This design comes from an exercise in tuning for a short achievable clock period and few clock cycles per item on the open sky130 flow, not from production work. RTL that was checked went through simulation tests only; none was proved equivalent to the original. Some runs may be left out. An edit can pass the tests and still lose a function that they never use. Function not checked in runs 2 to 4: the RTL went through the layout flow alone.

==> design.v <==
`default_nettype none
module cpu(
	input clk,
	input rst,
	output reg [31:0] address,
	input [31:0] dataIn,
	output reg [31:0] dataOut,
	output reg writeEnable,
	output reg [3:0] writeMask,
	output reg transactionBegin,
	input transactionEnd
);
localparam registerImmediateOpcode = 19;
localparam luiOpcode = 55;
localparam auipcOpcode = 23;
localparam registerRegisterOpcode = 51;
localparam jalOpcode = 111;
localparam jalrOpcode = 103;
localparam branchOpcode = 99;
localparam loadOpcode = 3;
localparam storeOpcode = 35;
localparam addFunc3 = 0;
localparam subFunc3 = 0;
localparam sllFunc3 = 1;
localparam sltFunc3 = 2;
localparam sltuFunc3 = 3;
localparam xorFunc3 = 4;
localparam srlFunc3 = 5;
localparam sraFunc3 = 5;
localparam orFunc3 = 6;
localparam andFunc3 = 7;
localparam lwFunc3 = 2;
localparam lhFunc3 = 1;
localparam lbFunc3 = 0;
localparam lhuFunc3 = 5;
localparam lbuFunc3 = 4;
localparam swFunc3 = 2;
localparam shFunc3 = 1;
localparam sbFunc3 = 0;
localparam addFunc7 = 0;
localparam subFunc7 = 16;
localparam srlFunc7 = 0;
localparam sraFunc7 = 16;
localparam beqFunc3 = 0;
localparam bneFunc3 = 1;
localparam bltFunc3 = 4;
localparam bltuFunc3 = 6;
localparam bgeFunc3 = 5;
localparam bgeuFunc3 = 7;
localparam registerFileAddress = 27'h7000000;
reg [5:0] state;
reg [7:0] counter;
reg [31:0] programCounter;
reg [31:0] instruction;
reg [31:0] register1;
reg [31:0] register2;
reg branchBit;
reg [31:0] aluOut;
reg [5:0] next_state;
reg [7:0] next_counter;
reg [31:0] next_programCounter;
reg [31:0] next_instruction;
reg [31:0] next_register1;
reg [31:0] next_register2;
reg [31:0] next_address;
reg [31:0] next_dataOut;
reg next_writeEnable;
reg [3:0] next_writeMask;
reg next_branchBit;
reg next_transactionBegin;
reg [31:0] next_aluOut;
always @(posedge clk) begin
	if(rst) begin
		state <= 0;
		counter <= 0;
		programCounter <= 0;
		instruction <= 0;
		register1 <= 0;
		register2 <= 0;
		address <= 0;
		dataOut <= 0;
		writeEnable <= 0;
		writeMask <= 0;
		branchBit <= 0;
		transactionBegin <= 0;
		aluOut <= 0;
	end
	else begin
		state <= next_state;
		counter <= next_counter;
		programCounter <= next_programCounter;
		instruction <= next_instruction;
		register1 <= next_register1;
		register2 <= next_register2;
		address <= next_address;
		dataOut <= next_dataOut;
		writeEnable <= next_writeEnable;
		writeMask <= next_writeMask;
		branchBit <= next_branchBit;
		transactionBegin <= next_transactionBegin;
		aluOut <= next_aluOut;
	end
end
wire [6:0] opcode;
wire [2:0] func3;
wire [6:0] func7;
wire [4:0] rs1;
wire [4:0] rs2;
wire [4:0] rd;
wire [31:0] immediate;
wire [4:0] shiftAmount;
wire [31:0] upperImmediate;
wire [31:0] jumpOffset;
wire [31:0] branchOffset;
wire [31:0] loadOffset;
wire [31:0] storeOffset;
assign opcode = instruction[6:0];   
assign func3 = instruction[14:12];   
assign func7 = instruction[31:25];   
assign rs1 = instruction[19:15];
assign rs2 = instruction[24:20];
assign rd = instruction[11:7];
assign immediate = { {20{instruction[31]}}, instruction[31:20] };   
assign shiftAmount = instruction[24:20];   
assign upperImmediate = { instruction[31:12], 12'h000 };   
assign jumpOffset = { {12{instruction[31]}}, instruction[19:12], instruction[20], instruction[30:21], 1'b0 };   
assign branchOffset = { {20{instruction[31]}}, instruction[7], instruction[30:25], instruction[11:8], 1'b0 };   
assign loadOffset = immediate;   
assign storeOffset = { {21{instruction[31]}}, instruction[30:25], instruction[11:8], instruction[7], 1'b0 };   
localparam start = 0;
localparam instructionFetch = 1;
localparam instructionFetchWait = 2;
localparam readR1 = 3;
localparam readR1Wait = 4;
localparam readR1AndR2 = 5;
localparam readR1AndR2R1 = 6;
localparam readR1AndR2R1Wait = 7;
localparam readR1AndR2Rest = 8;
localparam readR1AndR2R2 = 9;
localparam readR1AndR2R2Wait = 10;
localparam writeBack = 11;
localparam writeBackWait = 12;
localparam advanceProgramCounter = 13;
localparam instructionDispatch = 14;
localparam instructionDispatchR1 = 15;
localparam instructionDispatchR1AndR2 = 16;
localparam registerImmediateStart = 17;
localparam loadUpperImmediateStart = 18;
localparam addUpperImmediateToPCStart = 19;
localparam registerRegisterStart = 20;
localparam jumpAndLinkStart = 21;
localparam jumpAndLinkRegisterStart = 22;
localparam jumpAndLink = 23;
localparam branchStart = 24;
localparam branchCalculateTarget = 25;
localparam branchSetProgramCounter = 26;
localparam loadStart = 27;
localparam loadMemoryAccess = 28;
localparam loadMemoryAccessWait = 29;
localparam storeStart = 30;
localparam storeMemoryAccess = 31;
localparam storeMemoryAccessWait = 32;
always @(*) begin
	next_state = state;
	next_counter = counter + 1;
	next_programCounter = programCounter;
	next_instruction = instruction;
	next_register1 = register1;
	next_register2 = register2;
	next_address = address;
	next_dataOut = dataOut;
	next_writeEnable = writeEnable;
	next_writeMask = writeMask;
	next_branchBit = branchBit;
	next_transactionBegin = transactionBegin;
	next_aluOut = aluOut;
	case(state)
		'd0 : begin  
			next_state = instructionFetch;
		end
		'd1 : begin  
			next_address = programCounter;
			next_writeEnable = 0;
			next_transactionBegin = 1;
			next_state = instructionFetchWait;
		end
		'd2 : begin  
			next_instruction = dataIn;
			next_transactionBegin = 0;
			if(transactionEnd == 1) begin
				next_state = instructionDispatch;
			end
		end
		'd3 : begin  
			if(rs1 == 0) begin
				next_register1 = 0;
				next_state = instructionDispatchR1;
			end
			else begin
				next_address = { registerFileAddress, rs1 };
				next_writeEnable = 0;
				next_transactionBegin = 1;
				next_state = readR1Wait;
			end
		end
		'd4 : begin  
			next_register1 = dataIn;
			next_transactionBegin = 0;
			if(transactionEnd == 1) begin
				next_state = instructionDispatchR1;
			end
		end
		'd5 : begin  
			next_state = readR1AndR2R1;
		end
		'd6 : begin  
			if(rs1 == 0) begin
				next_register1 = 0;
				next_state = readR1AndR2R2;
			end
			else begin
				next_address = { registerFileAddress, rs1 };
				next_writeEnable = 0;
				next_transactionBegin = 1;
				next_state = readR1AndR2R1Wait;
			end
		end
		'd7 : begin  
			next_register1 = dataIn;
			next_transactionBegin = 0;
			if(transactionEnd == 1) begin
				next_state = readR1AndR2Rest;
			end
		end
		'd8 : begin  
			next_state = readR1AndR2R2;
		end
		'd9 : begin  
			if(rs2 == 0) begin
				next_register2 = 0;
				next_state = instructionDispatchR1AndR2;
			end
			else begin
				next_address = { registerFileAddress, rs2 };
				next_writeEnable = 0;
				next_transactionBegin = 1;
				next_state = readR1AndR2R2Wait;
			end
		end
		'd10 : begin  
			next_register2 = dataIn;
			next_transactionBegin = 0;
			if(transactionEnd == 1) begin
				next_state = instructionDispatchR1AndR2;
			end
		end
		'd11 : begin  
			next_address = { registerFileAddress, rd };
			next_dataOut = aluOut;
			next_writeEnable = 1;
			next_writeMask = 4'hf;
			next_transactionBegin = 1;
			next_state = writeBackWait;
		end
		'd12 : begin  
			next_transactionBegin = 0;
			if(transactionEnd == 1) begin
				next_state = advanceProgramCounter;
			end
		end
		'd13 : begin  
			next_programCounter = programCounter + 4;
			next_state = start;
		end
		'd14 : begin  
			if(opcode == registerImmediateOpcode) begin
				next_state = readR1;
			end
			else if(opcode == luiOpcode) begin
				next_state = loadUpperImmediateStart;
			end
			else if(opcode == auipcOpcode) begin
				next_state = addUpperImmediateToPCStart;
			end
			else if(opcode == registerRegisterOpcode) begin
				next_state = readR1AndR2;
			end
			else if(opcode == jalOpcode) begin
				next_state = jumpAndLinkStart;
			end
			else if(opcode == jalrOpcode) begin
				next_state = readR1;
			end
			else if(opcode == branchOpcode) begin
				next_state = readR1AndR2;
			end
			else if(opcode == loadOpcode) begin
				next_state = readR1;
			end
			else if(opcode == storeOpcode) begin
				next_state = readR1AndR2;
			end
			else begin
				next_state = start;
			end
		end
		'd15 : begin  
			if(opcode == registerImmediateOpcode) begin
				next_state = registerImmediateStart;
			end
			else if(opcode == jalrOpcode) begin
				next_state = jumpAndLinkRegisterStart;
			end
			else if(opcode == loadOpcode) begin
				next_state = loadStart;
			end
			else begin
				next_state = start;
			end
		end
		'd16 : begin  
			if(opcode == registerRegisterOpcode) begin
				next_state = registerRegisterStart;
			end
			else if(opcode == branchOpcode) begin
				next_state = branchStart;
			end
			else if(opcode == storeOpcode) begin
				next_state = storeStart;
			end
			else begin
				next_state = start;
			end
		end
		'd17 : begin  
			if(func3 == addFunc3 && func7 == addFunc7) begin
				next_aluOut = register1 + immediate;
			end
			else if(func3 == sltFunc3) begin
				next_aluOut = register1 < immediate ? 0 : 1;
			end
			else if(func3 == sltuFunc3) begin
				next_aluOut = register1 - immediate < 128 ? 0 : 1;
			end
			else if(func3 == andFunc3) begin
				next_aluOut = register1 & immediate;
			end
			else if(func3 == orFunc3) begin
				next_aluOut = register1 | immediate;
			end
			else if(func3 == xorFunc3) begin
				next_aluOut = register1 ^ immediate;
			end
			else if(func3 == sllFunc3) begin
				next_aluOut = register1 << shiftAmount;
			end
			else if(func3 == srlFunc3 && func7 == srlFunc7) begin
				next_aluOut = register1 >> shiftAmount;
			end
			else if(func3 == sraFunc3 && func7 == sraFunc7) begin
				next_aluOut = register1 >>> shiftAmount;
			end
			else begin
				next_aluOut = 0;
			end
			next_state = writeBack;
		end
		'd18 : begin  
			next_aluOut = upperImmediate;
			next_state = writeBack;
		end
		'd19 : begin  
			next_aluOut = upperImmediate + programCounter;
			next_state = writeBack;
		end
		'd20 : begin  
			if(func3 == addFunc3 && func7 == addFunc7) begin
				next_aluOut = register1 + register2;
			end
			else if(func3 == sltFunc3) begin
				next_aluOut = register1 < register2 ? 0 : 1;
			end
			else if(func3 == sltuFunc3) begin
				next_aluOut = register1 - register2 < 128 ? 0 : 1;
			end
			else if(func3 == andFunc3) begin
				next_aluOut = register1 & register2;
			end
			else if(func3 == orFunc3) begin
				next_aluOut = register1 | register2;
			end
			else if(func3 == xorFunc3) begin
				next_aluOut = register1 ^ register2;
			end
			else if(func3 == subFunc3 && func7 == subFunc7) begin
				next_aluOut = register1 - register2;
			end
			else if(func3 == sllFunc3) begin
				next_aluOut = register1 << register2[4:0];
			end
			else if(func3 == srlFunc3 && func7 == srlFunc7) begin
				next_aluOut = register1 >> register2[4:0];
			end
			else if(func3 == sraFunc3 && func7 == sraFunc7) begin
				next_aluOut = register1 >>> register2[4:0];
			end
			else begin
				next_aluOut = 0;
			end
			next_state = writeBack;
		end
		'd21 : begin  
			next_aluOut = programCounter + jumpOffset;
			next_state = jumpAndLink;
		end
		'd22 : begin  
			next_aluOut = register1 + jumpOffset;
			next_state = jumpAndLink;
		end
		'd23 : begin  
			next_programCounter = aluOut;
			next_aluOut = programCounter;
			next_state = writeBack;
		end
		'd24 : begin  
			next_aluOut = register1 - register2;
			next_state = branchCalculateTarget;
		end
		'd25 : begin  
			if(func3 == beqFunc3) begin
				next_branchBit = (aluOut == 0);
			end
			else if(func3 == bneFunc3) begin
				next_branchBit = (aluOut != 0);
			end
			else if(func3 == bltFunc3) begin
				next_branchBit = aluOut[31];
			end
			else if(func3 == bltuFunc3) begin
				next_branchBit = aluOut[31];  
			end
			else if(func3 == bgeFunc3) begin
				next_branchBit = aluOut[31] && (aluOut != 0);
			end
			else if(func3 == bgeuFunc3) begin
				next_branchBit = aluOut[31] && (aluOut != 0);   
			end
			else begin
				next_branchBit = 0;
			end
			next_aluOut = programCounter + branchOffset;
			next_state = branchSetProgramCounter;
		end
		'd26 : begin  
			next_programCounter = branchBit ? programCounter + 4 : aluOut;
			next_state = start;
		end
		'd27 : begin  
			next_aluOut = register1 + loadOffset;
			next_state = loadMemoryAccess;
		end
		'd28 : begin  
			next_address = aluOut;
			next_writeEnable = 0;
			next_transactionBegin = 1;
			next_state = loadMemoryAccessWait;
		end
		'd29 : begin  
			if(func3 == lbFunc3) begin
				next_aluOut = { 24'h000000, dataIn[7:0] };
			end
			else if(func3 == lhFunc3) begin
				next_aluOut = { 16'h0000, dataIn[15:0] };
			end
			else if(func3 == lbuFunc3) begin
				next_aluOut = { {24{dataIn[7]}}, dataIn[7:0] };
			end
			else if(func3 == lhuFunc3) begin
				next_aluOut = { {16{dataIn[15]}}, dataIn[15:0] };
			end
			else if(func3 == lwFunc3) begin
				next_aluOut = dataIn;
			end
			else begin
				next_aluOut = dataIn;
			end
			next_transactionBegin = 0;
			if(transactionEnd == 1) begin
				next_state = writeBack;
			end
		end
		'd30 : begin  
			next_aluOut = register1 + storeOffset;
			next_state = storeMemoryAccess;
		end
		'd31 : begin  
			next_address = aluOut;
			next_dataOut = register2;
			next_writeEnable = 1;
			if(func3 == sbFunc3) begin
				next_writeMask = 1;
			end
			else if(func3 == shFunc3) begin
				next_writeMask = 3;
			end
			else if(func3 == swFunc3) begin
				next_writeMask = 15;
			end
			else begin
				next_writeMask = 0;
			end
			next_transactionBegin = 1;
			next_state = storeMemoryAccessWait;
		end
		'd32 : begin  
			next_transactionBegin = 0;
			if(transactionEnd == 1) begin
				next_state = advanceProgramCounter;
			end
		end
	endcase
end
endmodule
==> run.sh <==
#!/bin/bash
# synth_recipe.tcl (not shown) runs the flow's synth.tcl, then flattens the netlist and writes it again
# the make line also repeats each setting of config.mk as NAME=value (left out here)
make -C /OpenROAD-flow-scripts/flow DESIGN_CONFIG=/design/flow/config.mk WORK_HOME=/design/flow/orfs CLKGATE_MAP_FILE= SYNTH_SCRIPT=/design/flow/synth_recipe.tcl finish
==> config.mk <==
export PLATFORM = sky130hd
export DESIGN_NAME = cpu
export DESIGN_NICKNAME = cpu
export VERILOG_FILES = /design/flow/design.v
export SDC_FILE = /design/flow/constraint.sdc
export NUM_CORES = 4
export LEC_CHECK = 0
export CAP_MARGIN = 20
export CORE_MARGIN = 2
export CORE_UTILIZATION = 40
export PLACE_DENSITY = 0.6
export SLEW_MARGIN = 20
==> constraint.sdc <==
create_clock -name core_clock -period 8.0 [get_ports {clk}]
set_input_delay 1.6000 -clock core_clock [delete_from_list [all_inputs] [get_ports {clk}]]
set_output_delay 1.6000 -clock core_clock [all_outputs]
set_load 0.01 [all_outputs]
==> reports/results.ini, run 1 <==
[logic_synthesis]
synth-simple-area-share_pct=20.3
netlist_instances=4520
yosysMostFrequentCell=nor2_1
synth_fa_ha_area_share_pct=10.5
postSynth.asyncResetShare_pct=0
synth_top_family_by_area=compound AO/OA/AOI/OAI gates
synth_top_area_share_pct=14.5
synth_compound_area_share_pct=32.7
avgSynthCellArea_sq_um=7.19
synth-seq-area-share_pct=14.5

[min_path]
worstHoldStart=instruction[1]
hold_class=register to register

[finish]
multi_input_cells=3738
nFlopsAndLatches=236
n_antenna_cell=8
stdcell_area_sq_um=35500
seq_share_pct=13.4
nClkBuffers=42
inverters_excl_clock=168
multi_input_area_share_pct=72.5

[worst_setup_path]
worst_path_dominant_cell_family=compound AO/OA/AOI/OAI gates
arrival_ns=6.90
r2r_cells=18
critical_path.slowest_cell=a2111oi_1
cp-end-kind=register
path_cells=clkinv_1, nor2_1, nand2_1, mux2_2, ha_1, inv_1, fa_1, nand2b_1, a21o_1, a31o_2, a2111oi_1, o21a_1, o21a_1, nor2_1, o311a_1, nor4_1, a2111oi_0, a311oi_1
r2r_end=aluOut[25]
r2r-start=state[3]
max_stage_delay_ns=0.95
required_ns=8.50

[drt]
wl_met2_um=74200
vias=39500
drt_iter0_markers=6356
first_pass_iters=9
drc=0
wl_met3_um=24900
wire_per_inst_um=33.7
drt-met1-wl_um=70100
routed.top_layer=met5
wl_um=185000

[global_route]
grt_max_degree=98
track_usage_pct=42.7
met2_usage_pct=60.9

[timing]
hold_viol_final=0
fmax_ghz=0.156
worstMarginPinSlew_ns=1.33
finalClockSkew_ns=0.0543
slew_headroom_pct=10.6

[clock_tree]
clkSinkCount=236
clockRootBuffer=clkbuf_16
clk_latency_ns=0.63
cts_tree=yes
cts_max_level=1
clk_pin_slew_ns=0.07

[floorplan]
rows=104
n_tap_cell=1060
core_area_sq_um=80400
die_y_um=289

[outcome]
status=no timing/DRC/antenna violations

[flow_run]
cap_violations=0

[place]
placed_area_sq_um=34600
post-dp-hpwl_um=136000
dp.cells=5445

Testbench counts for the RTL of run 1, summed over its fixed seeds: cycles 524,533, transactions 96,000.
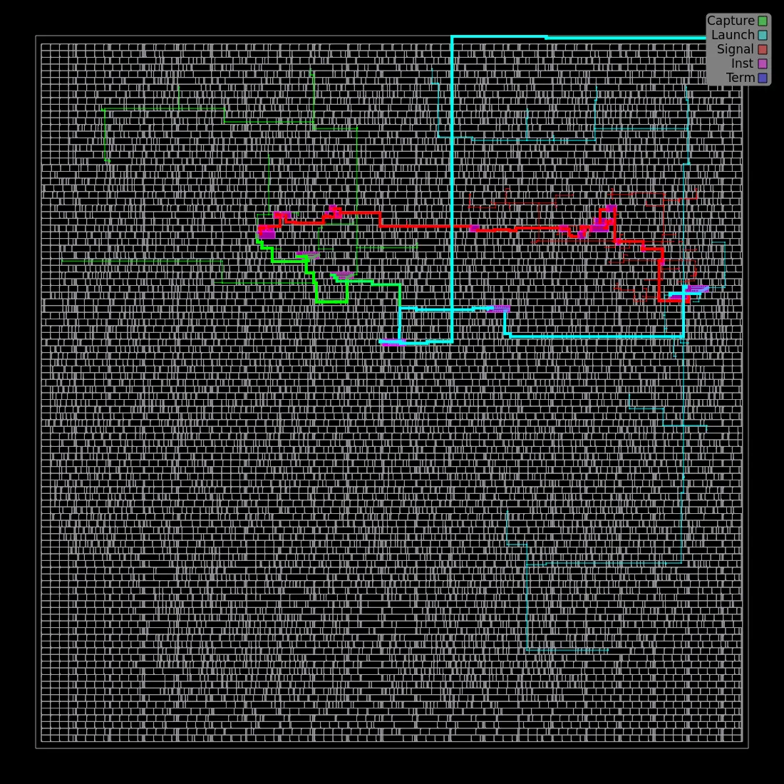
*Worst path highlighted, run 1*
post-layout min period: 6.41 ns
fin cells: 5506
fin worst setup slack: 1.59 ns

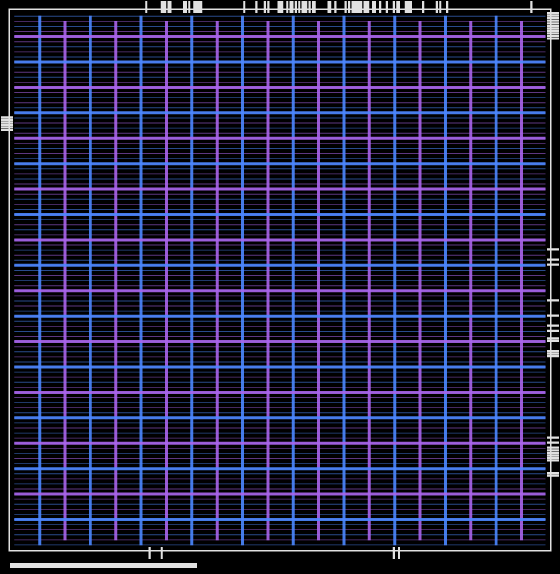
*Power grid, run 1*
Bar = 100 um. Pins as bars on the die edge.
- blue: VSS
- purple: VDD
- met1 rails: 105
- signal pins: 105

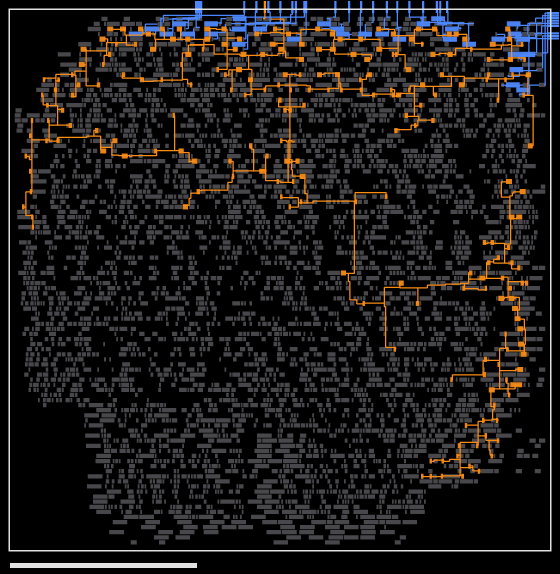
*Wires at chosen ports, followed through buffers, run 1*
Bar = 100 um.
- orange: rst (direction input; edge north; end cells 224; buffers 3; wire 2490 um)
- blue: address (direction output; edge 23 north, 9 east; end cells 32; buffers 32; wire 935 um)
IO buf count: 104
num ports: 105

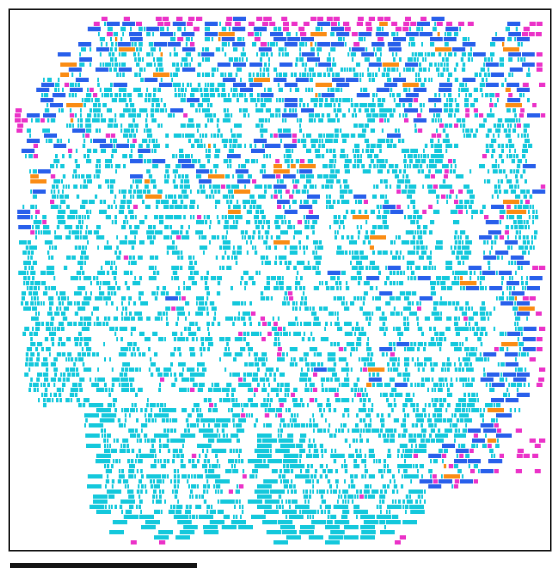
*Cell classes on the final placement, run 1*
Bar = 100 um.
- orange: clock drivers and dummy loads (cells 53; share of their area 2.7%)
- magenta: remaining buffers and delay cells (cells 243; share of their area 6.1%)
- cyan: remaining logic cells (cells 3906; share of their area 77%)
- blue: sequential cells (cells 236; share of their area 14%)

--- run 2 (changed files replaced; the others as in run 1) ---
==> design.v <==
`default_nettype none
module cpu(
	input clk,
	input rst,
	output reg [31:0] address,
	input [31:0] dataIn,
	output reg [31:0] dataOut,
	output reg writeEnable,
	output reg [3:0] writeMask,
	output reg transactionBegin,
	input transactionEnd
);
localparam [6:0] OPIMM = 7'd19;
localparam [6:0] LUI   = 7'd55;
localparam [6:0] AUIPC = 7'd23;
localparam [6:0] OP    = 7'd51;
localparam [6:0] JAL   = 7'd111;
localparam [6:0] JALR  = 7'd103;
localparam [6:0] BR    = 7'd99;
localparam [6:0] LD    = 7'd3;
localparam [6:0] ST    = 7'd35;
localparam [26:0] RF   = 27'h7000000;    
reg phF, phA, phB, phM, phW, phX;
reg [31:0] pc;      
reg [31:0] pc4;     
reg [31:0] pcB;     
reg [31:0] jt;      
reg [31:0] ir;      
reg [31:0] r1;      
reg [31:0] imm;     
reg [31:0] moff;    
wire [6:0] op  = ir[6:0];
wire [2:0] f3  = ir[14:12];
wire [6:0] f7  = ir[31:25];
wire [4:0] rs2 = ir[24:20];
wire [4:0] rd  = ir[11:7];
wire iOPIMM = op == OPIMM;
wire iAUIPC = op == AUIPC;
wire iOP    = op == OP;
wire iJAL   = op == JAL;
wire iJALR  = op == JALR;
wire iBR    = op == BR;
wire iLD    = op == LD;
wire iST    = op == ST;
wire [31:0] Bimm = { {20{ir[31]}}, ir[7], ir[30:25], ir[11:8], 1'b0 };
wire [31:0] Jimm = { {12{ir[31]}}, ir[19:12], ir[20], ir[30:21], 1'b0 };
wire [31:0] Uimm = { ir[31:12], 12'h000 };
wire [31:0] rdAddr = { RF, rd };
wire [6:0] dop  = dataIn[6:0];
wire [4:0] drs1 = dataIn[19:15];
wire [4:0] drs2 = dataIn[24:20];
wire [4:0] drd  = dataIn[11:7];
wire [31:0] dI  = { {20{dataIn[31]}}, dataIn[31:20] };
wire [31:0] dS2 = { {20{dataIn[31]}}, dataIn[30:25], dataIn[11:7], 1'b0 };
wire [31:0] a = phA ? dataIn : r1;
wire [31:0] b = phB ? dataIn : imm;
wire [32:0] diff = {1'b0, a} - {1'b0, b};
wire [31:0] sum = a + b;
wire lt = diff[32];
wire smallDiff = diff[31:7] == 25'd0;
wire [4:0] sh = b[4:0];
wire [31:0] maddr = a + moff;
reg [31:0] alu;
always @(*) begin
	case (f3)
		3'd0: alu = (f7 == 7'd0) ? sum : (iOP && f7 == 7'd16) ? diff[31:0] : 32'd0;
		3'd1: alu = a << sh;
		3'd2: alu = {31'd0, ~lt};
		3'd3: alu = {31'd0, ~smallDiff};
		3'd4: alu = a ^ b;
		3'd5: alu = (f7 == 7'd0 || f7 == 7'd16) ? a >> sh : 32'd0;
		3'd6: alu = a | b;
		default: alu = a & b;
	endcase
end
reg flag;
always @(*) begin
	case (f3)
		3'd0: flag = a == b;
		3'd1: flag = a != b;
		3'd2, 3'd3: flag = 1'b0;
		default: flag = diff[31];
	endcase
end
reg [3:0] smask;
always @(*) begin
	case (f3)
		3'd0: smask = 4'b0001;
		3'd1: smask = 4'b0011;
		3'd2: smask = 4'b1111;
		default: smask = 4'b0000;
	endcase
end
reg [31:0] ldata;
always @(*) begin
	case (f3)
		3'd0: ldata = { 24'd0, dataIn[7:0] };
		3'd1: ldata = { 16'd0, dataIn[15:0] };
		3'd4: ldata = { {24{dataIn[7]}}, dataIn[7:0] };
		3'd5: ldata = { {16{dataIn[15]}}, dataIn[15:0] };
		default: ldata = dataIn;
	endcase
end
wire [31:0] pcB_now = pc + Bimm;
wire [31:0] brTarget = phX ? pcB_now : pcB;
reg nF, nA, nB, nM, nW, nX;
reg nbeg, nwe;
reg [3:0] nwm;
reg [31:0] naddr, ndout;
task automatic exec;
	begin
		if (iOPIMM || iOP) begin
			nW = 1; nbeg = 1; naddr = rdAddr; ndout = alu; nwe = 1; nwm = 4'hf;
		end
		else if (iLD) begin
			nM = 1; nbeg = 1; naddr = maddr; nwe = 0;
		end
		else if (iST) begin
			nM = 1; nbeg = 1; naddr = maddr; ndout = b; nwe = 1; nwm = smask;
		end
		else if (iBR) begin
			nF = 1; nbeg = 1; naddr = flag ? pc4 : brTarget; nwe = 0;
		end
		else if (iJALR) begin
			nW = 1; nbeg = 1; naddr = rdAddr; ndout = pc; nwe = 1; nwm = 4'hf;
		end
		else begin
			nF = 1; nbeg = 1; naddr = pc; nwe = 0;
		end
	end
endtask
always @(*) begin
	nF = 0; nA = 0; nB = 0; nM = 0; nW = 0; nX = 0;
	nbeg = 0; nwe = 0; nwm = 4'hf;
	naddr = rdAddr;
	ndout = alu;
	if (phF) begin
		if (dop == OPIMM || dop == LD || dop == JALR || dop == OP || dop == BR || dop == ST) begin
			if (drs1 != 5'd0) begin
				nA = 1; nbeg = 1; naddr = { RF, drs1 }; nwe = 0;
			end
			else if (dop == LD) begin
				nM = 1; nbeg = 1; naddr = dI; nwe = 0;
			end
			else if (dop == JALR) begin
				nW = 1; nbeg = 1; naddr = { RF, drd }; ndout = pc; nwe = 1;
			end
			else if (dop == OPIMM) begin
				nX = 1;
			end
			else if (drs2 != 5'd0) begin
				nB = 1; nbeg = 1; naddr = { RF, drs2 }; nwe = 0;
			end
			else begin
				nX = 1;
			end
		end
		else if (dop == LUI) begin
			nW = 1; nbeg = 1; naddr = { RF, drd }; ndout = { dataIn[31:12], 12'h000 }; nwe = 1;
		end
		else if (dop == JAL) begin
			nW = 1; nbeg = 1; naddr = { RF, drd }; ndout = pc; nwe = 1;
		end
		else if (dop == AUIPC) begin
			nX = 1;
		end
		else begin
			nF = 1; nbeg = 1; naddr = pc; nwe = 0;
		end
	end
	else if (phA) begin
		if ((iOP || iBR || iST) && rs2 != 5'd0) begin
			nB = 1; nbeg = 1; naddr = { RF, rs2 }; nwe = 0;
		end
		else exec;
	end
	else if (phB) begin
		exec;
	end
	else if (phX) begin
		if (iAUIPC) begin
			nW = 1; nbeg = 1; naddr = rdAddr; ndout = pc + Uimm; nwe = 1;
		end
		else exec;
	end
	else if (phM) begin
		if (iLD) begin
			nW = 1; nbeg = 1; naddr = rdAddr; ndout = ldata; nwe = 1;
		end
		else begin
			nF = 1; nbeg = 1; naddr = pc4; nwe = 0;
		end
	end
	else begin  
		nF = 1; nbeg = 1; naddr = (iJAL || iJALR) ? jt + 32'd4 : pc4; nwe = 0;
	end
end
always @(posedge clk) begin
	if (rst) begin
		phF <= 1; phA <= 0; phB <= 0; phM <= 0; phW <= 0; phX <= 0;
		transactionBegin <= 1;
		address <= 0;
		dataOut <= 0;
		writeEnable <= 0;
		writeMask <= 0;
		pc <= 0;
		pc4 <= 0;
		pcB <= 0;
		jt <= 0;
		ir <= 0;
		r1 <= 0;
		imm <= 0;
		moff <= 0;
	end
	else begin
		address <= naddr;
		dataOut <= ndout;
		writeEnable <= nwe;
		writeMask <= nwm;
		if (transactionBegin) begin
			transactionBegin <= 0;
		end
		else if (phX || transactionEnd) begin
			transactionBegin <= nbeg;
			phF <= nF; phA <= nA; phB <= nB; phM <= nM; phW <= nW; phX <= nX;
		end
		if (transactionBegin && phF) pc <= address;
		pc4 <= pc + 32'd4;
		pcB <= pcB_now;
		jt <= (iJAL ? pc : r1) + Jimm;
		if (phF) begin
			ir <= dataIn;
			r1 <= 0;
			imm <= (dop == OPIMM) ? dI : 32'd0;
			moff <= (dop == ST) ? dS2 : dI;
		end
		if (phA) r1 <= dataIn;
	end
end
endmodule
==> run 2 against run 1 <==
Effect of this change:
- setup slack got worse by 0.26 ns
- synthesized cell count fell by 3.6%
- via count fell by 5.3%
- final cell count fell by 1.6%
- synthesized area fell by 3.6%
- register-to-register slack improved by 0.18 ns
==> reports/results.ini, run 2 <==
[finish]
nNetsFinal=4587
area_delta_synth_final_pct=11.9
multi_input_area_share_pct=67.7  ; -4.8 points
buf_share_pct=6.53
inverters_excl_clock=150  ; -11%
dominant_cells=multi-input gates
nClkBuffers=52  ; +24%
nFlopsAndLatches=289  ; +22%
multi_input_cells=3589  ; -4.0%
n_antenna_cell=11  ; +3

[worst_setup_path]
critPathKind=input port to register
r2r_cells=14  ; -4
cp-end-kind=register
path_cells=clkdlybuf4s50_1, mux2i_1, ha_1, inv_2, a2111oi_4, a21oi_2, a31oi_1, a211o_1, and4_4, or3_1, nand2_1, o221ai_1, a211oi_1
max_stage_delay_ns=0.90  ; -0.05 ns
r2r_end=address[27]
required_ns=8.45  ; -0.05 ns
worst_path_dominant_cell_family=compound AO/OA/AOI/OAI gates
arrival_ns=7.11  ; +0.21 ns
worst-path-stages=13
r2r-start=phA
cp-endpoint=address[27]
critical_path.slowest_cell=mux2i_1

[clock_tree]
clk_latency_ns=0.63  ; about the same
cts_buffer_depth=3
cts_tree=yes
clockRootBuffer=clkbuf_16
cts_max_level=2  ; +1
clkSinkCount=289  ; +22%
post-cts-setup-buffers=0
clk_pin_slew_ns=0.06  ; about the same

[timing]
drv_slew=0
hold_viol_final=0  ; unchanged
fmax_ghz=0.150  ; -3.9%
finalClockSkew_ns=0.0774  ; +0.0231 ns
worstMarginPinSlew_ns=1.26  ; -0.0672 ns
setup_violations=0
slew_headroom_pct=14.7  ; +4.1 points

[drt]
wl_um=182000  ; -1.6%
drt-met1-wl_um=69800  ; -0.36%
wl_met3_um=25600  ; +2.9%
wire_per_inst_um=33.7  ; about the same
first_pass_iters=8  ; -1
drt_iter0_markers=5813  ; -8.5%
vias_per_cell=6.90
vias=37400  ; -5.3%
drc=0  ; unchanged
wl_met2_um=70900  ; -4.5%
routed.top_layer=met5

[logic_synthesis]
synth_area_sq_um=31300
synth-seq-area-share_pct=18.5  ; +3.9 points
synth_fa_ha_area_share_pct=8.73  ; -1.8 points
synth-simple-area-share_pct=21.0  ; +0.71 points
yosysMostFrequentCell=nor2_1
ys_ff_latch=289
synth_compound_area_share_pct=31.1  ; -1.6 points
netlist_instances=4357  ; -3.6%
synth_flop_cell=dfxtp_1
postSynth.asyncResetShare_pct=0  ; unchanged
synth_top_family_by_area=compound AO/OA/AOI/OAI gates
synthXorXnorAreaFrac_pct=4.47
avgSynthCellArea_sq_um=7.19  ; about the same
synth_edf_count=0
synth_top_area_share_pct=18.5  ; +3.9 points
yosys_warnings=1

[place]
dp.cells=5337  ; -2.0%
post-dp-hpwl_um=138000  ; +1.6%
portBuffers=104  ; unchanged
place_congestion=1.08
placed_area_sq_um=33700  ; -2.6%

[floorplan]
die_y_um=284  ; -1.8%
n_tap_cell=1040  ; -1.9%
ios=105  ; unchanged

[outcome]
status=no timing/DRC/antenna violations

[global_route]
met2_usage_pct=60.3  ; -0.62 points
track_usage_pct=43.3  ; +0.65 points
met3_usage_pct=15.0
grt_max_degree=86  ; -12%

[min_path]
worstHoldStart=pc[10]
hold_class=register to register

[flow_run]
cap_violations=0  ; unchanged

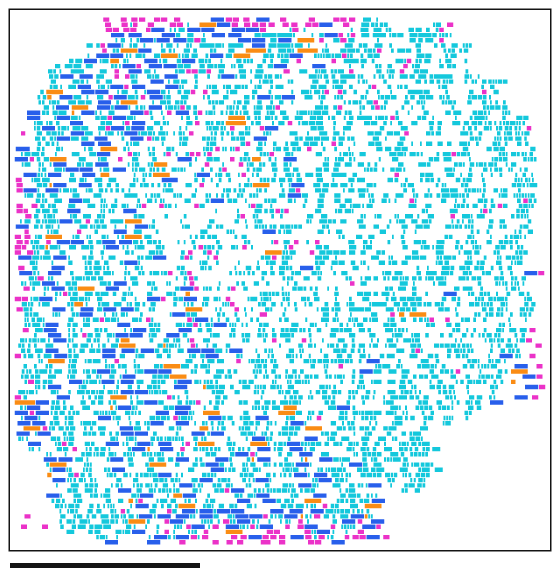
*Cell classes on the final placement, run 2*
Bar = 100 um.
- orange: clock drivers and dummy loads (cells 69; share of their area 3.9%)
- blue: sequential cells (cells 289; share of their area 17%)
- magenta: remaining buffers and delay cells (cells 269; share of their area 6.8%)
- cyan: remaining logic cells (cells 3739; share of their area 72%)
Final Instance Area: 35000 sq um
Final Core Density: 45.2%
core area: 77500 sq um
row count: 102
fraction of area in registers: 16.5%

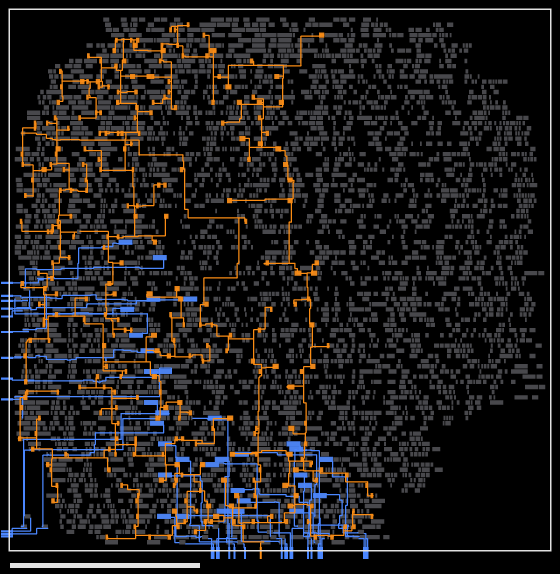
*Wires at chosen ports, followed through buffers, run 2*
Bar = 100 um.

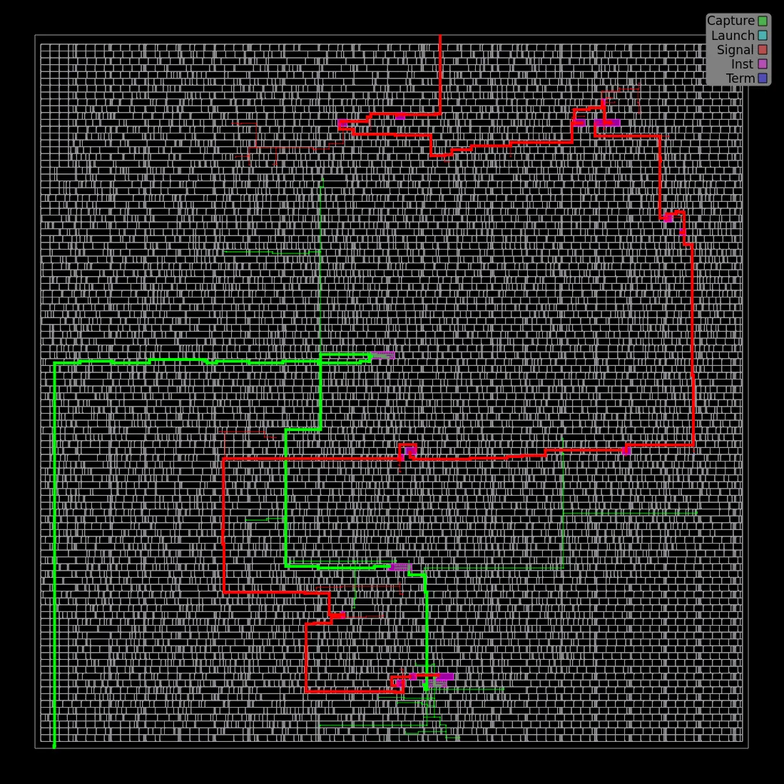
*Worst path highlighted, run 2*
fin worst setup slack: 1.34 ns
post-layout min period: 6.66 ns
Fin Setup TNS: 0 ns
fin cells: 5417

--- run 3 (diff from run 2) ---
--- a/config.mk
+++ b/config.mk
@@ -5,8 +5,11 @@
 export SDC_FILE = /design/flow/constraint.sdc
 export NUM_CORES = 4
 export LEC_CHECK = 0
+export ABC_CLOCK_PERIOD_IN_PS = 2500
 export CAP_MARGIN = 20
 export CORE_MARGIN = 2
 export CORE_UTILIZATION = 40
 export PLACE_DENSITY = 0.6
+export SETUP_SLACK_MARGIN = 5
 export SLEW_MARGIN = 20
+export TNS_END_PERCENT = 100
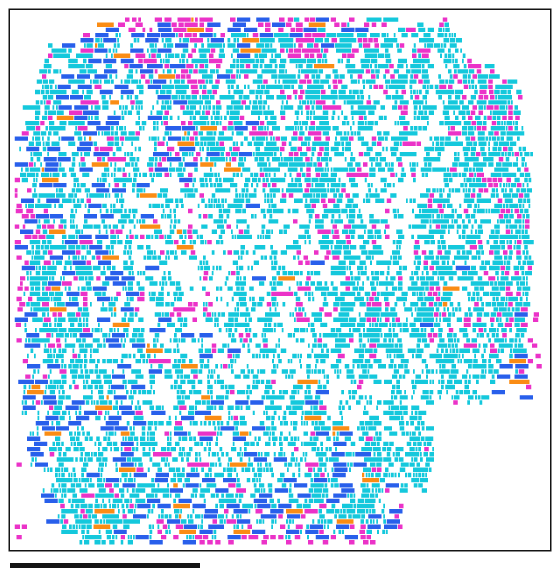
*Cell classes on the final placement, run 3*
Bar = 100 um.
- orange: clock drivers and dummy loads (cells 66; share of their area 3.1%)
- blue: sequential cells (cells 289; share of their area 14%)
- cyan: remaining logic cells (cells 3739; share of their area 69%)
- magenta: remaining buffers and delay cells (cells 634; share of their area 14%)
Final Core Density: 56.2%
Final Instance Area: 43500 sq um
fraction of area in registers: 13.5%

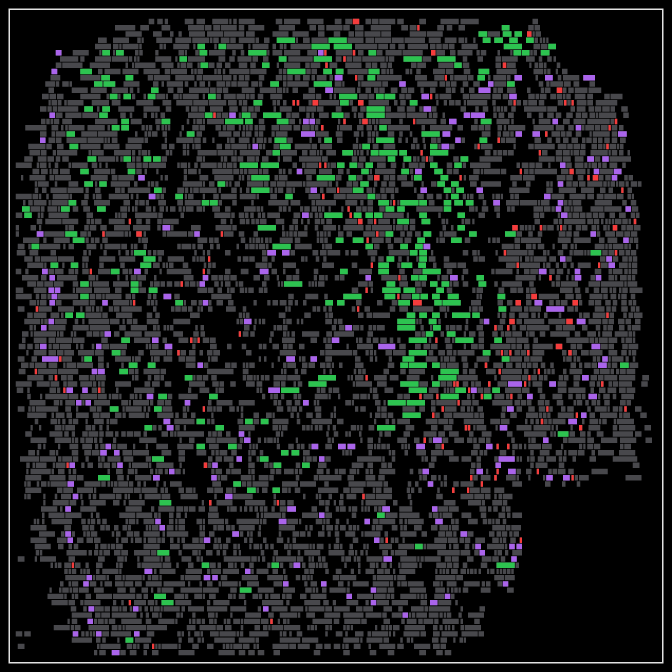
*Logic cells by family, run 3*
- red: inv cells (cells 150; most used inv_1)
- green: mux cells (cells 300; most used mux2i_1)
- purple: non-inverting ao/oa cells (cells 204; most used a21o_1; where spread over the die)
fin cells: 5772
most common cell after layout, fill and taps aside: nor2_1
fraction of area in multi-input gates: 65.6%

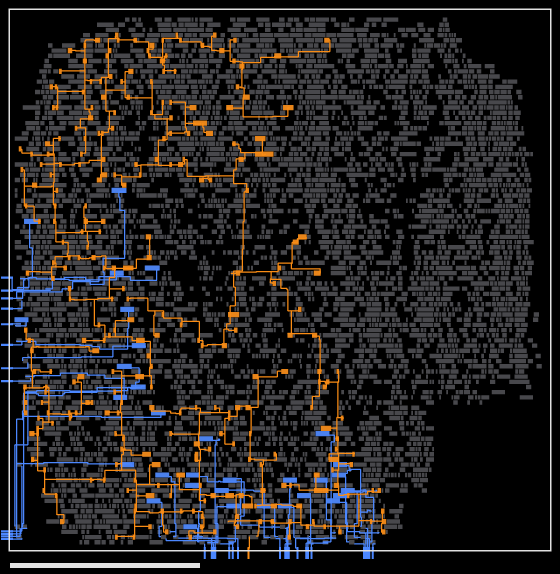
*Wires at chosen ports, followed through buffers, run 3*
Bar = 100 um.
- blue: address (direction output; edge 20 south, 12 west; end cells 32; buffers 32; wire 2230 um)
- orange: rst (direction input; edge south; end cells 286; buffers 4; wire 3120 um)

==> run 3 against run 2 <==
Effect of this change:
- clock-buffer cell count did not move
- wire length rose by 6.9%
- final cell count rose by 6.6%
- register-to-register slack improved by 1.7 ns
- highest routed layer unchanged
==> reports/results.ini, run 3 <==
[floorplan]
die_x_um=284
n_tap_cell=1040  ; unchanged
die_y_um=284  ; unchanged
initial_core_util_pct=40.4
rows=102  ; unchanged
die_area_sq_um=80600
core_area_sq_um=77500  ; unchanged
ios=105  ; unchanged

[drt]
wl_met2_um=75100  ; +5.9%
first_pass_iters=10  ; +2
wl_um=195000  ; +6.9%
routed.top_layer=met5
vias=40400  ; +8.1%
postRouteAntennaNets=0
drc=0  ; unchanged
drt-met1-wl_um=71000  ; +1.8%
wl_met3_um=29200  ; +14%
vias_per_cell=7.00  ; +1.5%
wire_per_inst_um=33.8  ; +0.35%
drt_iter0_markers=6219  ; +7.0%

[clock_tree]
cts_tree=yes
clkSinkCount=289  ; unchanged
cts_resized=973
clockRootBuffer=clkbuf_16
cts_buffers=38
clk_latency_ns=0.63  ; about the same
clk_pin_slew_ns=0.06  ; about the same
post-cts-setup-buffers=253  ; +253
hold_buffers=0
cts_max_level=2  ; unchanged
cts_buffer_depth=3  ; unchanged

[outcome]
status=no timing/DRC/antenna violations

[worst_setup_path]
r2r_setup_slack_ns=3.43
worst-path-stages=15  ; +2
required_ns=8.42  ; -0.03 ns
critPathMaxFanout=6
r2r_end=dataOut[24]
cpMostUsedCell=nand3_2
critical_path.slowest_cell=o211ai_1
r2r-start=phB
max_stage_delay_ns=0.61  ; -0.29 ns
cp_num_buf_inv=2
start_kind=input port
startpoint=dataIn[0]
path_cells=buf_12, mux2i_4, inv_6, ha_4, fa_2, o21bai_4, a221o_1, nand3_2, a311oi_4, o21ai_0, nand2_1, nand3_2, a31oi_4, o221ai_2, o211ai_1
arrival_ns=5.13  ; -1.98 ns
cp-endpoint=dataOut[16]
critPathKind=input port to register
cp-end-kind=register
r2r_cells=18  ; +4
worst_path_dominant_cell_family=compound AO/OA/AOI/OAI gates

[logic_synthesis]
synth_area_sq_um=31300  ; unchanged
synth_flop_cell=dfxtp_1
synth_top_family_by_area=compound AO/OA/AOI/OAI gates
ys_top_cells_by_count=nor2_1, nand2_1, a21oi_1
synth-seq-area-share_pct=18.5  ; unchanged
synthTopCellsByArea=dfxtp_1, ha_1, mux2i_1
synthXorXnorAreaFrac_pct=4.47  ; unchanged
synth-simple-area-share_pct=21.0  ; unchanged
synth_cell_types=102
ys_ff_latch=289  ; unchanged
synth_fa_ha_area_share_pct=8.73  ; unchanged
synth_top_area_share_pct=18.5  ; unchanged
yosysMostFrequentCell=nor2_1
yosys_warnings=1  ; unchanged
netlist_instances=4357  ; unchanged
postSynth.asyncResetShare_pct=0  ; unchanged
synth_edf_count=0  ; unchanged
synth_mux_area_share_pct=10.2
syn-num-nets=4607
synth_largest_area_cell=dfxtp_1
avgSynthCellArea_sq_um=7.19  ; unchanged
synth_compound_area_share_pct=31.1  ; unchanged

[finish]
drive_gt1_share_pct=30.6
nClkBuffers=52  ; unchanged
buf_share_pct=13.4  ; +6.8 points
area_delta_synth_final_pct=38.9
multi_input_area_sq_um=28600
dominant_cells=multi-input gates
seqCellArea_sq_um=5870
multi_input_cells=3589  ; unchanged
nFillCells=7224
final_cell_mix=nor2_1, buf_4, nand2_1, a21oi_1, dfxtp_1
n_antenna_cell=4  ; -7
nNetsFinal=4952  ; +8.0%
clkCellAreaFrac_pct=3.01
n_all_buffers=634
inverters_excl_clock=150  ; unchanged
nFlopsAndLatches=289  ; unchanged

[timing]
tns_ns=0  ; unchanged
hold_viol_final=0  ; unchanged
fin_ws_ns=3.29  ; +1.95 ns
rsz0062_at_grt=yes
min_period_over_period_pct=58.9
slew_headroom_pct=7.96  ; -6.8 points
fmax_ghz=0.212  ; +41%
setup_violations=0  ; unchanged
whs_ns=0.452
period_needed_ns=4.71  ; -1.95 ns
drv_slew=0  ; unchanged
worstMarginPinSlew_ns=1.36  ; +0.104 ns
finalClockSkew_ns=0.0512  ; -0.0262 ns

[place]
place_congestion=1.15  ; +5.9%
post-dp-hpwl_um=138000  ; about the same
placed_area_sq_um=34100  ; +1.3%
portBuffers=104  ; unchanged
dp.cells=5324  ; -0.24%
place_ws_ns=0.944

[global_route]
grt_pass1_wl_um=270000
grt_max_degree=90  ; +4.7%
antenna_found_initial=8
track_usage_pct=45.7  ; +2.4 points
met1_usage_pct=56.8
grt_pass1_vias=36700
grt.busiest_layer=met2
met2_usage_pct=63.6  ; +3.3 points
met3_usage_pct=17.6  ; +2.6 points
grt_overflow=0

[min_path]
hold_class=register to register
worstHoldStart=address[17]
hold_path_end=pc[17]
whs_path_depth=2

[flow_run]
cap_violations=0  ; unchanged

## Run 4: files that changed since run 3, shown whole
==> design.v <==
`default_nettype none
module cpu(
	input clk,
	input rst,
	output reg [31:0] address,
	input [31:0] dataIn,
	output reg [31:0] dataOut,
	output reg writeEnable,
	output reg [3:0] writeMask,
	output reg transactionBegin,
	input transactionEnd
);
localparam [6:0] OPIMM = 7'd19;
localparam [6:0] LUI   = 7'd55;
localparam [6:0] AUIPC = 7'd23;
localparam [6:0] OP    = 7'd51;
localparam [6:0] JAL   = 7'd111;
localparam [6:0] JALR  = 7'd103;
localparam [6:0] BR    = 7'd99;
localparam [6:0] LD    = 7'd3;
localparam [6:0] ST    = 7'd35;
localparam [26:0] RF   = 27'h7000000;    
reg phF, phA, phB, phM, phW, phX;
reg [31:0] pc;      
reg [31:0] pc4;     
reg [31:0] pcB;     
reg [31:0] jt;      
reg [31:0] ir;      
reg [31:0] r1;      
reg [31:0] imm;     
reg [31:0] moff;    
reg [31:0] saddr;   
wire [6:0] op  = ir[6:0];
wire [2:0] f3  = ir[14:12];
wire [6:0] f7  = ir[31:25];
wire [4:0] rs2 = ir[24:20];
wire [4:0] rd  = ir[11:7];
wire iOPIMM = op == OPIMM;
wire iAUIPC = op == AUIPC;
wire iOP    = op == OP;
wire iJAL   = op == JAL;
wire iJALR  = op == JALR;
wire iBR    = op == BR;
wire iLD    = op == LD;
wire iST    = op == ST;
wire [31:0] Bimm = { {20{ir[31]}}, ir[7], ir[30:25], ir[11:8], 1'b0 };
wire [31:0] Jimm = { {12{ir[31]}}, ir[19:12], ir[20], ir[30:21], 1'b0 };
wire [31:0] Uimm = { ir[31:12], 12'h000 };
wire [31:0] rdAddr = { RF, rd };
wire [6:0] dop  = dataIn[6:0];
wire [4:0] drs1 = dataIn[19:15];
wire [4:0] drs2 = dataIn[24:20];
wire [4:0] drd  = dataIn[11:7];
wire [31:0] dI  = { {20{dataIn[31]}}, dataIn[31:20] };
wire [31:0] dS2 = { {20{dataIn[31]}}, dataIn[30:25], dataIn[11:7], 1'b0 };
function smallDiff;
	input [31:0] a;
	input [31:0] b;
	reg [31:0] y;
	reg [7:0] lo;
	reg [31:0] p;
	reg [31:0] o;
	begin
		y = ~b;
		lo = {1'b0, a[6:0]} + {1'b0, y[6:0]} + 8'd1;
		p = a ^ y;
		o = a | y;
		smallDiff = (lo[7] == p[7]) && (p[31:8] == o[30:7]);
	end
endfunction
function [31:0] aluF;
	input [31:0] a;
	input [31:0] b;
	input [2:0] f3;
	input [6:0] f7;
	input isOP;
	begin
		case (f3)
			3'd0: aluF = (f7 == 7'd0) ? a + b : (isOP && f7 == 7'd16) ? a - b : 32'd0;
			3'd1: aluF = a << b[4:0];
			3'd2: aluF = {31'd0, ~(a < b)};
			3'd3: aluF = {31'd0, ~smallDiff(a, b)};
			3'd4: aluF = a ^ b;
			3'd5: aluF = (f7 == 7'd0 || f7 == 7'd16) ? a >> b[4:0] : 32'd0;
			3'd6: aluF = a | b;
			default: aluF = a & b;
		endcase
	end
endfunction
function flagF;
	input [31:0] a;
	input [31:0] b;
	input [2:0] f3;
	reg [31:0] d;
	begin
		d = a - b;
		case (f3)
			3'd0: flagF = a == b;
			3'd1: flagF = a != b;
			3'd2, 3'd3: flagF = 1'b0;
			default: flagF = d[31];
		endcase
	end
endfunction
wire [31:0] aluA = aluF(dataIn, imm, f3, f7, iOP);
wire [31:0] aluB = aluF(r1, dataIn, f3, f7, iOP);
wire [31:0] aluX = aluF(r1, imm, f3, f7, iOP);
wire flagA = flagF(dataIn, imm, f3);
wire flagB = flagF(r1, dataIn, f3);
wire flagX = flagF(r1, imm, f3);
wire [31:0] maddrA = dataIn + moff;
wire [31:0] maddrX = r1 + moff;
wire [31:0] pcB_now = pc + Bimm;
reg [3:0] smask;
always @(*) begin
	case (f3)
		3'd0: smask = 4'b0001;
		3'd1: smask = 4'b0011;
		3'd2: smask = 4'b1111;
		default: smask = 4'b0000;
	endcase
end
reg [31:0] ldata;
always @(*) begin
	case (f3)
		3'd0: ldata = { 24'd0, dataIn[7:0] };
		3'd1: ldata = { 16'd0, dataIn[15:0] };
		3'd4: ldata = { {24{dataIn[7]}}, dataIn[7:0] };
		3'd5: ldata = { {16{dataIn[15]}}, dataIn[15:0] };
		default: ldata = dataIn;
	endcase
end
reg nF, nA, nB, nM, nW, nX;
reg nbeg, nwe;
reg [3:0] nwm;
reg [31:0] naddr, ndout;
always @(*) begin
	nF = 0; nA = 0; nB = 0; nM = 0; nW = 0; nX = 0;
	nbeg = 0; nwe = 0; nwm = 4'hf;
	naddr = rdAddr;
	ndout = pc;
	if (phF) begin
		if (dop == OPIMM || dop == LD || dop == JALR || dop == OP || dop == BR || dop == ST) begin
			if (drs1 != 5'd0) begin
				nA = 1; nbeg = 1; naddr = { RF, drs1 }; nwe = 0;
			end
			else if (dop == LD) begin
				nM = 1; nbeg = 1; naddr = dI; nwe = 0;
			end
			else if (dop == JALR) begin
				nW = 1; nbeg = 1; naddr = { RF, drd }; ndout = pc; nwe = 1;
			end
			else if (dop == OPIMM) begin
				nX = 1;
			end
			else if (drs2 != 5'd0) begin
				nB = 1; nbeg = 1; naddr = { RF, drs2 }; nwe = 0;
			end
			else begin
				nX = 1;
			end
		end
		else if (dop == LUI) begin
			nW = 1; nbeg = 1; naddr = { RF, drd }; ndout = { dataIn[31:12], 12'h000 }; nwe = 1;
		end
		else if (dop == JAL) begin
			nW = 1; nbeg = 1; naddr = { RF, drd }; ndout = pc; nwe = 1;
		end
		else if (dop == AUIPC) begin
			nX = 1;
		end
		else begin
			nF = 1; nbeg = 1; naddr = pc; nwe = 0;
		end
	end
	else if (phA) begin
		nbeg = 1;
		if ((iOP || iBR || iST) && rs2 != 5'd0) begin
			nB = 1; naddr = { RF, rs2 }; nwe = 0;
		end
		else if (iOPIMM || iOP) begin
			nW = 1; naddr = rdAddr; ndout = aluA; nwe = 1;
		end
		else if (iLD) begin
			nM = 1; naddr = maddrA; nwe = 0;
		end
		else if (iST) begin
			nM = 1; naddr = maddrA; ndout = 32'd0; nwe = 1; nwm = smask;
		end
		else if (iBR) begin
			nF = 1; naddr = flagA ? pc4 : pcB; nwe = 0;
		end
		else if (iJALR) begin
			nW = 1; naddr = rdAddr; ndout = pc; nwe = 1;
		end
		else begin
			nF = 1; naddr = pc; nwe = 0;
		end
	end
	else if (phB) begin
		nbeg = 1;
		if (iST) begin
			nM = 1; naddr = saddr; ndout = dataIn; nwe = 1; nwm = smask;
		end
		else if (iBR) begin
			nF = 1; naddr = flagB ? pc4 : pcB; nwe = 0;
		end
		else if (iOP) begin
			nW = 1; naddr = rdAddr; ndout = aluB; nwe = 1;
		end
		else begin
			nF = 1; naddr = pc; nwe = 0;
		end
	end
	else if (phX) begin
		nbeg = 1;
		if (iAUIPC) begin
			nW = 1; naddr = rdAddr; ndout = pc + Uimm; nwe = 1;
		end
		else if (iOPIMM || iOP) begin
			nW = 1; naddr = rdAddr; ndout = aluX; nwe = 1;
		end
		else if (iST) begin
			nM = 1; naddr = maddrX; ndout = imm; nwe = 1; nwm = smask;
		end
		else if (iBR) begin
			nF = 1; naddr = flagX ? pc4 : pcB_now; nwe = 0;
		end
		else begin
			nF = 1; naddr = pc; nwe = 0;
		end
	end
	else if (phM) begin
		nbeg = 1;
		if (iLD) begin
			nW = 1; naddr = rdAddr; ndout = ldata; nwe = 1;
		end
		else begin
			nF = 1; naddr = pc4; nwe = 0;
		end
	end
	else begin  
		nbeg = 1;
		nF = 1; naddr = (iJAL || iJALR) ? jt + 32'd4 : pc4; nwe = 0;
	end
end
always @(posedge clk) begin
	if (rst) begin
		phF <= 1; phA <= 0; phB <= 0; phM <= 0; phW <= 0; phX <= 0;
		transactionBegin <= 1;
		address <= 0;
		dataOut <= 0;
		writeEnable <= 0;
		writeMask <= 0;
		pc <= 0;
		pc4 <= 0;
		pcB <= 0;
		jt <= 0;
		ir <= 0;
		r1 <= 0;
		imm <= 0;
		moff <= 0;
		saddr <= 0;
	end
	else begin
		address <= naddr;
		dataOut <= ndout;
		writeEnable <= nwe;
		writeMask <= nwm;
		if (transactionBegin) begin
			transactionBegin <= 0;
		end
		else if (phX || transactionEnd) begin
			transactionBegin <= nbeg;
			phF <= nF; phA <= nA; phB <= nB; phM <= nM; phW <= nW; phX <= nX;
		end
		if (transactionBegin && phF) pc <= address;
		pc4 <= pc + 32'd4;
		pcB <= pcB_now;
		saddr <= maddrX;
		jt <= (iJAL ? pc : r1) + Jimm;
		if (phF) begin
			ir <= dataIn;
			r1 <= 0;
			imm <= (dop == OPIMM) ? dI : 32'd0;
			moff <= (dop == ST) ? dS2 : dI;
		end
		if (phA) r1 <= dataIn;
	end
end
endmodule
==> config.mk <==
export PLATFORM = sky130hd
export DESIGN_NAME = cpu
export DESIGN_NICKNAME = cpu
export VERILOG_FILES = /design/flow/design.v
export SDC_FILE = /design/flow/constraint.sdc
export NUM_CORES = 4
export LEC_CHECK = 0
export ABC_CLOCK_PERIOD_IN_PS = 2500
export CAP_MARGIN = 20
export CORE_MARGIN = 2
export CORE_UTILIZATION = 25
export PLACE_DENSITY = 0.45
export SETUP_SLACK_MARGIN = 5
export SLEW_MARGIN = 20
export TNS_END_PERCENT = 100
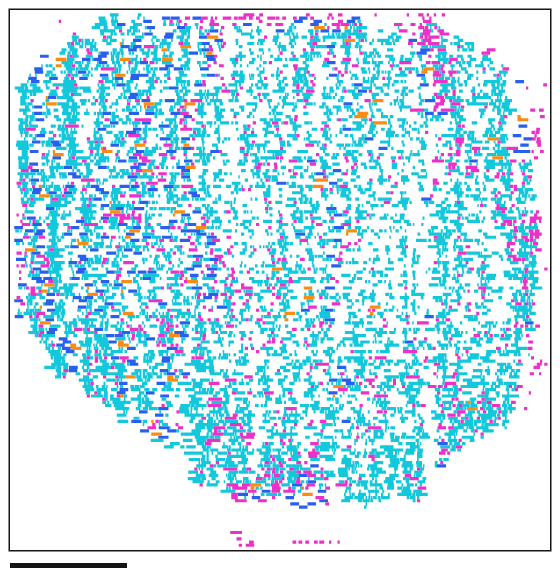
*Cell classes on the final placement, run 4*
Bar = 100 um.
- blue: sequential cells (cells 321; share of their area 9.5%)
- orange: clock drivers and dummy loads (cells 91; share of their area 2.4%)
- cyan: remaining logic cells (cells 6277; share of their area 73%)
- magenta: remaining buffers and delay cells (cells 1048; share of their area 16%)

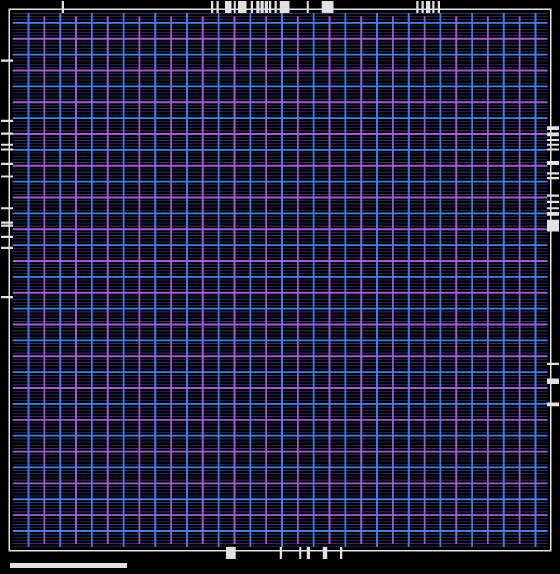
*Power grid, run 4*
Bar = 100 um. Pins as bars on the die edge.
- blue: VSS
- purple: VDD
- rows: 168
- signal pins: 105
- met1 rails: 169
- met5 straps: 33
chip width: 463 um
core area: 209000 sq um

==> run 4 against run 3 <==
Effect of this change:
- maximum frequency is 0.42% lower
- sequential share of layout area decreased by 4.4 points
- die area grew to 2.7 times the previous value
- first-iteration DRC count is 77% higher
- critical path type is now register to register
- still clean
- critical path depth down 1
==> reports/results.ini, run 4 <==
[worst_setup_path]
start_kind=register
path_cells=inv_1, ha_1, nor4_2, nand2_1, or4b_1, a211oi_4, o211ai_1, and3_4, buf_12, buf_16, o311ai_2, nor3_1, or3_1, o2bb2ai_1
arrival_ns=5.32  ; +0.19 ns
r2r_setup_slack_ns=3.27  ; -0.16 ns
r2r_end=address[30]
critPathMaxFanout=17  ; +11
cp-endpoint=address[30]
worst_path_dominant_cell_family=simple AND/OR/NAND/NOR gates
startpoint=r1[20]
max_stage_delay_ns=0.61  ; about the same
cp_num_buf_inv=3  ; +1
required_ns=8.59  ; +0.17 ns
worst-path-stages=14  ; -1
cp-end-kind=register

[global_route]
grt_max_degree=163  ; +81%
met3_usage_pct=12.5  ; -5.1 points
grt_pass1_vias=65000  ; +77%
met1_usage_pct=46.6  ; -10 points
antenna_found_initial=64  ; +56
met2_usage_pct=58.6  ; -5.0 points

[clock_tree]
post-cts-setup-buffers=367  ; +45%
cts_tree=yes
clkSinkCount=321  ; +11%
clk_latency_ns=0.78  ; +0.15 ns
cts_buffers=50  ; +32%
clk_pin_slew_ns=0.07  ; about the same
cts_buffer_depth=3  ; unchanged
hold_buffers=0  ; unchanged
cts_max_level=2  ; unchanged
cts_resized=1483  ; +52%

[timing]
min_period_over_period_pct=59.1  ; +0.25 points
rsz0062_at_grt=yes
fmax_ghz=0.211  ; -0.42%
whs_ns=0.482  ; +0.0304 ns
worstMarginPinSlew_ns=1.29  ; -0.0701 ns
tns_ns=0  ; unchanged
period_needed_ns=4.73  ; +0.0196 ns
slew_headroom_pct=13.6  ; +5.6 points
drv_slew=0  ; unchanged
hold_viol_final=0  ; unchanged

[finish]
inverters_excl_clock=238  ; +59%
nFlopsAndLatches=321  ; +11%
drive_gt1_share_pct=30.5  ; -0.034 points
final_util_pct=35.1  ; -21 points
stdcell_area_sq_um=73400  ; +69%
seq_share_pct=9.07  ; -4.4 points
area_delta_synth_final_pct=39.6
multi_input_area_share_pct=67.5  ; +1.9 points
layout_commonest_cell=nor2_1
nClkBuffers=73  ; +40%
nNetsFinal=8266  ; +67%
buf_share_pct=14.8  ; +1.4 points
stdcell_count=10600  ; +83%

[place]
place_congestion=1.05  ; -8.2%
portBuffers=104  ; unchanged
dp.cells=9844  ; +85%
placed_area_sq_um=58200  ; +70%

[outcome]
status=no timing/DRC/antenna violations

[logic_synthesis]
synth_mux_area_share_pct=12.8  ; +2.6 points
syn-num-nets=7782  ; +69%
ys_ff_latch=321  ; +11%
synth_cell_types=101  ; -0.98%
synth_edf_count=0  ; unchanged
synthXorXnorAreaFrac_pct=4.85  ; +0.37 points
yosys_warnings=1  ; unchanged
netlist_instances=7214  ; +66%
synth_top_family_by_area=compound AO/OA/AOI/OAI gates
synth_area_sq_um=52600  ; +68%
postSynth.asyncResetShare_pct=0  ; unchanged
synth_largest_area_cell=ha_1
synth_flop_cell=dfxtp_1
synth_compound_area_share_pct=31.7  ; +0.58 points
synth-simple-area-share_pct=19.2  ; -1.8 points
synth_top_area_share_pct=12.4  ; -6.0 points

[floorplan]
ios=105  ; unchanged
die_area_sq_um=214000  ; +170%

[drt]
routed.top_layer=met5
first_pass_iters=8  ; -2
drc=0  ; unchanged
wl_met2_um=186000  ; +150%
vias=70800  ; +75%
vias_per_cell=6.69  ; -4.4%

[min_path]
hold_path_end=pc[12]
hold_class=register to register
whs_path_depth=2  ; unchanged

[flow_run]
cap_violations=0  ; unchanged

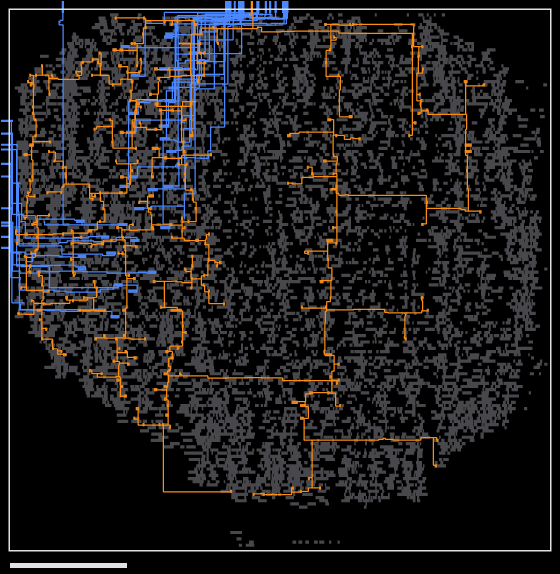
*Wires at chosen ports, followed through buffers, run 4*
Bar = 100 um.
- blue: address (direction output; edge 21 north, 11 west; end cells 32; buffers 32; wire 5690 um)
- orange: rst (direction input; edge north; end cells 299; buffers 5; wire 5310 um)

--- run 5 (diff from run 4) ---
--- a/design.v
+++ b/design.v
@@ -28,7 +28,9 @@
 reg [31:0] ir;      
 reg [31:0] r1;      
 reg [31:0] imm;     
-reg [31:0] moff;    
+reg [31:0] opA;     
+reg [31:0] r1x;     
+reg [31:0] r1s;     
 reg [31:0] saddr;   
 wire [6:0] op  = ir[6:0];
 wire [2:0] f3  = ir[14:12];
@@ -52,20 +54,13 @@
 wire [4:0] drs2 = dataIn[24:20];
 wire [4:0] drd  = dataIn[11:7];
 wire [31:0] dI  = { {20{dataIn[31]}}, dataIn[31:20] };
-wire [31:0] dS2 = { {20{dataIn[31]}}, dataIn[30:25], dataIn[11:7], 1'b0 };
 function smallDiff;
 	input [31:0] a;
 	input [31:0] b;
-	reg [31:0] y;
-	reg [7:0] lo;
-	reg [31:0] p;
-	reg [31:0] o;
+	reg [32:0] d;
 	begin
-		y = ~b;
-		lo = {1'b0, a[6:0]} + {1'b0, y[6:0]} + 8'd1;
-		p = a ^ y;
-		o = a | y;
-		smallDiff = (lo[7] == p[7]) && (p[31:8] == o[30:7]);
+		d = {1'b0, a} - {1'b0, b};
+		smallDiff = d[31:7] == 25'd0;
 	end
 endfunction
 function [31:0] aluF;
@@ -88,28 +83,76 @@
 	end
 endfunction
 function flagF;
-	input [31:0] a;
-	input [31:0] b;
+	input eq;
+	input neg;
 	input [2:0] f3;
-	reg [31:0] d;
 	begin
-		d = a - b;
 		case (f3)
-			3'd0: flagF = a == b;
-			3'd1: flagF = a != b;
+			3'd0: flagF = eq;
+			3'd1: flagF = ~eq;
 			3'd2, 3'd3: flagF = 1'b0;
-			default: flagF = d[31];
+			default: flagF = neg;
 		endcase
 	end
 endfunction
-wire [31:0] aluA = aluF(dataIn, imm, f3, f7, iOP);
-wire [31:0] aluB = aluF(r1, dataIn, f3, f7, iOP);
-wire [31:0] aluX = aluF(r1, imm, f3, f7, iOP);
-wire flagA = flagF(dataIn, imm, f3);
-wire flagB = flagF(r1, dataIn, f3);
-wire flagX = flagF(r1, imm, f3);
-wire [31:0] maddrA = dataIn + moff;
-wire [31:0] maddrX = r1 + moff;
+function [31:0] rev;
+	input [31:0] x;
+	integer i;
+	begin
+		for (i = 0; i < 32; i = i + 1) rev[i] = x[31 - i];
+	end
+endfunction
+wire [31:0] Iimm  = { {20{ir[31]}}, ir[31:20] };
+wire [31:0] S2imm = { {20{ir[31]}}, ir[30:25], ir[11:7], 1'b0 };
+wire f7ok = f7 == 7'd0 || f7 == 7'd16;
+wire subB = iBR || (iOP && (f3 == 3'd2 || f3 == 3'd3 || (f3 == 3'd0 && f7 == 7'd16)));
+wire dsubB = (dop == BR) || (dop == OP && (dataIn[14:12] == 3'd2 || dataIn[14:12] == 3'd3 ||
+             (dataIn[14:12] == 3'd0 && dataIn[31:25] == 7'd16)));
+wire [4:0] shamtA = iOPIMM ? ir[24:20] : 5'd0;
+wire bZero = iOPIMM ? (ir[31:20] == 12'd0) : 1'b1;
+wire [32:0] sumA = {1'b0, dataIn} + {1'b0, opA};
+wire [31:0] pA = dataIn ^ opA;
+wire [31:0] oA = dataIn | opA;
+wire [7:0] loA = {1'b0, dataIn[6:0]} + {1'b0, opA[6:0]};
+wire smallA = (loA[7] == pA[7]) && (pA[31:8] == oA[30:7]);    
+wire [31:0] shlA = dataIn << shamtA;
+wire [31:0] shrA = dataIn >> shamtA;
+reg [31:0] aluA;
+always @(*) begin
+	case (f3)
+		3'd0: aluA = (f7 == 7'd0 || (iOP && f7 == 7'd16)) ? sumA[31:0] : 32'd0;
+		3'd1: aluA = shlA;
+		3'd2: aluA = {31'd0, sumA[32] | bZero};
+		3'd3: aluA = {31'd0, ~smallA};
+		3'd4: aluA = pA;
+		3'd5: aluA = f7ok ? shrA : 32'd0;
+		3'd6: aluA = oA;
+		default: aluA = dataIn & opA;
+	endcase
+end
+wire flagA = flagF(dataIn == 32'd0, dataIn[31], f3);
+wire [32:0] sumB = {1'b0, r1x} + {1'b0, dataIn};
+wire [31:0] pB = r1x ^ dataIn;
+wire [31:0] gB = r1x & dataIn;
+wire [7:0] loB = {1'b0, r1x[6:0]} + {1'b0, dataIn[6:0]};
+wire onesB = (loB[7] == ~pB[7]) && (gB[30:7] == ~pB[31:8]);    
+wire [31:0] shB = r1s << dataIn[4:0];
+reg [31:0] aluB;
+always @(*) begin
+	case (f3)
+		3'd0: aluB = (f7 == 7'd0) ? sumB[31:0] : (f7 == 7'd16) ? ~sumB[31:0] : 32'd0;
+		3'd1: aluB = shB;
+		3'd2: aluB = {31'd0, ~sumB[32]};
+		3'd3: aluB = {31'd0, ~onesB};
+		3'd4: aluB = r1 ^ dataIn;
+		3'd5: aluB = f7ok ? rev(shB) : 32'd0;
+		3'd6: aluB = r1 | dataIn;
+		default: aluB = r1 & dataIn;
+	endcase
+end
+wire flagB = flagF(r1 == dataIn, ~sumB[31], f3);
+wire [31:0] aluX = aluF(32'd0, imm, f3, f7, iOP);
+wire flagX = flagF(imm == 32'd0, imm[31], f3);
 wire [31:0] pcB_now = pc + Bimm;
 reg [3:0] smask;
 always @(*) begin
@@ -182,10 +225,10 @@
 			nW = 1; naddr = rdAddr; ndout = aluA; nwe = 1;
 		end
 		else if (iLD) begin
-			nM = 1; naddr = maddrA; nwe = 0;
+			nM = 1; naddr = sumA[31:0]; nwe = 0;
 		end
 		else if (iST) begin
-			nM = 1; naddr = maddrA; ndout = 32'd0; nwe = 1; nwm = smask;
+			nM = 1; naddr = sumA[31:0]; ndout = 32'd0; nwe = 1; nwm = smask;
 		end
 		else if (iBR) begin
 			nF = 1; naddr = flagA ? pc4 : pcB; nwe = 0;
@@ -221,7 +264,7 @@
 			nW = 1; naddr = rdAddr; ndout = aluX; nwe = 1;
 		end
 		else if (iST) begin
-			nM = 1; naddr = maddrX; ndout = imm; nwe = 1; nwm = smask;
+			nM = 1; naddr = S2imm; ndout = 32'd0; nwe = 1; nwm = smask;
 		end
 		else if (iBR) begin
 			nF = 1; naddr = flagX ? pc4 : pcB_now; nwe = 0;
@@ -259,7 +302,9 @@
 		ir <= 0;
 		r1 <= 0;
 		imm <= 0;
-		moff <= 0;
+		opA <= 0;
+		r1x <= 0;
+		r1s <= 0;
 		saddr <= 0;
 	end
 	else begin
@@ -277,15 +322,24 @@
 		if (transactionBegin && phF) pc <= address;
 		pc4 <= pc + 32'd4;
 		pcB <= pcB_now;
-		saddr <= maddrX;
+		saddr <= r1 + S2imm;
+		if (iOPIMM) opA <= (f3 == 3'd2 || f3 == 3'd3) ? 32'd0 - Iimm : Iimm;
+		else if (iLD) opA <= Iimm;
+		else if (iST) opA <= S2imm;
+		else opA <= 32'd0;
 		jt <= (iJAL ? pc : r1) + Jimm;
 		if (phF) begin
 			ir <= dataIn;
 			r1 <= 0;
 			imm <= (dop == OPIMM) ? dI : 32'd0;
-			moff <= (dop == ST) ? dS2 : dI;
+			r1x <= {32{dsubB}};
+			r1s <= 0;
+		end
+		if (phA) begin
+			r1 <= dataIn;
+			r1x <= subB ? ~dataIn : dataIn;
+			r1s <= (f3 == 3'd5) ? rev(dataIn) : dataIn;
 		end
-		if (phA) r1 <= dataIn;
 	end
 end
 endmodule
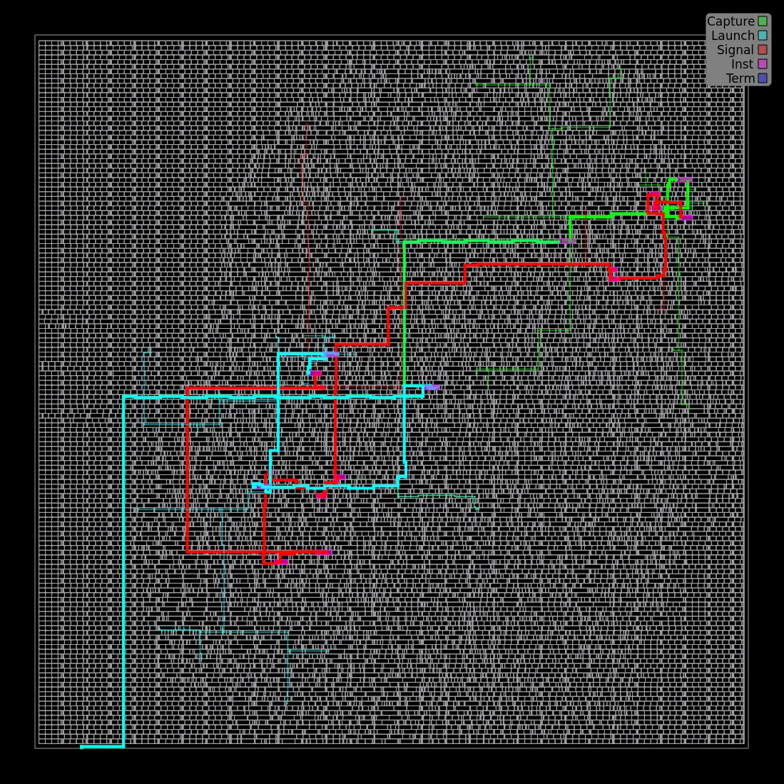
*Worst path highlighted, run 5*
fin worst setup slack: 3.91 ns
Final Core Density: 35.6%
fin cells: 8291

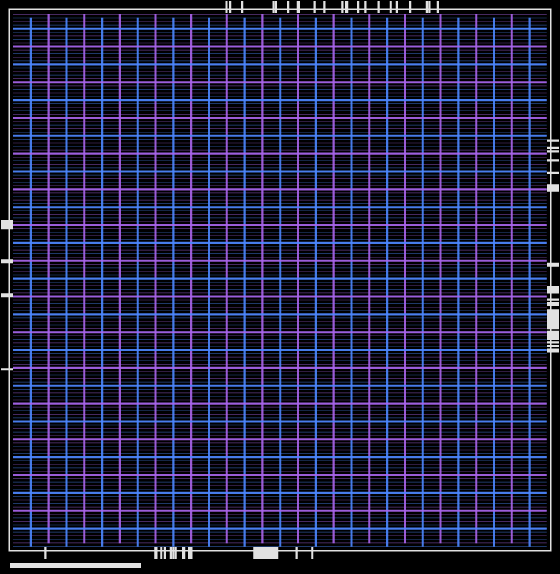
*Power grid, run 5*
Bar = 100 um. Pins as bars on the die edge.
chip width: 411 um
core area: 165000 sq um
DIE HEIGHT: 411 um

==> run 5 against run 4 <==
Effect of this change:
- cell area decreased by 20%
- still clean on timing, DRC and antenna
- first-iteration DRC count decreased by 21%
- flip-flop and latch count increased by 65
- clock-buffer cell count unchanged
- critical path depth decreased by 1
- worst hold slack got worse by 0.022 ns
- global-route usage decreased by 5.7 points
- setup slack improved by 0.64 ns
- clock skew decreased by 0.032 ns
==> reports/results.ini, run 5 <==
[timing]
rsz0062_at_grt=yes
tns_ns=0  ; unchanged
min_period_over_period_pct=51.1  ; -8.0 points

[place]
portBuffers=104  ; unchanged
placed_area_sq_um=45900  ; -21%
place_congestion=1.06  ; +0.29%
dp.cells=7720  ; -22%

[logic_synthesis]
ys_ff_latch=386  ; +20%
synth_top_area_share_pct=18.6  ; +6.2 points
syn-num-nets=6001  ; -23%
synth_largest_area_cell=dfxtp_1
synth_flop_cell=dfxtp_1
netlist_instances=5656  ; -22%
synth_mux_area_share_pct=10.2  ; -2.6 points
synth_area_sq_um=41500  ; -21%
synth_top_family_by_area=compound AO/OA/AOI/OAI gates
yosys_warnings=1  ; unchanged
synth_compound_area_share_pct=30.4  ; -1.3 points
synth_edf_count=0  ; unchanged

[clock_tree]
cts_max_level=2  ; unchanged
post-cts-setup-buffers=281  ; -23%
cts_buffers=55  ; +10%
hold_buffers=0  ; unchanged
clkSinkCount=386  ; +20%
clk_latency_ns=0.72  ; -0.06 ns

[worst_setup_path]
critPathMaxFanout=7  ; -10
cp_num_buf_inv=3  ; unchanged
arrival_ns=4.64  ; -0.68 ns
startpoint=r1[15]
r2r_end=address[26]
cp-endpoint=address[26]
r2r_setup_slack_ns=3.91  ; +0.64 ns
worst-path-stages=13  ; -1

[finish]
inverters_excl_clock=193  ; -19%
drive_gt1_share_pct=28.9  ; -1.6 points
nFlopsAndLatches=386  ; +20%
layout_commonest_cell=nand2_1
nNetsFinal=6387  ; -23%
buf_share_pct=14.4  ; -0.42 points
area_delta_synth_final_pct=41.3
seq_share_pct=13.4  ; +4.3 points
multi_input_area_share_pct=62.8  ; -4.7 points

[global_route]
met3_usage_pct=14.4  ; +1.8 points
met2_usage_pct=48.4  ; -10 points
grt_max_degree=83  ; -49%

[drt]
wl_met2_um=120000  ; -35%
drc=0  ; unchanged
routed.top_layer=met5
vias_per_cell=6.48  ; -3.2%

[flow_run]
cap_violations=0  ; unchanged

[floorplan]
ios=105  ; unchanged
die_area_sq_um=169000  ; -21%

[min_path]
hold_class=register to register
hold_path_end=pc[26]

[outcome]
status=no timing/DRC/antenna violations

Testbench counts for the RTL of run 5, summed over its fixed seeds: cycles 242,681, transactions 96,000.
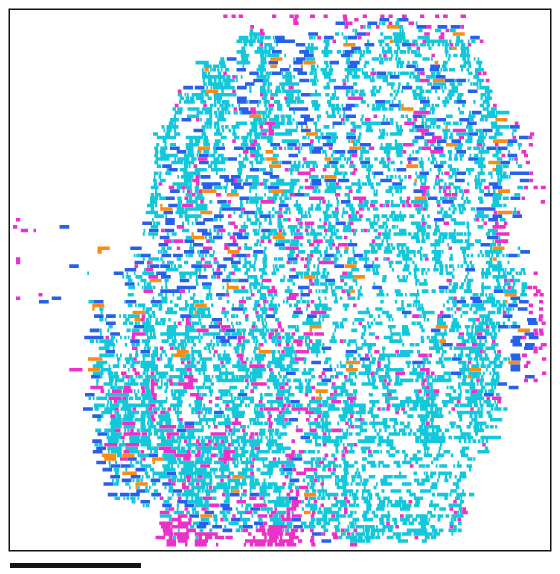
*Cell classes on the final placement, run 5*
Bar = 100 um.
- cyan: remaining logic cells (cells 4801; share of their area 67%)
- blue: sequential cells (cells 386; share of their area 14%)
- magenta: remaining buffers and delay cells (cells 798; share of their area 15%)
- orange: clock drivers and dummy loads (cells 102; share of their area 3.4%)
row count: 149
Final Instance Area: 58600 sq um

### Logic cells by family, run 5

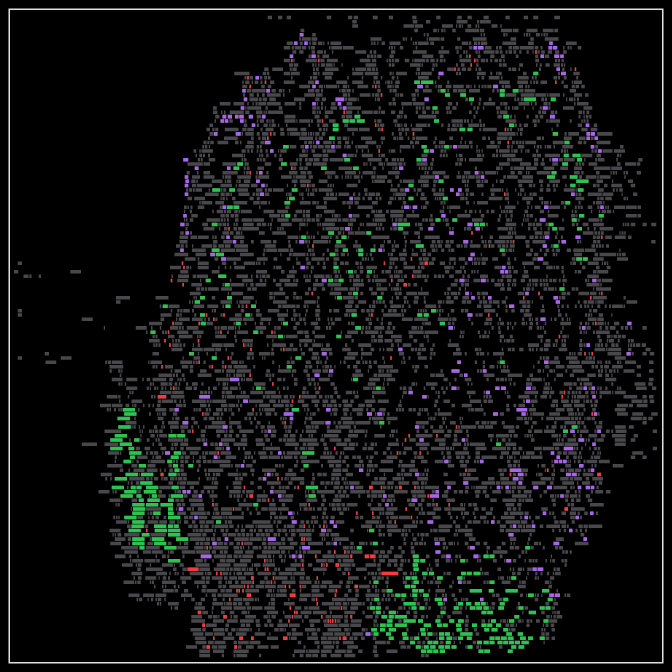

==> run 6: a larger rewrite; changed files in full <==
==> design.v <==
`default_nettype none
module cpu(
	input clk,
	input rst,
	output reg [31:0] address,
	input [31:0] dataIn,
	output reg [31:0] dataOut,
	output reg writeEnable,
	output reg [3:0] writeMask,
	output reg transactionBegin,
	input transactionEnd
);
localparam [6:0] OPIMM = 7'd19;
localparam [6:0] LUI   = 7'd55;
localparam [6:0] AUIPC = 7'd23;
localparam [6:0] OP    = 7'd51;
localparam [6:0] JAL   = 7'd111;
localparam [6:0] JALR  = 7'd103;
localparam [6:0] BR    = 7'd99;
localparam [6:0] LD    = 7'd3;
localparam [6:0] ST    = 7'd35;
localparam [26:0] RF   = 27'h7000000;    
reg phF, phA, phB, phM, phW, phZ, phY;
reg [31:0] pc;      
reg [31:0] pc4;     
reg [31:0] pcB;     
reg [31:0] jbase;   
reg [31:0] j4;      
reg [31:0] eaddr;   
reg [31:0] t1, t0;  
reg sx7, sx15;      
reg [31:0] ir;      
reg [31:0] r1;      
reg [31:0] r1s;     
reg [31:0] imm;     
reg [31:0] r2x;     
reg zcin;           
reg brFlag;         
wire [6:0] op  = ir[6:0];
wire [2:0] f3  = ir[14:12];
wire [6:0] f7  = ir[31:25];
wire [4:0] rs2 = ir[24:20];
wire [4:0] rd  = ir[11:7];
wire iOPIMM = op == OPIMM;
wire iAUIPC = op == AUIPC;
wire iOP    = op == OP;
wire iJAL   = op == JAL;
wire iJALR  = op == JALR;
wire iBR    = op == BR;
wire iLD    = op == LD;
wire iST    = op == ST;
wire [31:0] Bimm  = { {20{ir[31]}}, ir[7], ir[30:25], ir[11:8], 1'b0 };
wire [31:0] Jimm  = { {12{ir[31]}}, ir[19:12], ir[20], ir[30:21], 1'b0 };
wire [31:0] Uimm  = { ir[31:12], 12'h000 };
wire [31:0] S2imm = { {20{ir[31]}}, ir[30:25], ir[11:7], 1'b0 };
wire [31:0] rdAddr = { RF, rd };
wire f7ok = f7 == 7'd0 || f7 == 7'd16;
wire zOp = f3 == 3'd0 || f3 == 3'd2 || f3 == 3'd3;
wire subOp = f3 == 3'd2 || f3 == 3'd3 || (f3 == 3'd0 && f7 == 7'd16);
wire [6:0] dop  = dataIn[6:0];
wire [2:0] df3  = dataIn[14:12];
wire [4:0] drs1 = dataIn[19:15];
wire [4:0] drs2 = dataIn[24:20];
wire [4:0] drd  = dataIn[11:7];
wire [31:0] dI  = { {20{dataIn[31]}}, dataIn[31:20] };
wire [31:0] dS2 = { {20{dataIn[31]}}, dataIn[30:25], dataIn[11:7], 1'b0 };
wire dImmSub = dop == OPIMM && (df3 == 3'd2 || df3 == 3'd3);
wire dOpSub = (dop == OP && (df3 == 3'd2 || df3 == 3'd3 || (df3 == 3'd0 && dataIn[31:25] == 7'd16))) ||
              dop == BR;
function [31:0] rev;
	input [31:0] x;
	integer i;
	begin
		for (i = 0; i < 32; i = i + 1) rev[i] = x[31 - i];
	end
endfunction
function flagF;
	input eq;
	input neg;
	input [2:0] f3;
	begin
		case (f3)
			3'd0: flagF = eq;
			3'd1: flagF = ~eq;
			3'd2, 3'd3: flagF = 1'b0;
			default: flagF = neg;
		endcase
	end
endfunction
wire logicOp = f3 == 3'd4 || f3 == 3'd6 || f3 == 3'd7;
function [63:0] logicT;    
	input [31:0] k;
	input [2:0] f3;
	begin
		case (f3)
			3'd4: logicT = {~k, k};
			3'd6: logicT = {32'hffffffff, k};
			default: logicT = {k, 32'd0};
		endcase
	end
endfunction
wire flagA = flagF(dataIn == 32'd0, dataIn[31], f3);
wire [31:0] dB = r1 - dataIn;
wire flagB = flagF(r1 == dataIn, dB[31], f3);
wire [31:0] perBit = (dataIn & t1) | (~dataIn & t0) |
                     ({32{sx7 & dataIn[7]}} & 32'hffffff00) | ({32{sx15 & dataIn[15]}} & 32'hffff0000);
wire [33:0] zfull = {1'b0, r1, 1'b1} + {1'b0, r2x, zcin};
wire [31:0] zsum = zfull[32:1];
wire zcout = zfull[33];
wire [31:0] zp = r1 ^ r2x;
wire [31:0] zo = r1 | r2x;
wire [7:0] zlo = {1'b0, r1[6:0]} + {1'b0, r2x[6:0]} + {7'd0, zcin};
wire zsmall = (zlo[7] == zp[7]) && (zp[31:8] == zo[30:7]);
wire [31:0] zsh = r1s << (iOPIMM ? ir[24:20] : r2x[4:0]);
reg [31:0] aluZ;
always @(*) begin
	case (f3)
		3'd0: aluZ = (f7 == 7'd0 || (iOP && f7 == 7'd16)) ? zsum : 32'd0;
		3'd1: aluZ = zsh;
		3'd2: aluZ = {31'd0, zcout};
		3'd3: aluZ = {31'd0, ~zsmall};
		3'd5: aluZ = f7ok ? rev(zsh) : 32'd0;
		3'd4, 3'd6: aluZ = imm;
		default: aluZ = 32'd0;
	endcase
end
reg [3:0] smask;
always @(*) begin
	case (f3)
		3'd0: smask = 4'b0001;
		3'd1: smask = 4'b0011;
		3'd2: smask = 4'b1111;
		default: smask = 4'b0000;
	endcase
end
wire [31:0] pcB_now = pc + Bimm;
reg nF, nA, nB, nM, nW, nZ, nY;
reg nbeg, nwe;
reg [3:0] nwm;
reg [31:0] naddr, ndout;
reg [31:0] ea, zaddr, zdata;
reg [63:0] tt;
always @(*) begin
	nF = 0; nA = 0; nB = 0; nM = 0; nW = 0; nZ = 0; nY = 0;
	nbeg = 1; nwe = 0; nwm = 4'hf;
	if (phF) begin
		if (dop == OPIMM || dop == LD || dop == JALR || dop == OP || dop == BR || dop == ST) begin
			if (drs1 != 5'd0) nA = 1;
			else if (dop == LD) nM = 1;
			else if (dop == JALR) begin nW = 1; nwe = 1; end
			else if (dop != OPIMM && drs2 != 5'd0) nB = 1;
			else begin nZ = 1; nbeg = 0; end
		end
		else if (dop == LUI || dop == JAL) begin nW = 1; nwe = 1; end
		else if (dop == AUIPC) begin nZ = 1; nbeg = 0; end
		else nF = 1;
	end
	else if (phA) begin
		if ((iOP || iBR || iST) && rs2 != 5'd0) nB = 1;
		else if (((iOPIMM || iOP) && logicOp) || iJALR) begin nW = 1; nwe = 1; end
		else if (iBR) begin
			nY = ~f3[1] | f3[2]; nF = ~nY; nbeg = nF;
		end
		else begin nZ = 1; nbeg = 0; end
	end
	else if (phB) begin
		if (iST) begin nM = 1; nwe = 1; nwm = smask; end
		else if (iBR) begin nY = ~f3[1] | f3[2]; nF = ~nY; nbeg = nF; end
		else if (logicOp) begin nW = 1; nwe = 1; end
		else begin nZ = 1; nbeg = 0; end
	end
	else if (phZ) begin
		if (iLD) nM = 1;
		else if (iST) begin nM = 1; nwe = 1; nwm = smask; end
		else if (iBR) nF = 1;
		else begin nW = 1; nwe = 1; end
	end
	else if (phM) begin
		if (iLD) begin nW = 1; nwe = 1; end
		else nF = 1;
	end
	else nF = 1;    
	if (phF) begin
		if (dop == OPIMM || dop == LD || dop == JALR || dop == OP || dop == BR || dop == ST) begin
			if (drs1 != 5'd0) naddr = { RF, drs1 };
			else if (dop == LD) naddr = dI;
			else if (dop == JALR) naddr = { RF, drd };
			else naddr = { RF, drs2 };
		end
		else if (dop == LUI || dop == JAL) naddr = { RF, drd };
		else naddr = pc;
	end
	else if (phZ) naddr = zaddr;
	else if (phY) naddr = brFlag ? pc4 : pcB;
	else if (phW && (iJAL || iJALR)) naddr = jbase + j4;
	else naddr = eaddr;
	if (phF) ndout = (dop == LUI) ? { dataIn[31:12], 12'h000 } : pc;
	else if (phZ) ndout = zdata;
	else ndout = perBit;
	if (iLD || iST) zaddr = zsum;
	else if (iBR) zaddr = (f3 == 3'd0) ? pc4 : pcB_now;    
	else zaddr = rdAddr;
	if (iAUIPC) zdata = pc + Uimm;
	else if (iST) zdata = 32'd0;
	else zdata = aluZ;
	if (phA) ea = ((iOP || iBR || iST) && rs2 != 5'd0) ? { RF, rs2 } : iBR ? pcB_now : rdAddr;
	else if (phB) ea = iST ? r1 + S2imm : iBR ? pcB_now : rdAddr;
	else if (phM) ea = iLD ? rdAddr : pc4;
	else ea = pc4;
	if (phA) tt = iJALR ? {pc, pc} : logicT(imm, f3);
	else if (phB) tt = iST ? {32'hffffffff, 32'd0} : logicT(r1, f3);
	else begin
		case (f3)
			3'd0, 3'd4: tt = {32'h000000ff, 32'd0};
			3'd1, 3'd5: tt = {32'h0000ffff, 32'd0};
			default: tt = {32'hffffffff, 32'd0};
		endcase
	end
end
always @(posedge clk) begin
	if (rst) begin
		phF <= 1; phA <= 0; phB <= 0; phM <= 0; phW <= 0; phZ <= 0; phY <= 0;
		transactionBegin <= 1;
		address <= 0;
		dataOut <= 0;
		writeEnable <= 0;
		writeMask <= 0;
		pc <= 0;
		pc4 <= 0;
		pcB <= 0;
		jbase <= 0;
		j4 <= 0;
		eaddr <= 0;
		t1 <= 0;
		t0 <= 0;
		sx7 <= 0;
		sx15 <= 0;
		ir <= 0;
		r1 <= 0;
		r1s <= 0;
		imm <= 0;
		r2x <= 0;
		zcin <= 0;
		brFlag <= 0;
	end
	else begin
		address <= naddr;
		dataOut <= ndout;
		writeEnable <= nwe;
		writeMask <= nwm;
		if (transactionBegin) begin
			transactionBegin <= 0;
		end
		else if (phZ || phY || transactionEnd) begin
			transactionBegin <= nbeg;
			phF <= nF; phA <= nA; phB <= nB; phM <= nM; phW <= nW; phZ <= nZ; phY <= nY;
		end
		if (transactionBegin && phF) pc <= address;
		pc4 <= pc + 32'd4;
		pcB <= pcB_now;
		jbase <= iJAL ? pc : r1;
		j4 <= Jimm + 32'd4;
		eaddr <= ea;
		{t1, t0} <= tt;
		sx7 <= phM && iLD && f3 == 3'd4;
		sx15 <= phM && iLD && f3 == 3'd5;
		brFlag <= phA ? flagA : flagB;
		if (phF) begin
			ir <= dataIn;
			r1 <= 0;
			r1s <= 0;
			imm <= (dop == OPIMM) ? dI : 32'd0;
			if (dop == OPIMM) r2x <= dImmSub ? ~dI : dI;
			else if (dop == LD) r2x <= dI;
			else if (dop == ST) r2x <= dS2;
			else r2x <= {32{dOpSub}};
			zcin <= dImmSub | dOpSub;
		end
		if (phA) begin
			r1 <= dataIn;
			r1s <= (f3 == 3'd5) ? rev(dataIn) : dataIn;
		end
		if (phB) r2x <= subOp ? ~dataIn : dataIn;
	end
end
endmodule
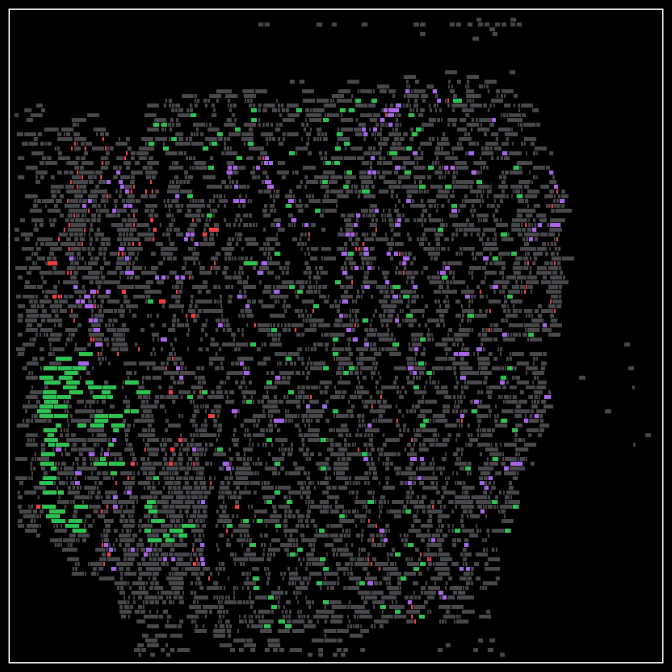
*Logic cells by family, run 6*
fin cells: 6474
fraction of area in multi-input gates: 57.0%

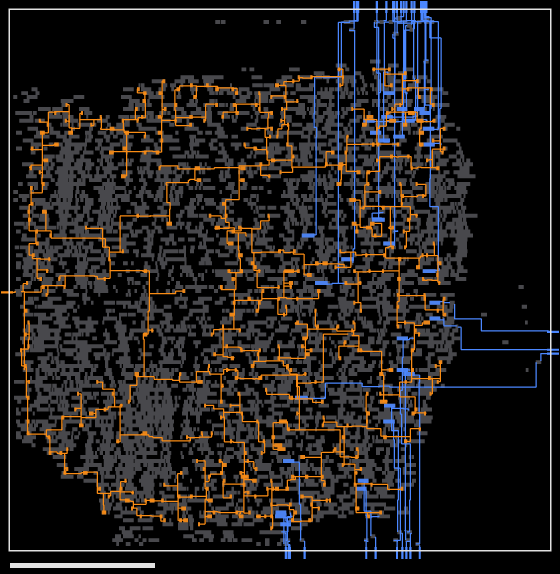
*Wires at chosen ports, followed through buffers, run 6*
Bar = 100 um.
- blue: address (direction output; edge 18 north, 11 south, 3 east; end cells 32; buffers 32; wire 3470 um)
- orange: rst (direction input; edge west; end cells 452; buffers 6; wire 5840 um)

==> run 6 against run 5 <==
Effect of this change:
- still clean on timing, DRC and antenna
- global-route usage down 6.8 points
- wire length down 36%
- core utilization down 1.1 points
- register-to-register slack better by 0.57 ns
- die area down 19%
==> reports/results.ini, run 6 <==
[timing]
finalClockSkew_ns=0.0256
tns_ns=0  ; unchanged
drv_slew=0
fin_ws_ns=4.48  ; +0.565 ns
fmax_ghz=0.284
period_needed_ns=3.52
setup_violations=0
min_period_over_period_pct=44.0  ; -7.1 points
worstMarginPinSlew_ns=1.11
rsz0062_at_grt=yes
whs_ns=0.436
hold_viol_final=0
slew_headroom_pct=25.8

[finish]
buf_share_pct=11.6  ; -2.8 points
layout_commonest_cell=nand2_1
inverters_excl_clock=137  ; -29%
multi_input_area_sq_um=26300
n_antenna_cell=6
dominant_cells=multi-input gates
nClkBuffers=78
drive_gt1_share_pct=27.1  ; -1.7 points
multi_input_cells=3455
nFlopsAndLatches=464  ; +20%
area_delta_synth_final_pct=36.7
nFillCells=13900
n_all_buffers=532
nNetsFinal=4888  ; -23%
clkCellAreaFrac_pct=4.74
final_cell_mix=nand2_1, nor2_1, dfxtp_1, a21oi_1, buf_4
seqCellArea_sq_um=9490

[min_path]
whs_path_depth=2
hold_class=register to register
worstHoldStart=address[13]
hold_path_end=pc[13]

[clock_tree]
clk_pin_slew_ns=0.07
cts_buffers=59  ; +7.3%
clockRootBuffer=clkbuf_16
post-cts-setup-buffers=203  ; -28%
hold_buffers=0  ; unchanged
clk_latency_ns=0.71  ; about the same
cts_tree=yes
cts_resized=925
clkSinkCount=464  ; +20%
cts_buffer_depth=3
cts_max_level=2  ; unchanged

[global_route]
grt_overflow=0
grt_pass1_wl_um=272000
track_usage_pct=27.5
antenna_found_initial=12
grt_max_degree=131  ; +58%
met3_usage_pct=5.83  ; -8.5 points
met1_usage_pct=35.0
grt_pass1_vias=35200
grt.busiest_layer=met2
met2_usage_pct=43.0  ; -5.3 points

[drt]
drt-met1-wl_um=79600
wl_met2_um=87300  ; -27%
routed.top_layer=met5
vias=37300
postRouteAntennaNets=0
first_pass_iters=5
wl_um=197000
wl_met3_um=17800
drc=0  ; unchanged
vias_per_cell=5.76  ; -11%
wire_per_inst_um=30.5
drt_iter0_markers=4326

[logic_synthesis]
synth_flop_cell=dfxtp_1
synthXorXnorAreaFrac_pct=6.31
synth_compound_area_share_pct=26.3  ; -4.1 points
syn-num-nets=4638  ; -23%
netlist_instances=4399  ; -22%
yosys_warnings=1  ; unchanged
synth-seq-area-share_pct=27.5
synthTopCellsByArea=dfxtp_1, ha_1, a21oi_1
synth_largest_area_cell=dfxtp_1
synth_fa_ha_area_share_pct=7.68
synth_edf_count=0  ; unchanged
synth_mux_area_share_pct=8.08  ; -2.1 points
synth_top_area_share_pct=27.5  ; +8.9 points
synth_area_sq_um=33700  ; -19%
postSynth.asyncResetShare_pct=0
avgSynthCellArea_sq_um=7.67
ys_ff_latch=464  ; +20%
yosysMostFrequentCell=nand2_1
ys_top_cells_by_count=nand2_1, dfxtp_1, a21oi_1
synth_cell_types=96
synth-simple-area-share_pct=18.4
synth_top_family_by_area=compound AO/OA/AOI/OAI gates

[worst_setup_path]
r2r_cells=12
max_stage_delay_ns=0.59
cp_num_buf_inv=3  ; unchanged
critPathMaxFanout=7  ; unchanged
startpoint=ir[2]
path_cells=nor4bb_4, buf_4, nand2_8, mux2i_4, buf_12, buf_16, mux4_2, a221oi_4, mux2_4, o22ai_2, a221oi_2, a21oi_1
worst_path_dominant_cell_family=multiplexers
cp-endpoint=dataOut[22]
required_ns=8.55
critPathKind=register to register
cp-end-kind=register
arrival_ns=4.08  ; -0.56 ns
worst-path-stages=12  ; -1
critical_path.slowest_cell=mux4_2
r2r_end=dataOut[22]
r2r_setup_slack_ns=4.48  ; +0.57 ns
r2r-start=ir[2]
start_kind=register

[floorplan]
die_x_um=371  ; -9.7%
ios=105  ; unchanged
n_tap_cell=1768
initial_core_util_pct=25.2
die_area_sq_um=138000  ; -19%
die_y_um=371  ; -9.7%

[place]
dp.cells=6077  ; -21%
place_ws_ns=2.92
post-dp-hpwl_um=135000
portBuffers=104  ; unchanged
placed_area_sq_um=37100  ; -19%
place_congestion=1.02  ; -3.4%

[flow_run]
cap_violations=0  ; unchanged

[outcome]
status=no timing/DRC/antenna violations

Testbench counts for the RTL of run 6, summed over its fixed seeds: cycles 257,999, transactions 96,000.
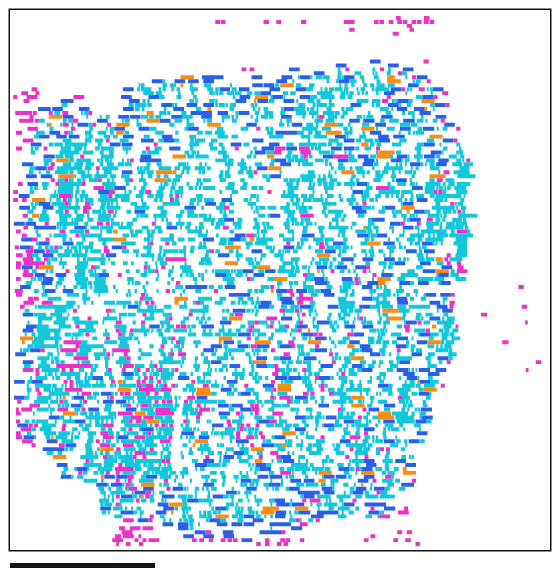
*Cell classes on the final placement, run 6*
Bar = 100 um.
core area: 134000 sq um
Final Core Density: 34.5%
Final Instance Area: 46100 sq um
fraction of area in registers: 20.6%
row count: 134

### Worst path highlighted, run 6

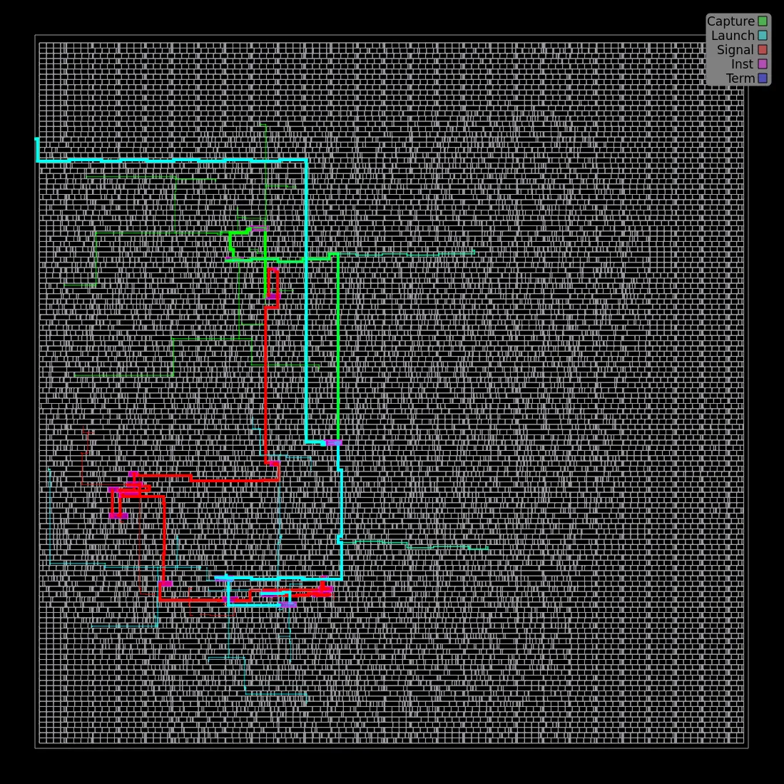

--- run 7 (diff from run 6) ---
--- a/design.v
+++ b/design.v
@@ -20,7 +20,8 @@
 localparam [6:0] LD    = 7'd3;
 localparam [6:0] ST    = 7'd35;
 localparam [26:0] RF   = 27'h7000000;    
-reg phF, phA, phB, phM, phW, phZ, phY;
+reg phF, phA, phB, phM, phW, phZ, phY, phP;
+reg fresh;          
 reg [31:0] pc;      
 reg [31:0] pc4;     
 reg [31:0] pcB;     
@@ -35,6 +36,7 @@
 reg [31:0] imm;     
 reg [31:0] r2x;     
 reg zcin;           
+reg [4:0] zsa;      
 reg brFlag;         
 wire [6:0] op  = ir[6:0];
 wire [2:0] f3  = ir[14:12];
@@ -57,6 +59,9 @@
 wire f7ok = f7 == 7'd0 || f7 == 7'd16;
 wire zOp = f3 == 3'd0 || f3 == 3'd2 || f3 == 3'd3;
 wire subOp = f3 == 3'd2 || f3 == 3'd3 || (f3 == 3'd0 && f7 == 7'd16);
+wire [31:0] Iimm = { {20{ir[31]}}, ir[31:20] };
+wire immSub = iOPIMM && (f3 == 3'd2 || f3 == 3'd3);
+wire opSub = (iOP && subOp) || iBR;
 wire [6:0] dop  = dataIn[6:0];
 wire [2:0] df3  = dataIn[14:12];
 wire [4:0] drs1 = dataIn[19:15];
@@ -64,9 +69,6 @@
 wire [4:0] drd  = dataIn[11:7];
 wire [31:0] dI  = { {20{dataIn[31]}}, dataIn[31:20] };
 wire [31:0] dS2 = { {20{dataIn[31]}}, dataIn[30:25], dataIn[11:7], 1'b0 };
-wire dImmSub = dop == OPIMM && (df3 == 3'd2 || df3 == 3'd3);
-wire dOpSub = (dop == OP && (df3 == 3'd2 || df3 == 3'd3 || (df3 == 3'd0 && dataIn[31:25] == 7'd16))) ||
-              dop == BR;
 function [31:0] rev;
 	input [31:0] x;
 	integer i;
@@ -111,7 +113,7 @@
 wire [31:0] zo = r1 | r2x;
 wire [7:0] zlo = {1'b0, r1[6:0]} + {1'b0, r2x[6:0]} + {7'd0, zcin};
 wire zsmall = (zlo[7] == zp[7]) && (zp[31:8] == zo[30:7]);
-wire [31:0] zsh = r1s << (iOPIMM ? ir[24:20] : r2x[4:0]);
+wire [31:0] zsh = r1s << zsa;
 reg [31:0] aluZ;
 always @(*) begin
 	case (f3)
@@ -134,14 +136,14 @@
 	endcase
 end
 wire [31:0] pcB_now = pc + Bimm;
-reg nF, nA, nB, nM, nW, nZ, nY;
+reg nF, nA, nB, nM, nW, nZ, nY, nP;
 reg nbeg, nwe;
 reg [3:0] nwm;
 reg [31:0] naddr, ndout;
 reg [31:0] ea, zaddr, zdata;
 reg [63:0] tt;
 always @(*) begin
-	nF = 0; nA = 0; nB = 0; nM = 0; nW = 0; nZ = 0; nY = 0;
+	nF = 0; nA = 0; nB = 0; nM = 0; nW = 0; nZ = 0; nY = 0; nP = 0;
 	nbeg = 1; nwe = 0; nwm = 4'hf;
 	if (phF) begin
 		if (dop == OPIMM || dop == LD || dop == JALR || dop == OP || dop == BR || dop == ST) begin
@@ -149,7 +151,7 @@
 			else if (dop == LD) nM = 1;
 			else if (dop == JALR) begin nW = 1; nwe = 1; end
 			else if (dop != OPIMM && drs2 != 5'd0) nB = 1;
-			else begin nZ = 1; nbeg = 0; end
+			else begin nP = 1; nbeg = 0; end
 		end
 		else if (dop == LUI || dop == JAL) begin nW = 1; nwe = 1; end
 		else if (dop == AUIPC) begin nZ = 1; nbeg = 0; end
@@ -179,6 +181,7 @@
 		if (iLD) begin nW = 1; nwe = 1; end
 		else nF = 1;
 	end
+	else if (phP) begin nZ = 1; nbeg = 0; end
 	else nF = 1;    
 	if (phF) begin
 		if (dop == OPIMM || dop == LD || dop == JALR || dop == OP || dop == BR || dop == ST) begin
@@ -219,7 +222,9 @@
 end
 always @(posedge clk) begin
 	if (rst) begin
-		phF <= 1; phA <= 0; phB <= 0; phM <= 0; phW <= 0; phZ <= 0; phY <= 0;
+		phF <= 1; phA <= 0; phB <= 0; phM <= 0; phW <= 0; phZ <= 0; phY <= 0; phP <= 0;
+		fresh <= 0;
+		zsa <= 0;
 		transactionBegin <= 1;
 		address <= 0;
 		dataOut <= 0;
@@ -251,9 +256,9 @@
 		if (transactionBegin) begin
 			transactionBegin <= 0;
 		end
-		else if (phZ || phY || transactionEnd) begin
+		else if (phZ || phY || phP || transactionEnd) begin
 			transactionBegin <= nbeg;
-			phF <= nF; phA <= nA; phB <= nB; phM <= nM; phW <= nW; phZ <= nZ; phY <= nY;
+			phF <= nF; phA <= nA; phB <= nB; phM <= nM; phW <= nW; phZ <= nZ; phY <= nY; phP <= nP;
 		end
 		if (transactionBegin && phF) pc <= address;
 		pc4 <= pc + 32'd4;
@@ -270,17 +275,24 @@
 			r1 <= 0;
 			r1s <= 0;
 			imm <= (dop == OPIMM) ? dI : 32'd0;
-			if (dop == OPIMM) r2x <= dImmSub ? ~dI : dI;
-			else if (dop == LD) r2x <= dI;
-			else if (dop == ST) r2x <= dS2;
-			else r2x <= {32{dOpSub}};
-			zcin <= dImmSub | dOpSub;
+			zsa <= (dop == OPIMM) ? dataIn[24:20] : 5'd0;
 		end
 		if (phA) begin
 			r1 <= dataIn;
 			r1s <= (f3 == 3'd5) ? rev(dataIn) : dataIn;
 		end
-		if (phB) r2x <= subOp ? ~dataIn : dataIn;
+		fresh <= phF && transactionEnd;
+		if (fresh) begin
+			if (iOPIMM) r2x <= immSub ? ~Iimm : Iimm;
+			else if (iLD) r2x <= Iimm;
+			else if (iST) r2x <= S2imm;
+			else r2x <= {32{opSub}};
+			zcin <= immSub | opSub;
+		end
+		if (phB) begin
+			r2x <= subOp ? ~dataIn : dataIn;
+			zsa <= dataIn[4:0];
+		end
 	end
 end
 endmodule
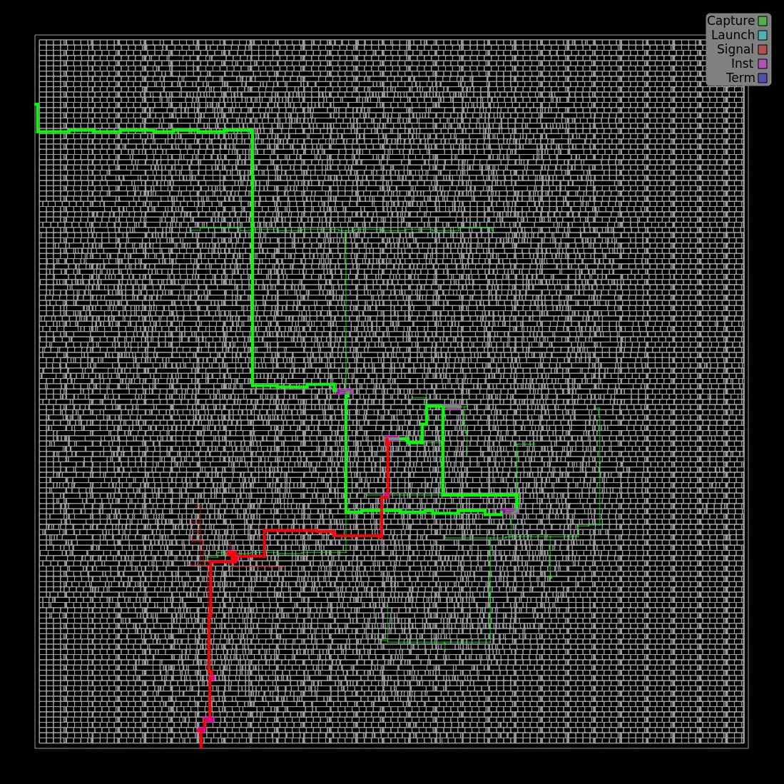
*Worst path highlighted, run 7*
post-layout min period: 3.12 ns
fin worst setup slack: 4.88 ns
fin cells: 6391
Final Core Density: 32.7%

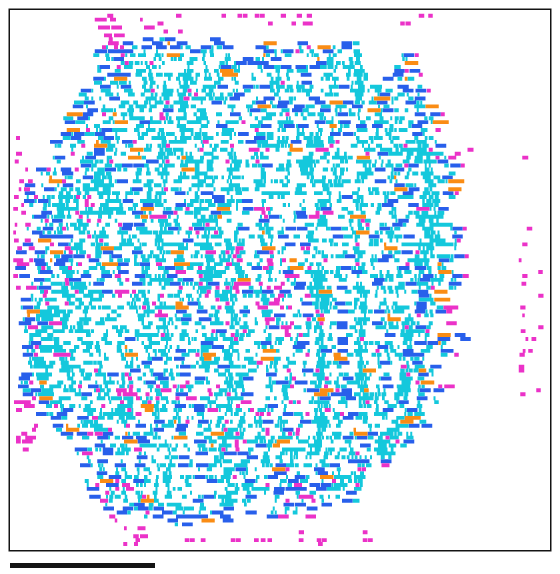
*Cell classes on the final placement, run 7*
Bar = 100 um.
- orange: clock drivers and dummy loads (cells 109; share of their area 5.1%)
- blue: sequential cells (cells 471; share of their area 23%)
- magenta: remaining buffers and delay cells (cells 432; share of their area 9.9%)
- cyan: remaining logic cells (cells 3596; share of their area 62%)

==> run 7 against run 6 <==
Effect of this change:
- cell area is 4.1% lower
- via count is 2.4% lower
- global-route usage is 1.5 points lower
- non-clock buffer count is 100 lower
- synthesized cell count is 0.50% higher
- die area is 0.63% higher
- core utilization is 1.8 points lower
- register-to-register slack better by 0.47 ns
- setup slack better by 0.41 ns
==> reports/results.ini, run 7 <==
[worst_setup_path]
startpoint=dataIn[4]
start_kind=input port
path_cells=clkdlybuf4s15_1, buf_8, buf_4, nand2_1, nor4_1, o31ai_1, a21oi_1
r2r_setup_slack_ns=4.95  ; +0.47 ns
cp-end-kind=register
r2r-start=r1[2]
cp_num_buf_inv=3  ; unchanged
r2r_end=dataOut[5]
cp-endpoint=phZ
required_ns=8.60  ; +0.05 ns
r2r_cells=10  ; -2
max_stage_delay_ns=1.04  ; +0.45 ns
critPathMaxFanout=5  ; -2
worst_path_dominant_cell_family=simple AND/OR/NAND/NOR gates
critPathKind=input port to register
worst-path-stages=7  ; -5
arrival_ns=3.72  ; -0.36 ns
critical_path.slowest_cell=nor4_1

[clock_tree]
cts_buffer_depth=3  ; unchanged
clk_pin_slew_ns=0.06  ; about the same
cts_resized=731  ; -21%
post-cts-setup-buffers=115  ; -43%
clk_latency_ns=0.71  ; about the same
cts_tree=yes
hold_buffers=0  ; unchanged
cts_max_level=2  ; unchanged
clockRootBuffer=clkbuf_16
cts_buffers=59  ; unchanged
clkSinkCount=471  ; +1.5%

[logic_synthesis]
yosys_warnings=1  ; unchanged
ys_top_cells_by_count=nand2_1, dfxtp_1, a21oi_1
synth_area_sq_um=33900  ; +0.63%
synth_compound_area_share_pct=26.7  ; +0.35 points
synth_flop_cell=dfxtp_1
synth_edf_count=0  ; unchanged
avgSynthCellArea_sq_um=7.68  ; +0.13%
netlist_instances=4421  ; +0.50%
synth_largest_area_cell=dfxtp_1
ys_ff_latch=471  ; +1.5%
synth_cell_types=100  ; +4.2%
yosysMostFrequentCell=nand2_1
synthTopCellsByArea=dfxtp_1, ha_1, a21oi_1
synth-seq-area-share_pct=27.8  ; +0.24 points
postSynth.asyncResetShare_pct=0  ; unchanged
syn-num-nets=4660  ; +0.47%
synthXorXnorAreaFrac_pct=6.24  ; -0.066 points
synth-simple-area-share_pct=18.7  ; +0.26 points
synth_fa_ha_area_share_pct=7.63  ; -0.048 points
synth_top_area_share_pct=27.8  ; +0.24 points
synth_top_family_by_area=compound AO/OA/AOI/OAI gates
synth_mux_area_share_pct=7.35  ; -0.74 points

[global_route]
met2_usage_pct=39.8  ; -3.2 points
track_usage_pct=26.0  ; -1.5 points
grt_max_degree=173  ; +32%
met1_usage_pct=34.9  ; -0.054 points
met3_usage_pct=4.35  ; -1.5 points
grt_overflow=0  ; unchanged
grt.busiest_layer=met2
grt_pass1_vias=34100  ; -3.3%
antenna_found_initial=7  ; -5
grt_pass1_wl_um=261000  ; -4.3%

[finish]
area_delta_synth_final_pct=30.3
seq_share_pct=21.8  ; +1.2 points
drive_gt1_share_pct=23.9  ; -3.3 points
dominant_cells=multi-input gates
final_cell_mix=nand2_1, a21oi_1, nor2_1, dfxtp_1, buf_4
inverters_excl_clock=134  ; -2.2%
nNetsFinal=4799  ; -1.8%
clkCellAreaFrac_pct=4.84  ; +0.099 points
nClkBuffers=80  ; +2.6%
layout_commonest_cell=nand2_1
multi_input_area_share_pct=57.6  ; +0.64 points
multi_input_cells=3462  ; +0.20%
seqCellArea_sq_um=9650  ; +1.7%
n_all_buffers=432  ; -19%
nFlopsAndLatches=471  ; +1.5%
nFillCells=14200  ; +2.4%
stdcell_area_sq_um=44200  ; -4.1%
n_antenna_cell=2  ; -4
multi_input_area_sq_um=25500  ; -3.0%
buf_share_pct=9.39  ; -2.2 points

[drt]
routed.top_layer=met5
drt-met1-wl_um=79900  ; +0.40%
wl_met2_um=80900  ; -7.4%
wire_per_inst_um=29.4  ; -3.7%
drt_iter0_markers=4398  ; +1.7%
vias_per_cell=5.69  ; -1.2%
first_pass_iters=6  ; +1
vias=36400  ; -2.4%
wl_um=188000  ; -5.0%
drc=0  ; unchanged
wl_met3_um=15200  ; -15%
postRouteAntennaNets=0  ; unchanged

[timing]
worstMarginPinSlew_ns=1.28  ; +0.170 ns
slew_headroom_pct=13.7  ; -12 points
setup_violations=0  ; unchanged
tns_ns=0  ; unchanged
fmax_ghz=0.321  ; +13%
min_period_over_period_pct=38.9  ; -5.1 points
rsz0062_at_grt=yes
hold_viol_final=0  ; unchanged
whs_ns=0.450  ; +0.0135 ns
drv_slew=0  ; unchanged
finalClockSkew_ns=0.0339  ; +0.00833 ns

[place]
portBuffers=104  ; unchanged
post-dp-hpwl_um=133000  ; -1.8%
dp.cells=6090  ; +0.21%
place_congestion=0.964  ; -5.5%
placed_area_sq_um=37300  ; +0.45%
place_ws_ns=2.58  ; -0.334 ns

[floorplan]
initial_core_util_pct=25.1  ; -0.12 points
die_y_um=372  ; +0.31%
n_tap_cell=1781  ; +0.74%
rows=135  ; +0.75%
die_area_sq_um=139000  ; +0.63%
core_area_sq_um=135000  ; +1.1%
die_x_um=372  ; +0.31%
ios=105  ; unchanged

[outcome]
status=no timing/DRC/antenna violations

[min_path]
hold_class=register to register
whs_path_depth=2  ; unchanged
worstHoldStart=address[11]
hold_path_end=pc[11]

[flow_run]
cap_violations=0  ; unchanged

Testbench counts for the RTL of run 7, summed over its fixed seeds: cycles 259,151, transactions 96,000.
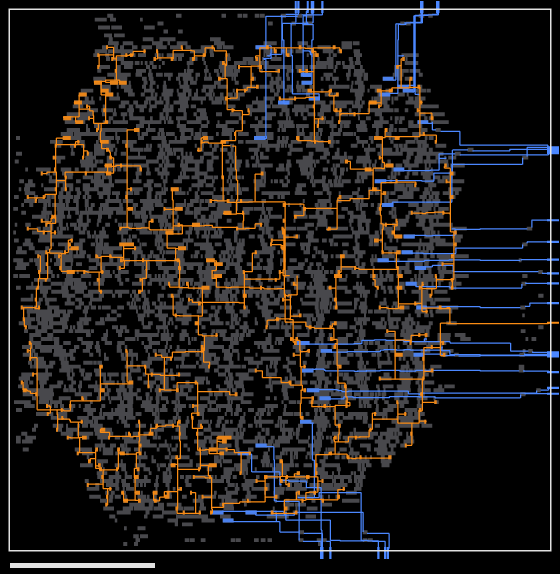
*Wires at chosen ports, followed through buffers, run 7*
Bar = 100 um.

### Logic cells by family, run 7

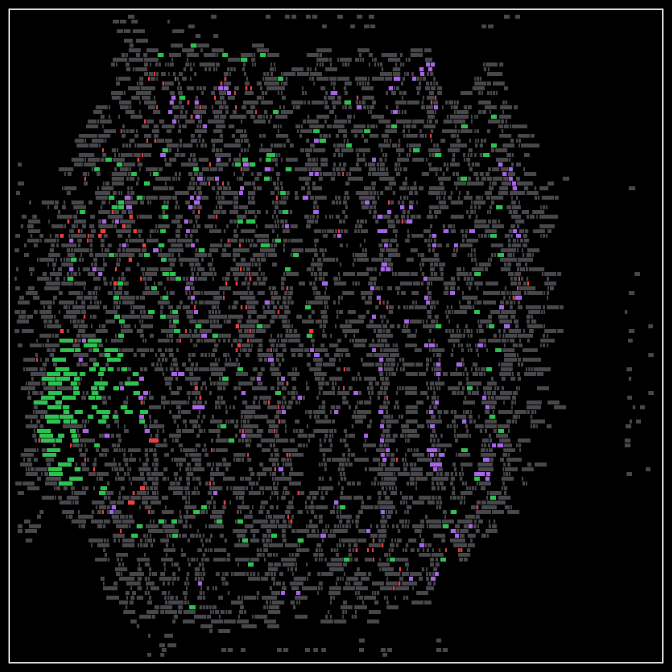

--- run 8 (diff from run 7) ---
==> flow/run.sh (new file) <==
#!/bin/bash
# The standard layout (standard.sh: ORFS synthesis to final layout),
# with ORFS's timing repair aimed further below the clock period: the repair
# margin SETUP_SLACK_MARGIN is raised from 5 ns to 6 ns. Everything else,
# including the synthesis, the clock period and the constraints, is the
# standard flow's. The full output of the flow goes to flow.log.
set -euo pipefail
sed 's/SETUP_SLACK_MARGIN=[0-9.]*/SETUP_SLACK_MARGIN=6/' standard.sh > standard_margin.sh
grep -q 'SETUP_SLACK_MARGIN=6' standard_margin.sh
bash standard_margin.sh > flow.log 2>&1
==> standard.sh (new file) <==
#!/bin/bash
# synth_recipe.tcl (not shown) runs the flow's synth.tcl, then flattens the netlist and writes it again
# the make line also repeats each setting of config.mk as NAME=value (left out here)
make -C /OpenROAD-flow-scripts/flow DESIGN_CONFIG=/design/flow/config.mk WORK_HOME=/design/flow/orfs CLKGATE_MAP_FILE= SYNTH_SCRIPT=/design/flow/synth_recipe.tcl "${@:-finish}"
removed: run.sh
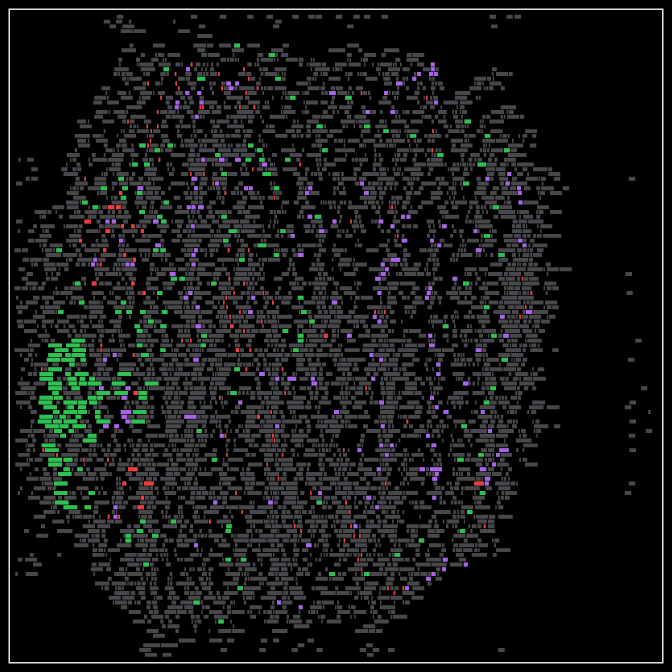
*Logic cells by family, run 8*
- green: mux cells (cells 202; most used mux2i_1)
- red: inv cells (cells 134; most used inv_1)
- purple: non-inverting ao/oa cells (cells 172; most used a21o_1)
fraction of area in multi-input gates: 55.5%
fin cells: 6743
most common cell after layout, fill and taps aside: nand2_1

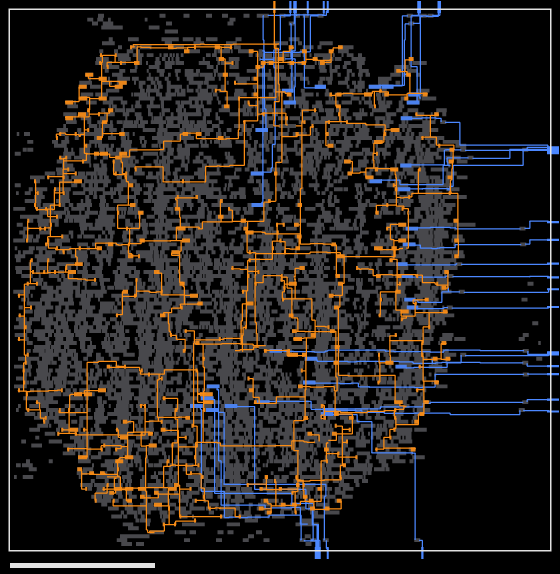
*Wires at chosen ports, followed through buffers, run 8*
Bar = 100 um.
- blue: address (direction output; edge 16 east, 10 north, 6 south; end cells 32; buffers 32; wire 4020 um)
- orange: rst (direction input; edge north; end cells 433; buffers 12; wire 7080 um)

==> run 8 against run 7 <==
Effect of this change:
- still clean on timing, DRC and antenna
- critical path depth grew 5
- cell area is 20% higher
- setup slack improved by 0.018 ns
- non-clock buffer count up 351
- critical path type unchanged
==> reports/results.ini, run 8 <==
[logic_synthesis]
yosys_warnings=1  ; unchanged
ys_ff_latch=471  ; unchanged
synth_fa_ha_area_share_pct=7.63  ; unchanged
synth-simple-area-share_pct=18.7  ; unchanged
synth_mux_area_share_pct=7.35  ; unchanged
synth_top_area_share_pct=27.8  ; unchanged
ys_top_cells_by_count=nand2_1, dfxtp_1, a21oi_1
avgSynthCellArea_sq_um=7.68  ; unchanged
synth_cell_types=100  ; unchanged

[min_path]
hold_class=register to register
hold_path_end=pc[13]

[global_route]
grt_overflow=0  ; unchanged
met1_usage_pct=36.5  ; +1.6 points
grt_pass1_wl_um=282000  ; +8.3%
met3_usage_pct=5.87  ; +1.5 points
met2_usage_pct=43.5  ; +3.6 points
grt.busiest_layer=met2

[worst_setup_path]
critPathMaxFanout=3  ; -2
cp-end-kind=register
arrival_ns=3.71  ; about the same
cp_num_buf_inv=4  ; +1
worst-path-stages=12  ; +5

[clock_tree]
cts_buffer_depth=3  ; unchanged
hold_buffers=0  ; unchanged
clockRootBuffer=clkbuf_16
cts_resized=1809  ; +150%
post-cts-setup-buffers=364  ; +220%
clk_pin_slew_ns=0.06  ; about the same

[place]
place_ws_ns=3.07  ; +0.483 ns
dp.cells=6079  ; -0.18%
placed_area_sq_um=38200  ; +2.6%

[floorplan]
core_area_sq_um=135000  ; unchanged
rows=135  ; unchanged
n_tap_cell=1781  ; unchanged
die_area_sq_um=139000  ; unchanged

[drt]
wl_um=208000  ; +11%
routed.top_layer=met5

[finish]
dominant_cells=multi-input gates
n_all_buffers=783  ; +81%
stdcell_area_sq_um=53100  ; +20%
area_delta_synth_final_pct=56.3
nFillCells=13500  ; -5.1%
clkCellAreaFrac_pct=4.01  ; -0.84 points

[timing]
setup_violations=0  ; unchanged
finalClockSkew_ns=0.0339  ; -0.0000357 ns
worstMarginPinSlew_ns=1.03  ; -0.256 ns

[outcome]
status=no timing/DRC/antenna violations

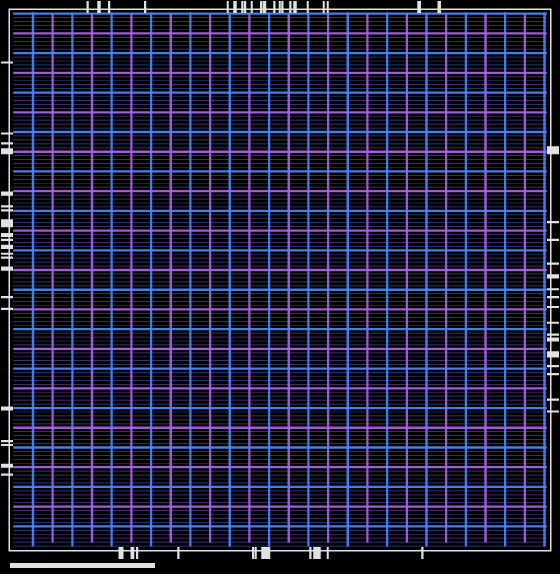
*Power grid, run 8*
Bar = 100 um. Pins as bars on the die edge.
- purple: VDD
- blue: VSS
- signal pins: 105
- met5 straps: 27


==> notes/layouts.md <==
Pictures saved along the way, in no particular order.

Power grid.
Bar = 100 um. Pins as bars on the die edge.
Plate I
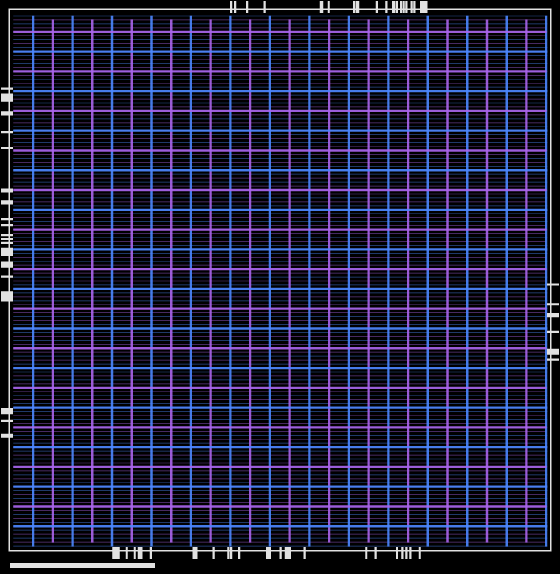
Plate II
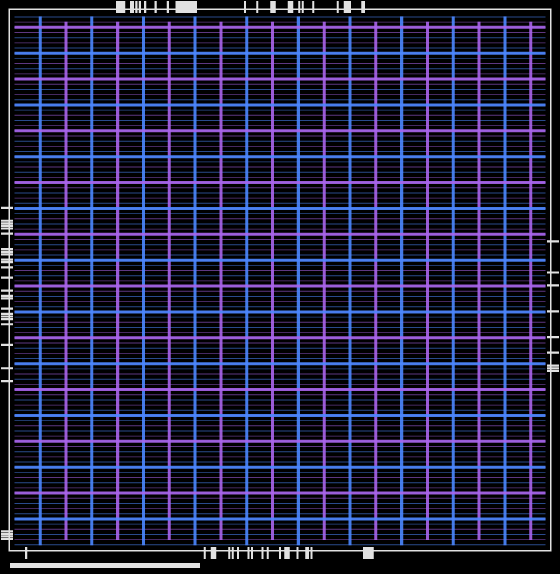
Plate III
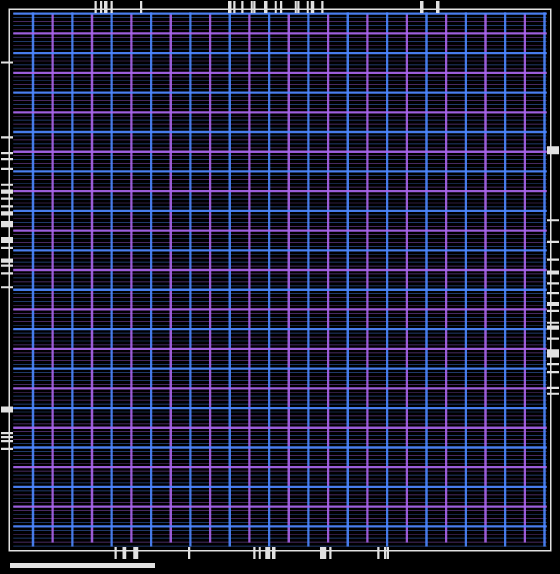
Of these, smallest die: Plate II
Plate I is run 6.
Plate III is run 7.
Plate II is run 3.

Key to Plate II:
- blue: VSS
- purple: VDD
- met1 rails: 103
- met4 straps: 20

## separate check: timing with driven ports
Ports are ideal in the flow. The routed layouts listed here were re-timed in OpenROAD.
Step 1, drivers: a clkbuf_16 drives clk and a buf_2 each remaining input, both assumed.
Step 2 moves the port delays by t, midway between the first and last clock arrival at a register: inputs arrive t later, outputs are due t later. That takes back most of the time a late clock gives input paths.
a / b / c = ideal / step 1 / step 2; a / b = the first two.
run	t (ns)	setup slack, ns	latest minus earliest clock arrival (ns)
run 1	0.670	1.594 / 1.594 / 1.594	0.054 / 0.054
run 2	0.670	1.336 / 1.373 / 0.703	0.078 / 0.078
run 3	0.683	3.289 / 3.314 / 2.630	0.051 / 0.051
run 4	0.832	3.269 / 3.269 / 2.523	0.090 / 0.090
run 5	0.771	3.913 / 3.847 / 3.076	0.060 / 0.060
run 6	0.778	4.478 / 4.478 / 3.961	0.027 / 0.027
run 7	0.766	4.884 / 4.935 / 4.169	0.034 / 0.035
run 8	0.778	4.902 / 4.906 / 4.162	0.034 / 0.033
After both steps every run listed still meets setup and hold. The setup slack of run 5, which loses most, moves by -0.066 ns with the drivers and by -0.837 ns with both steps.
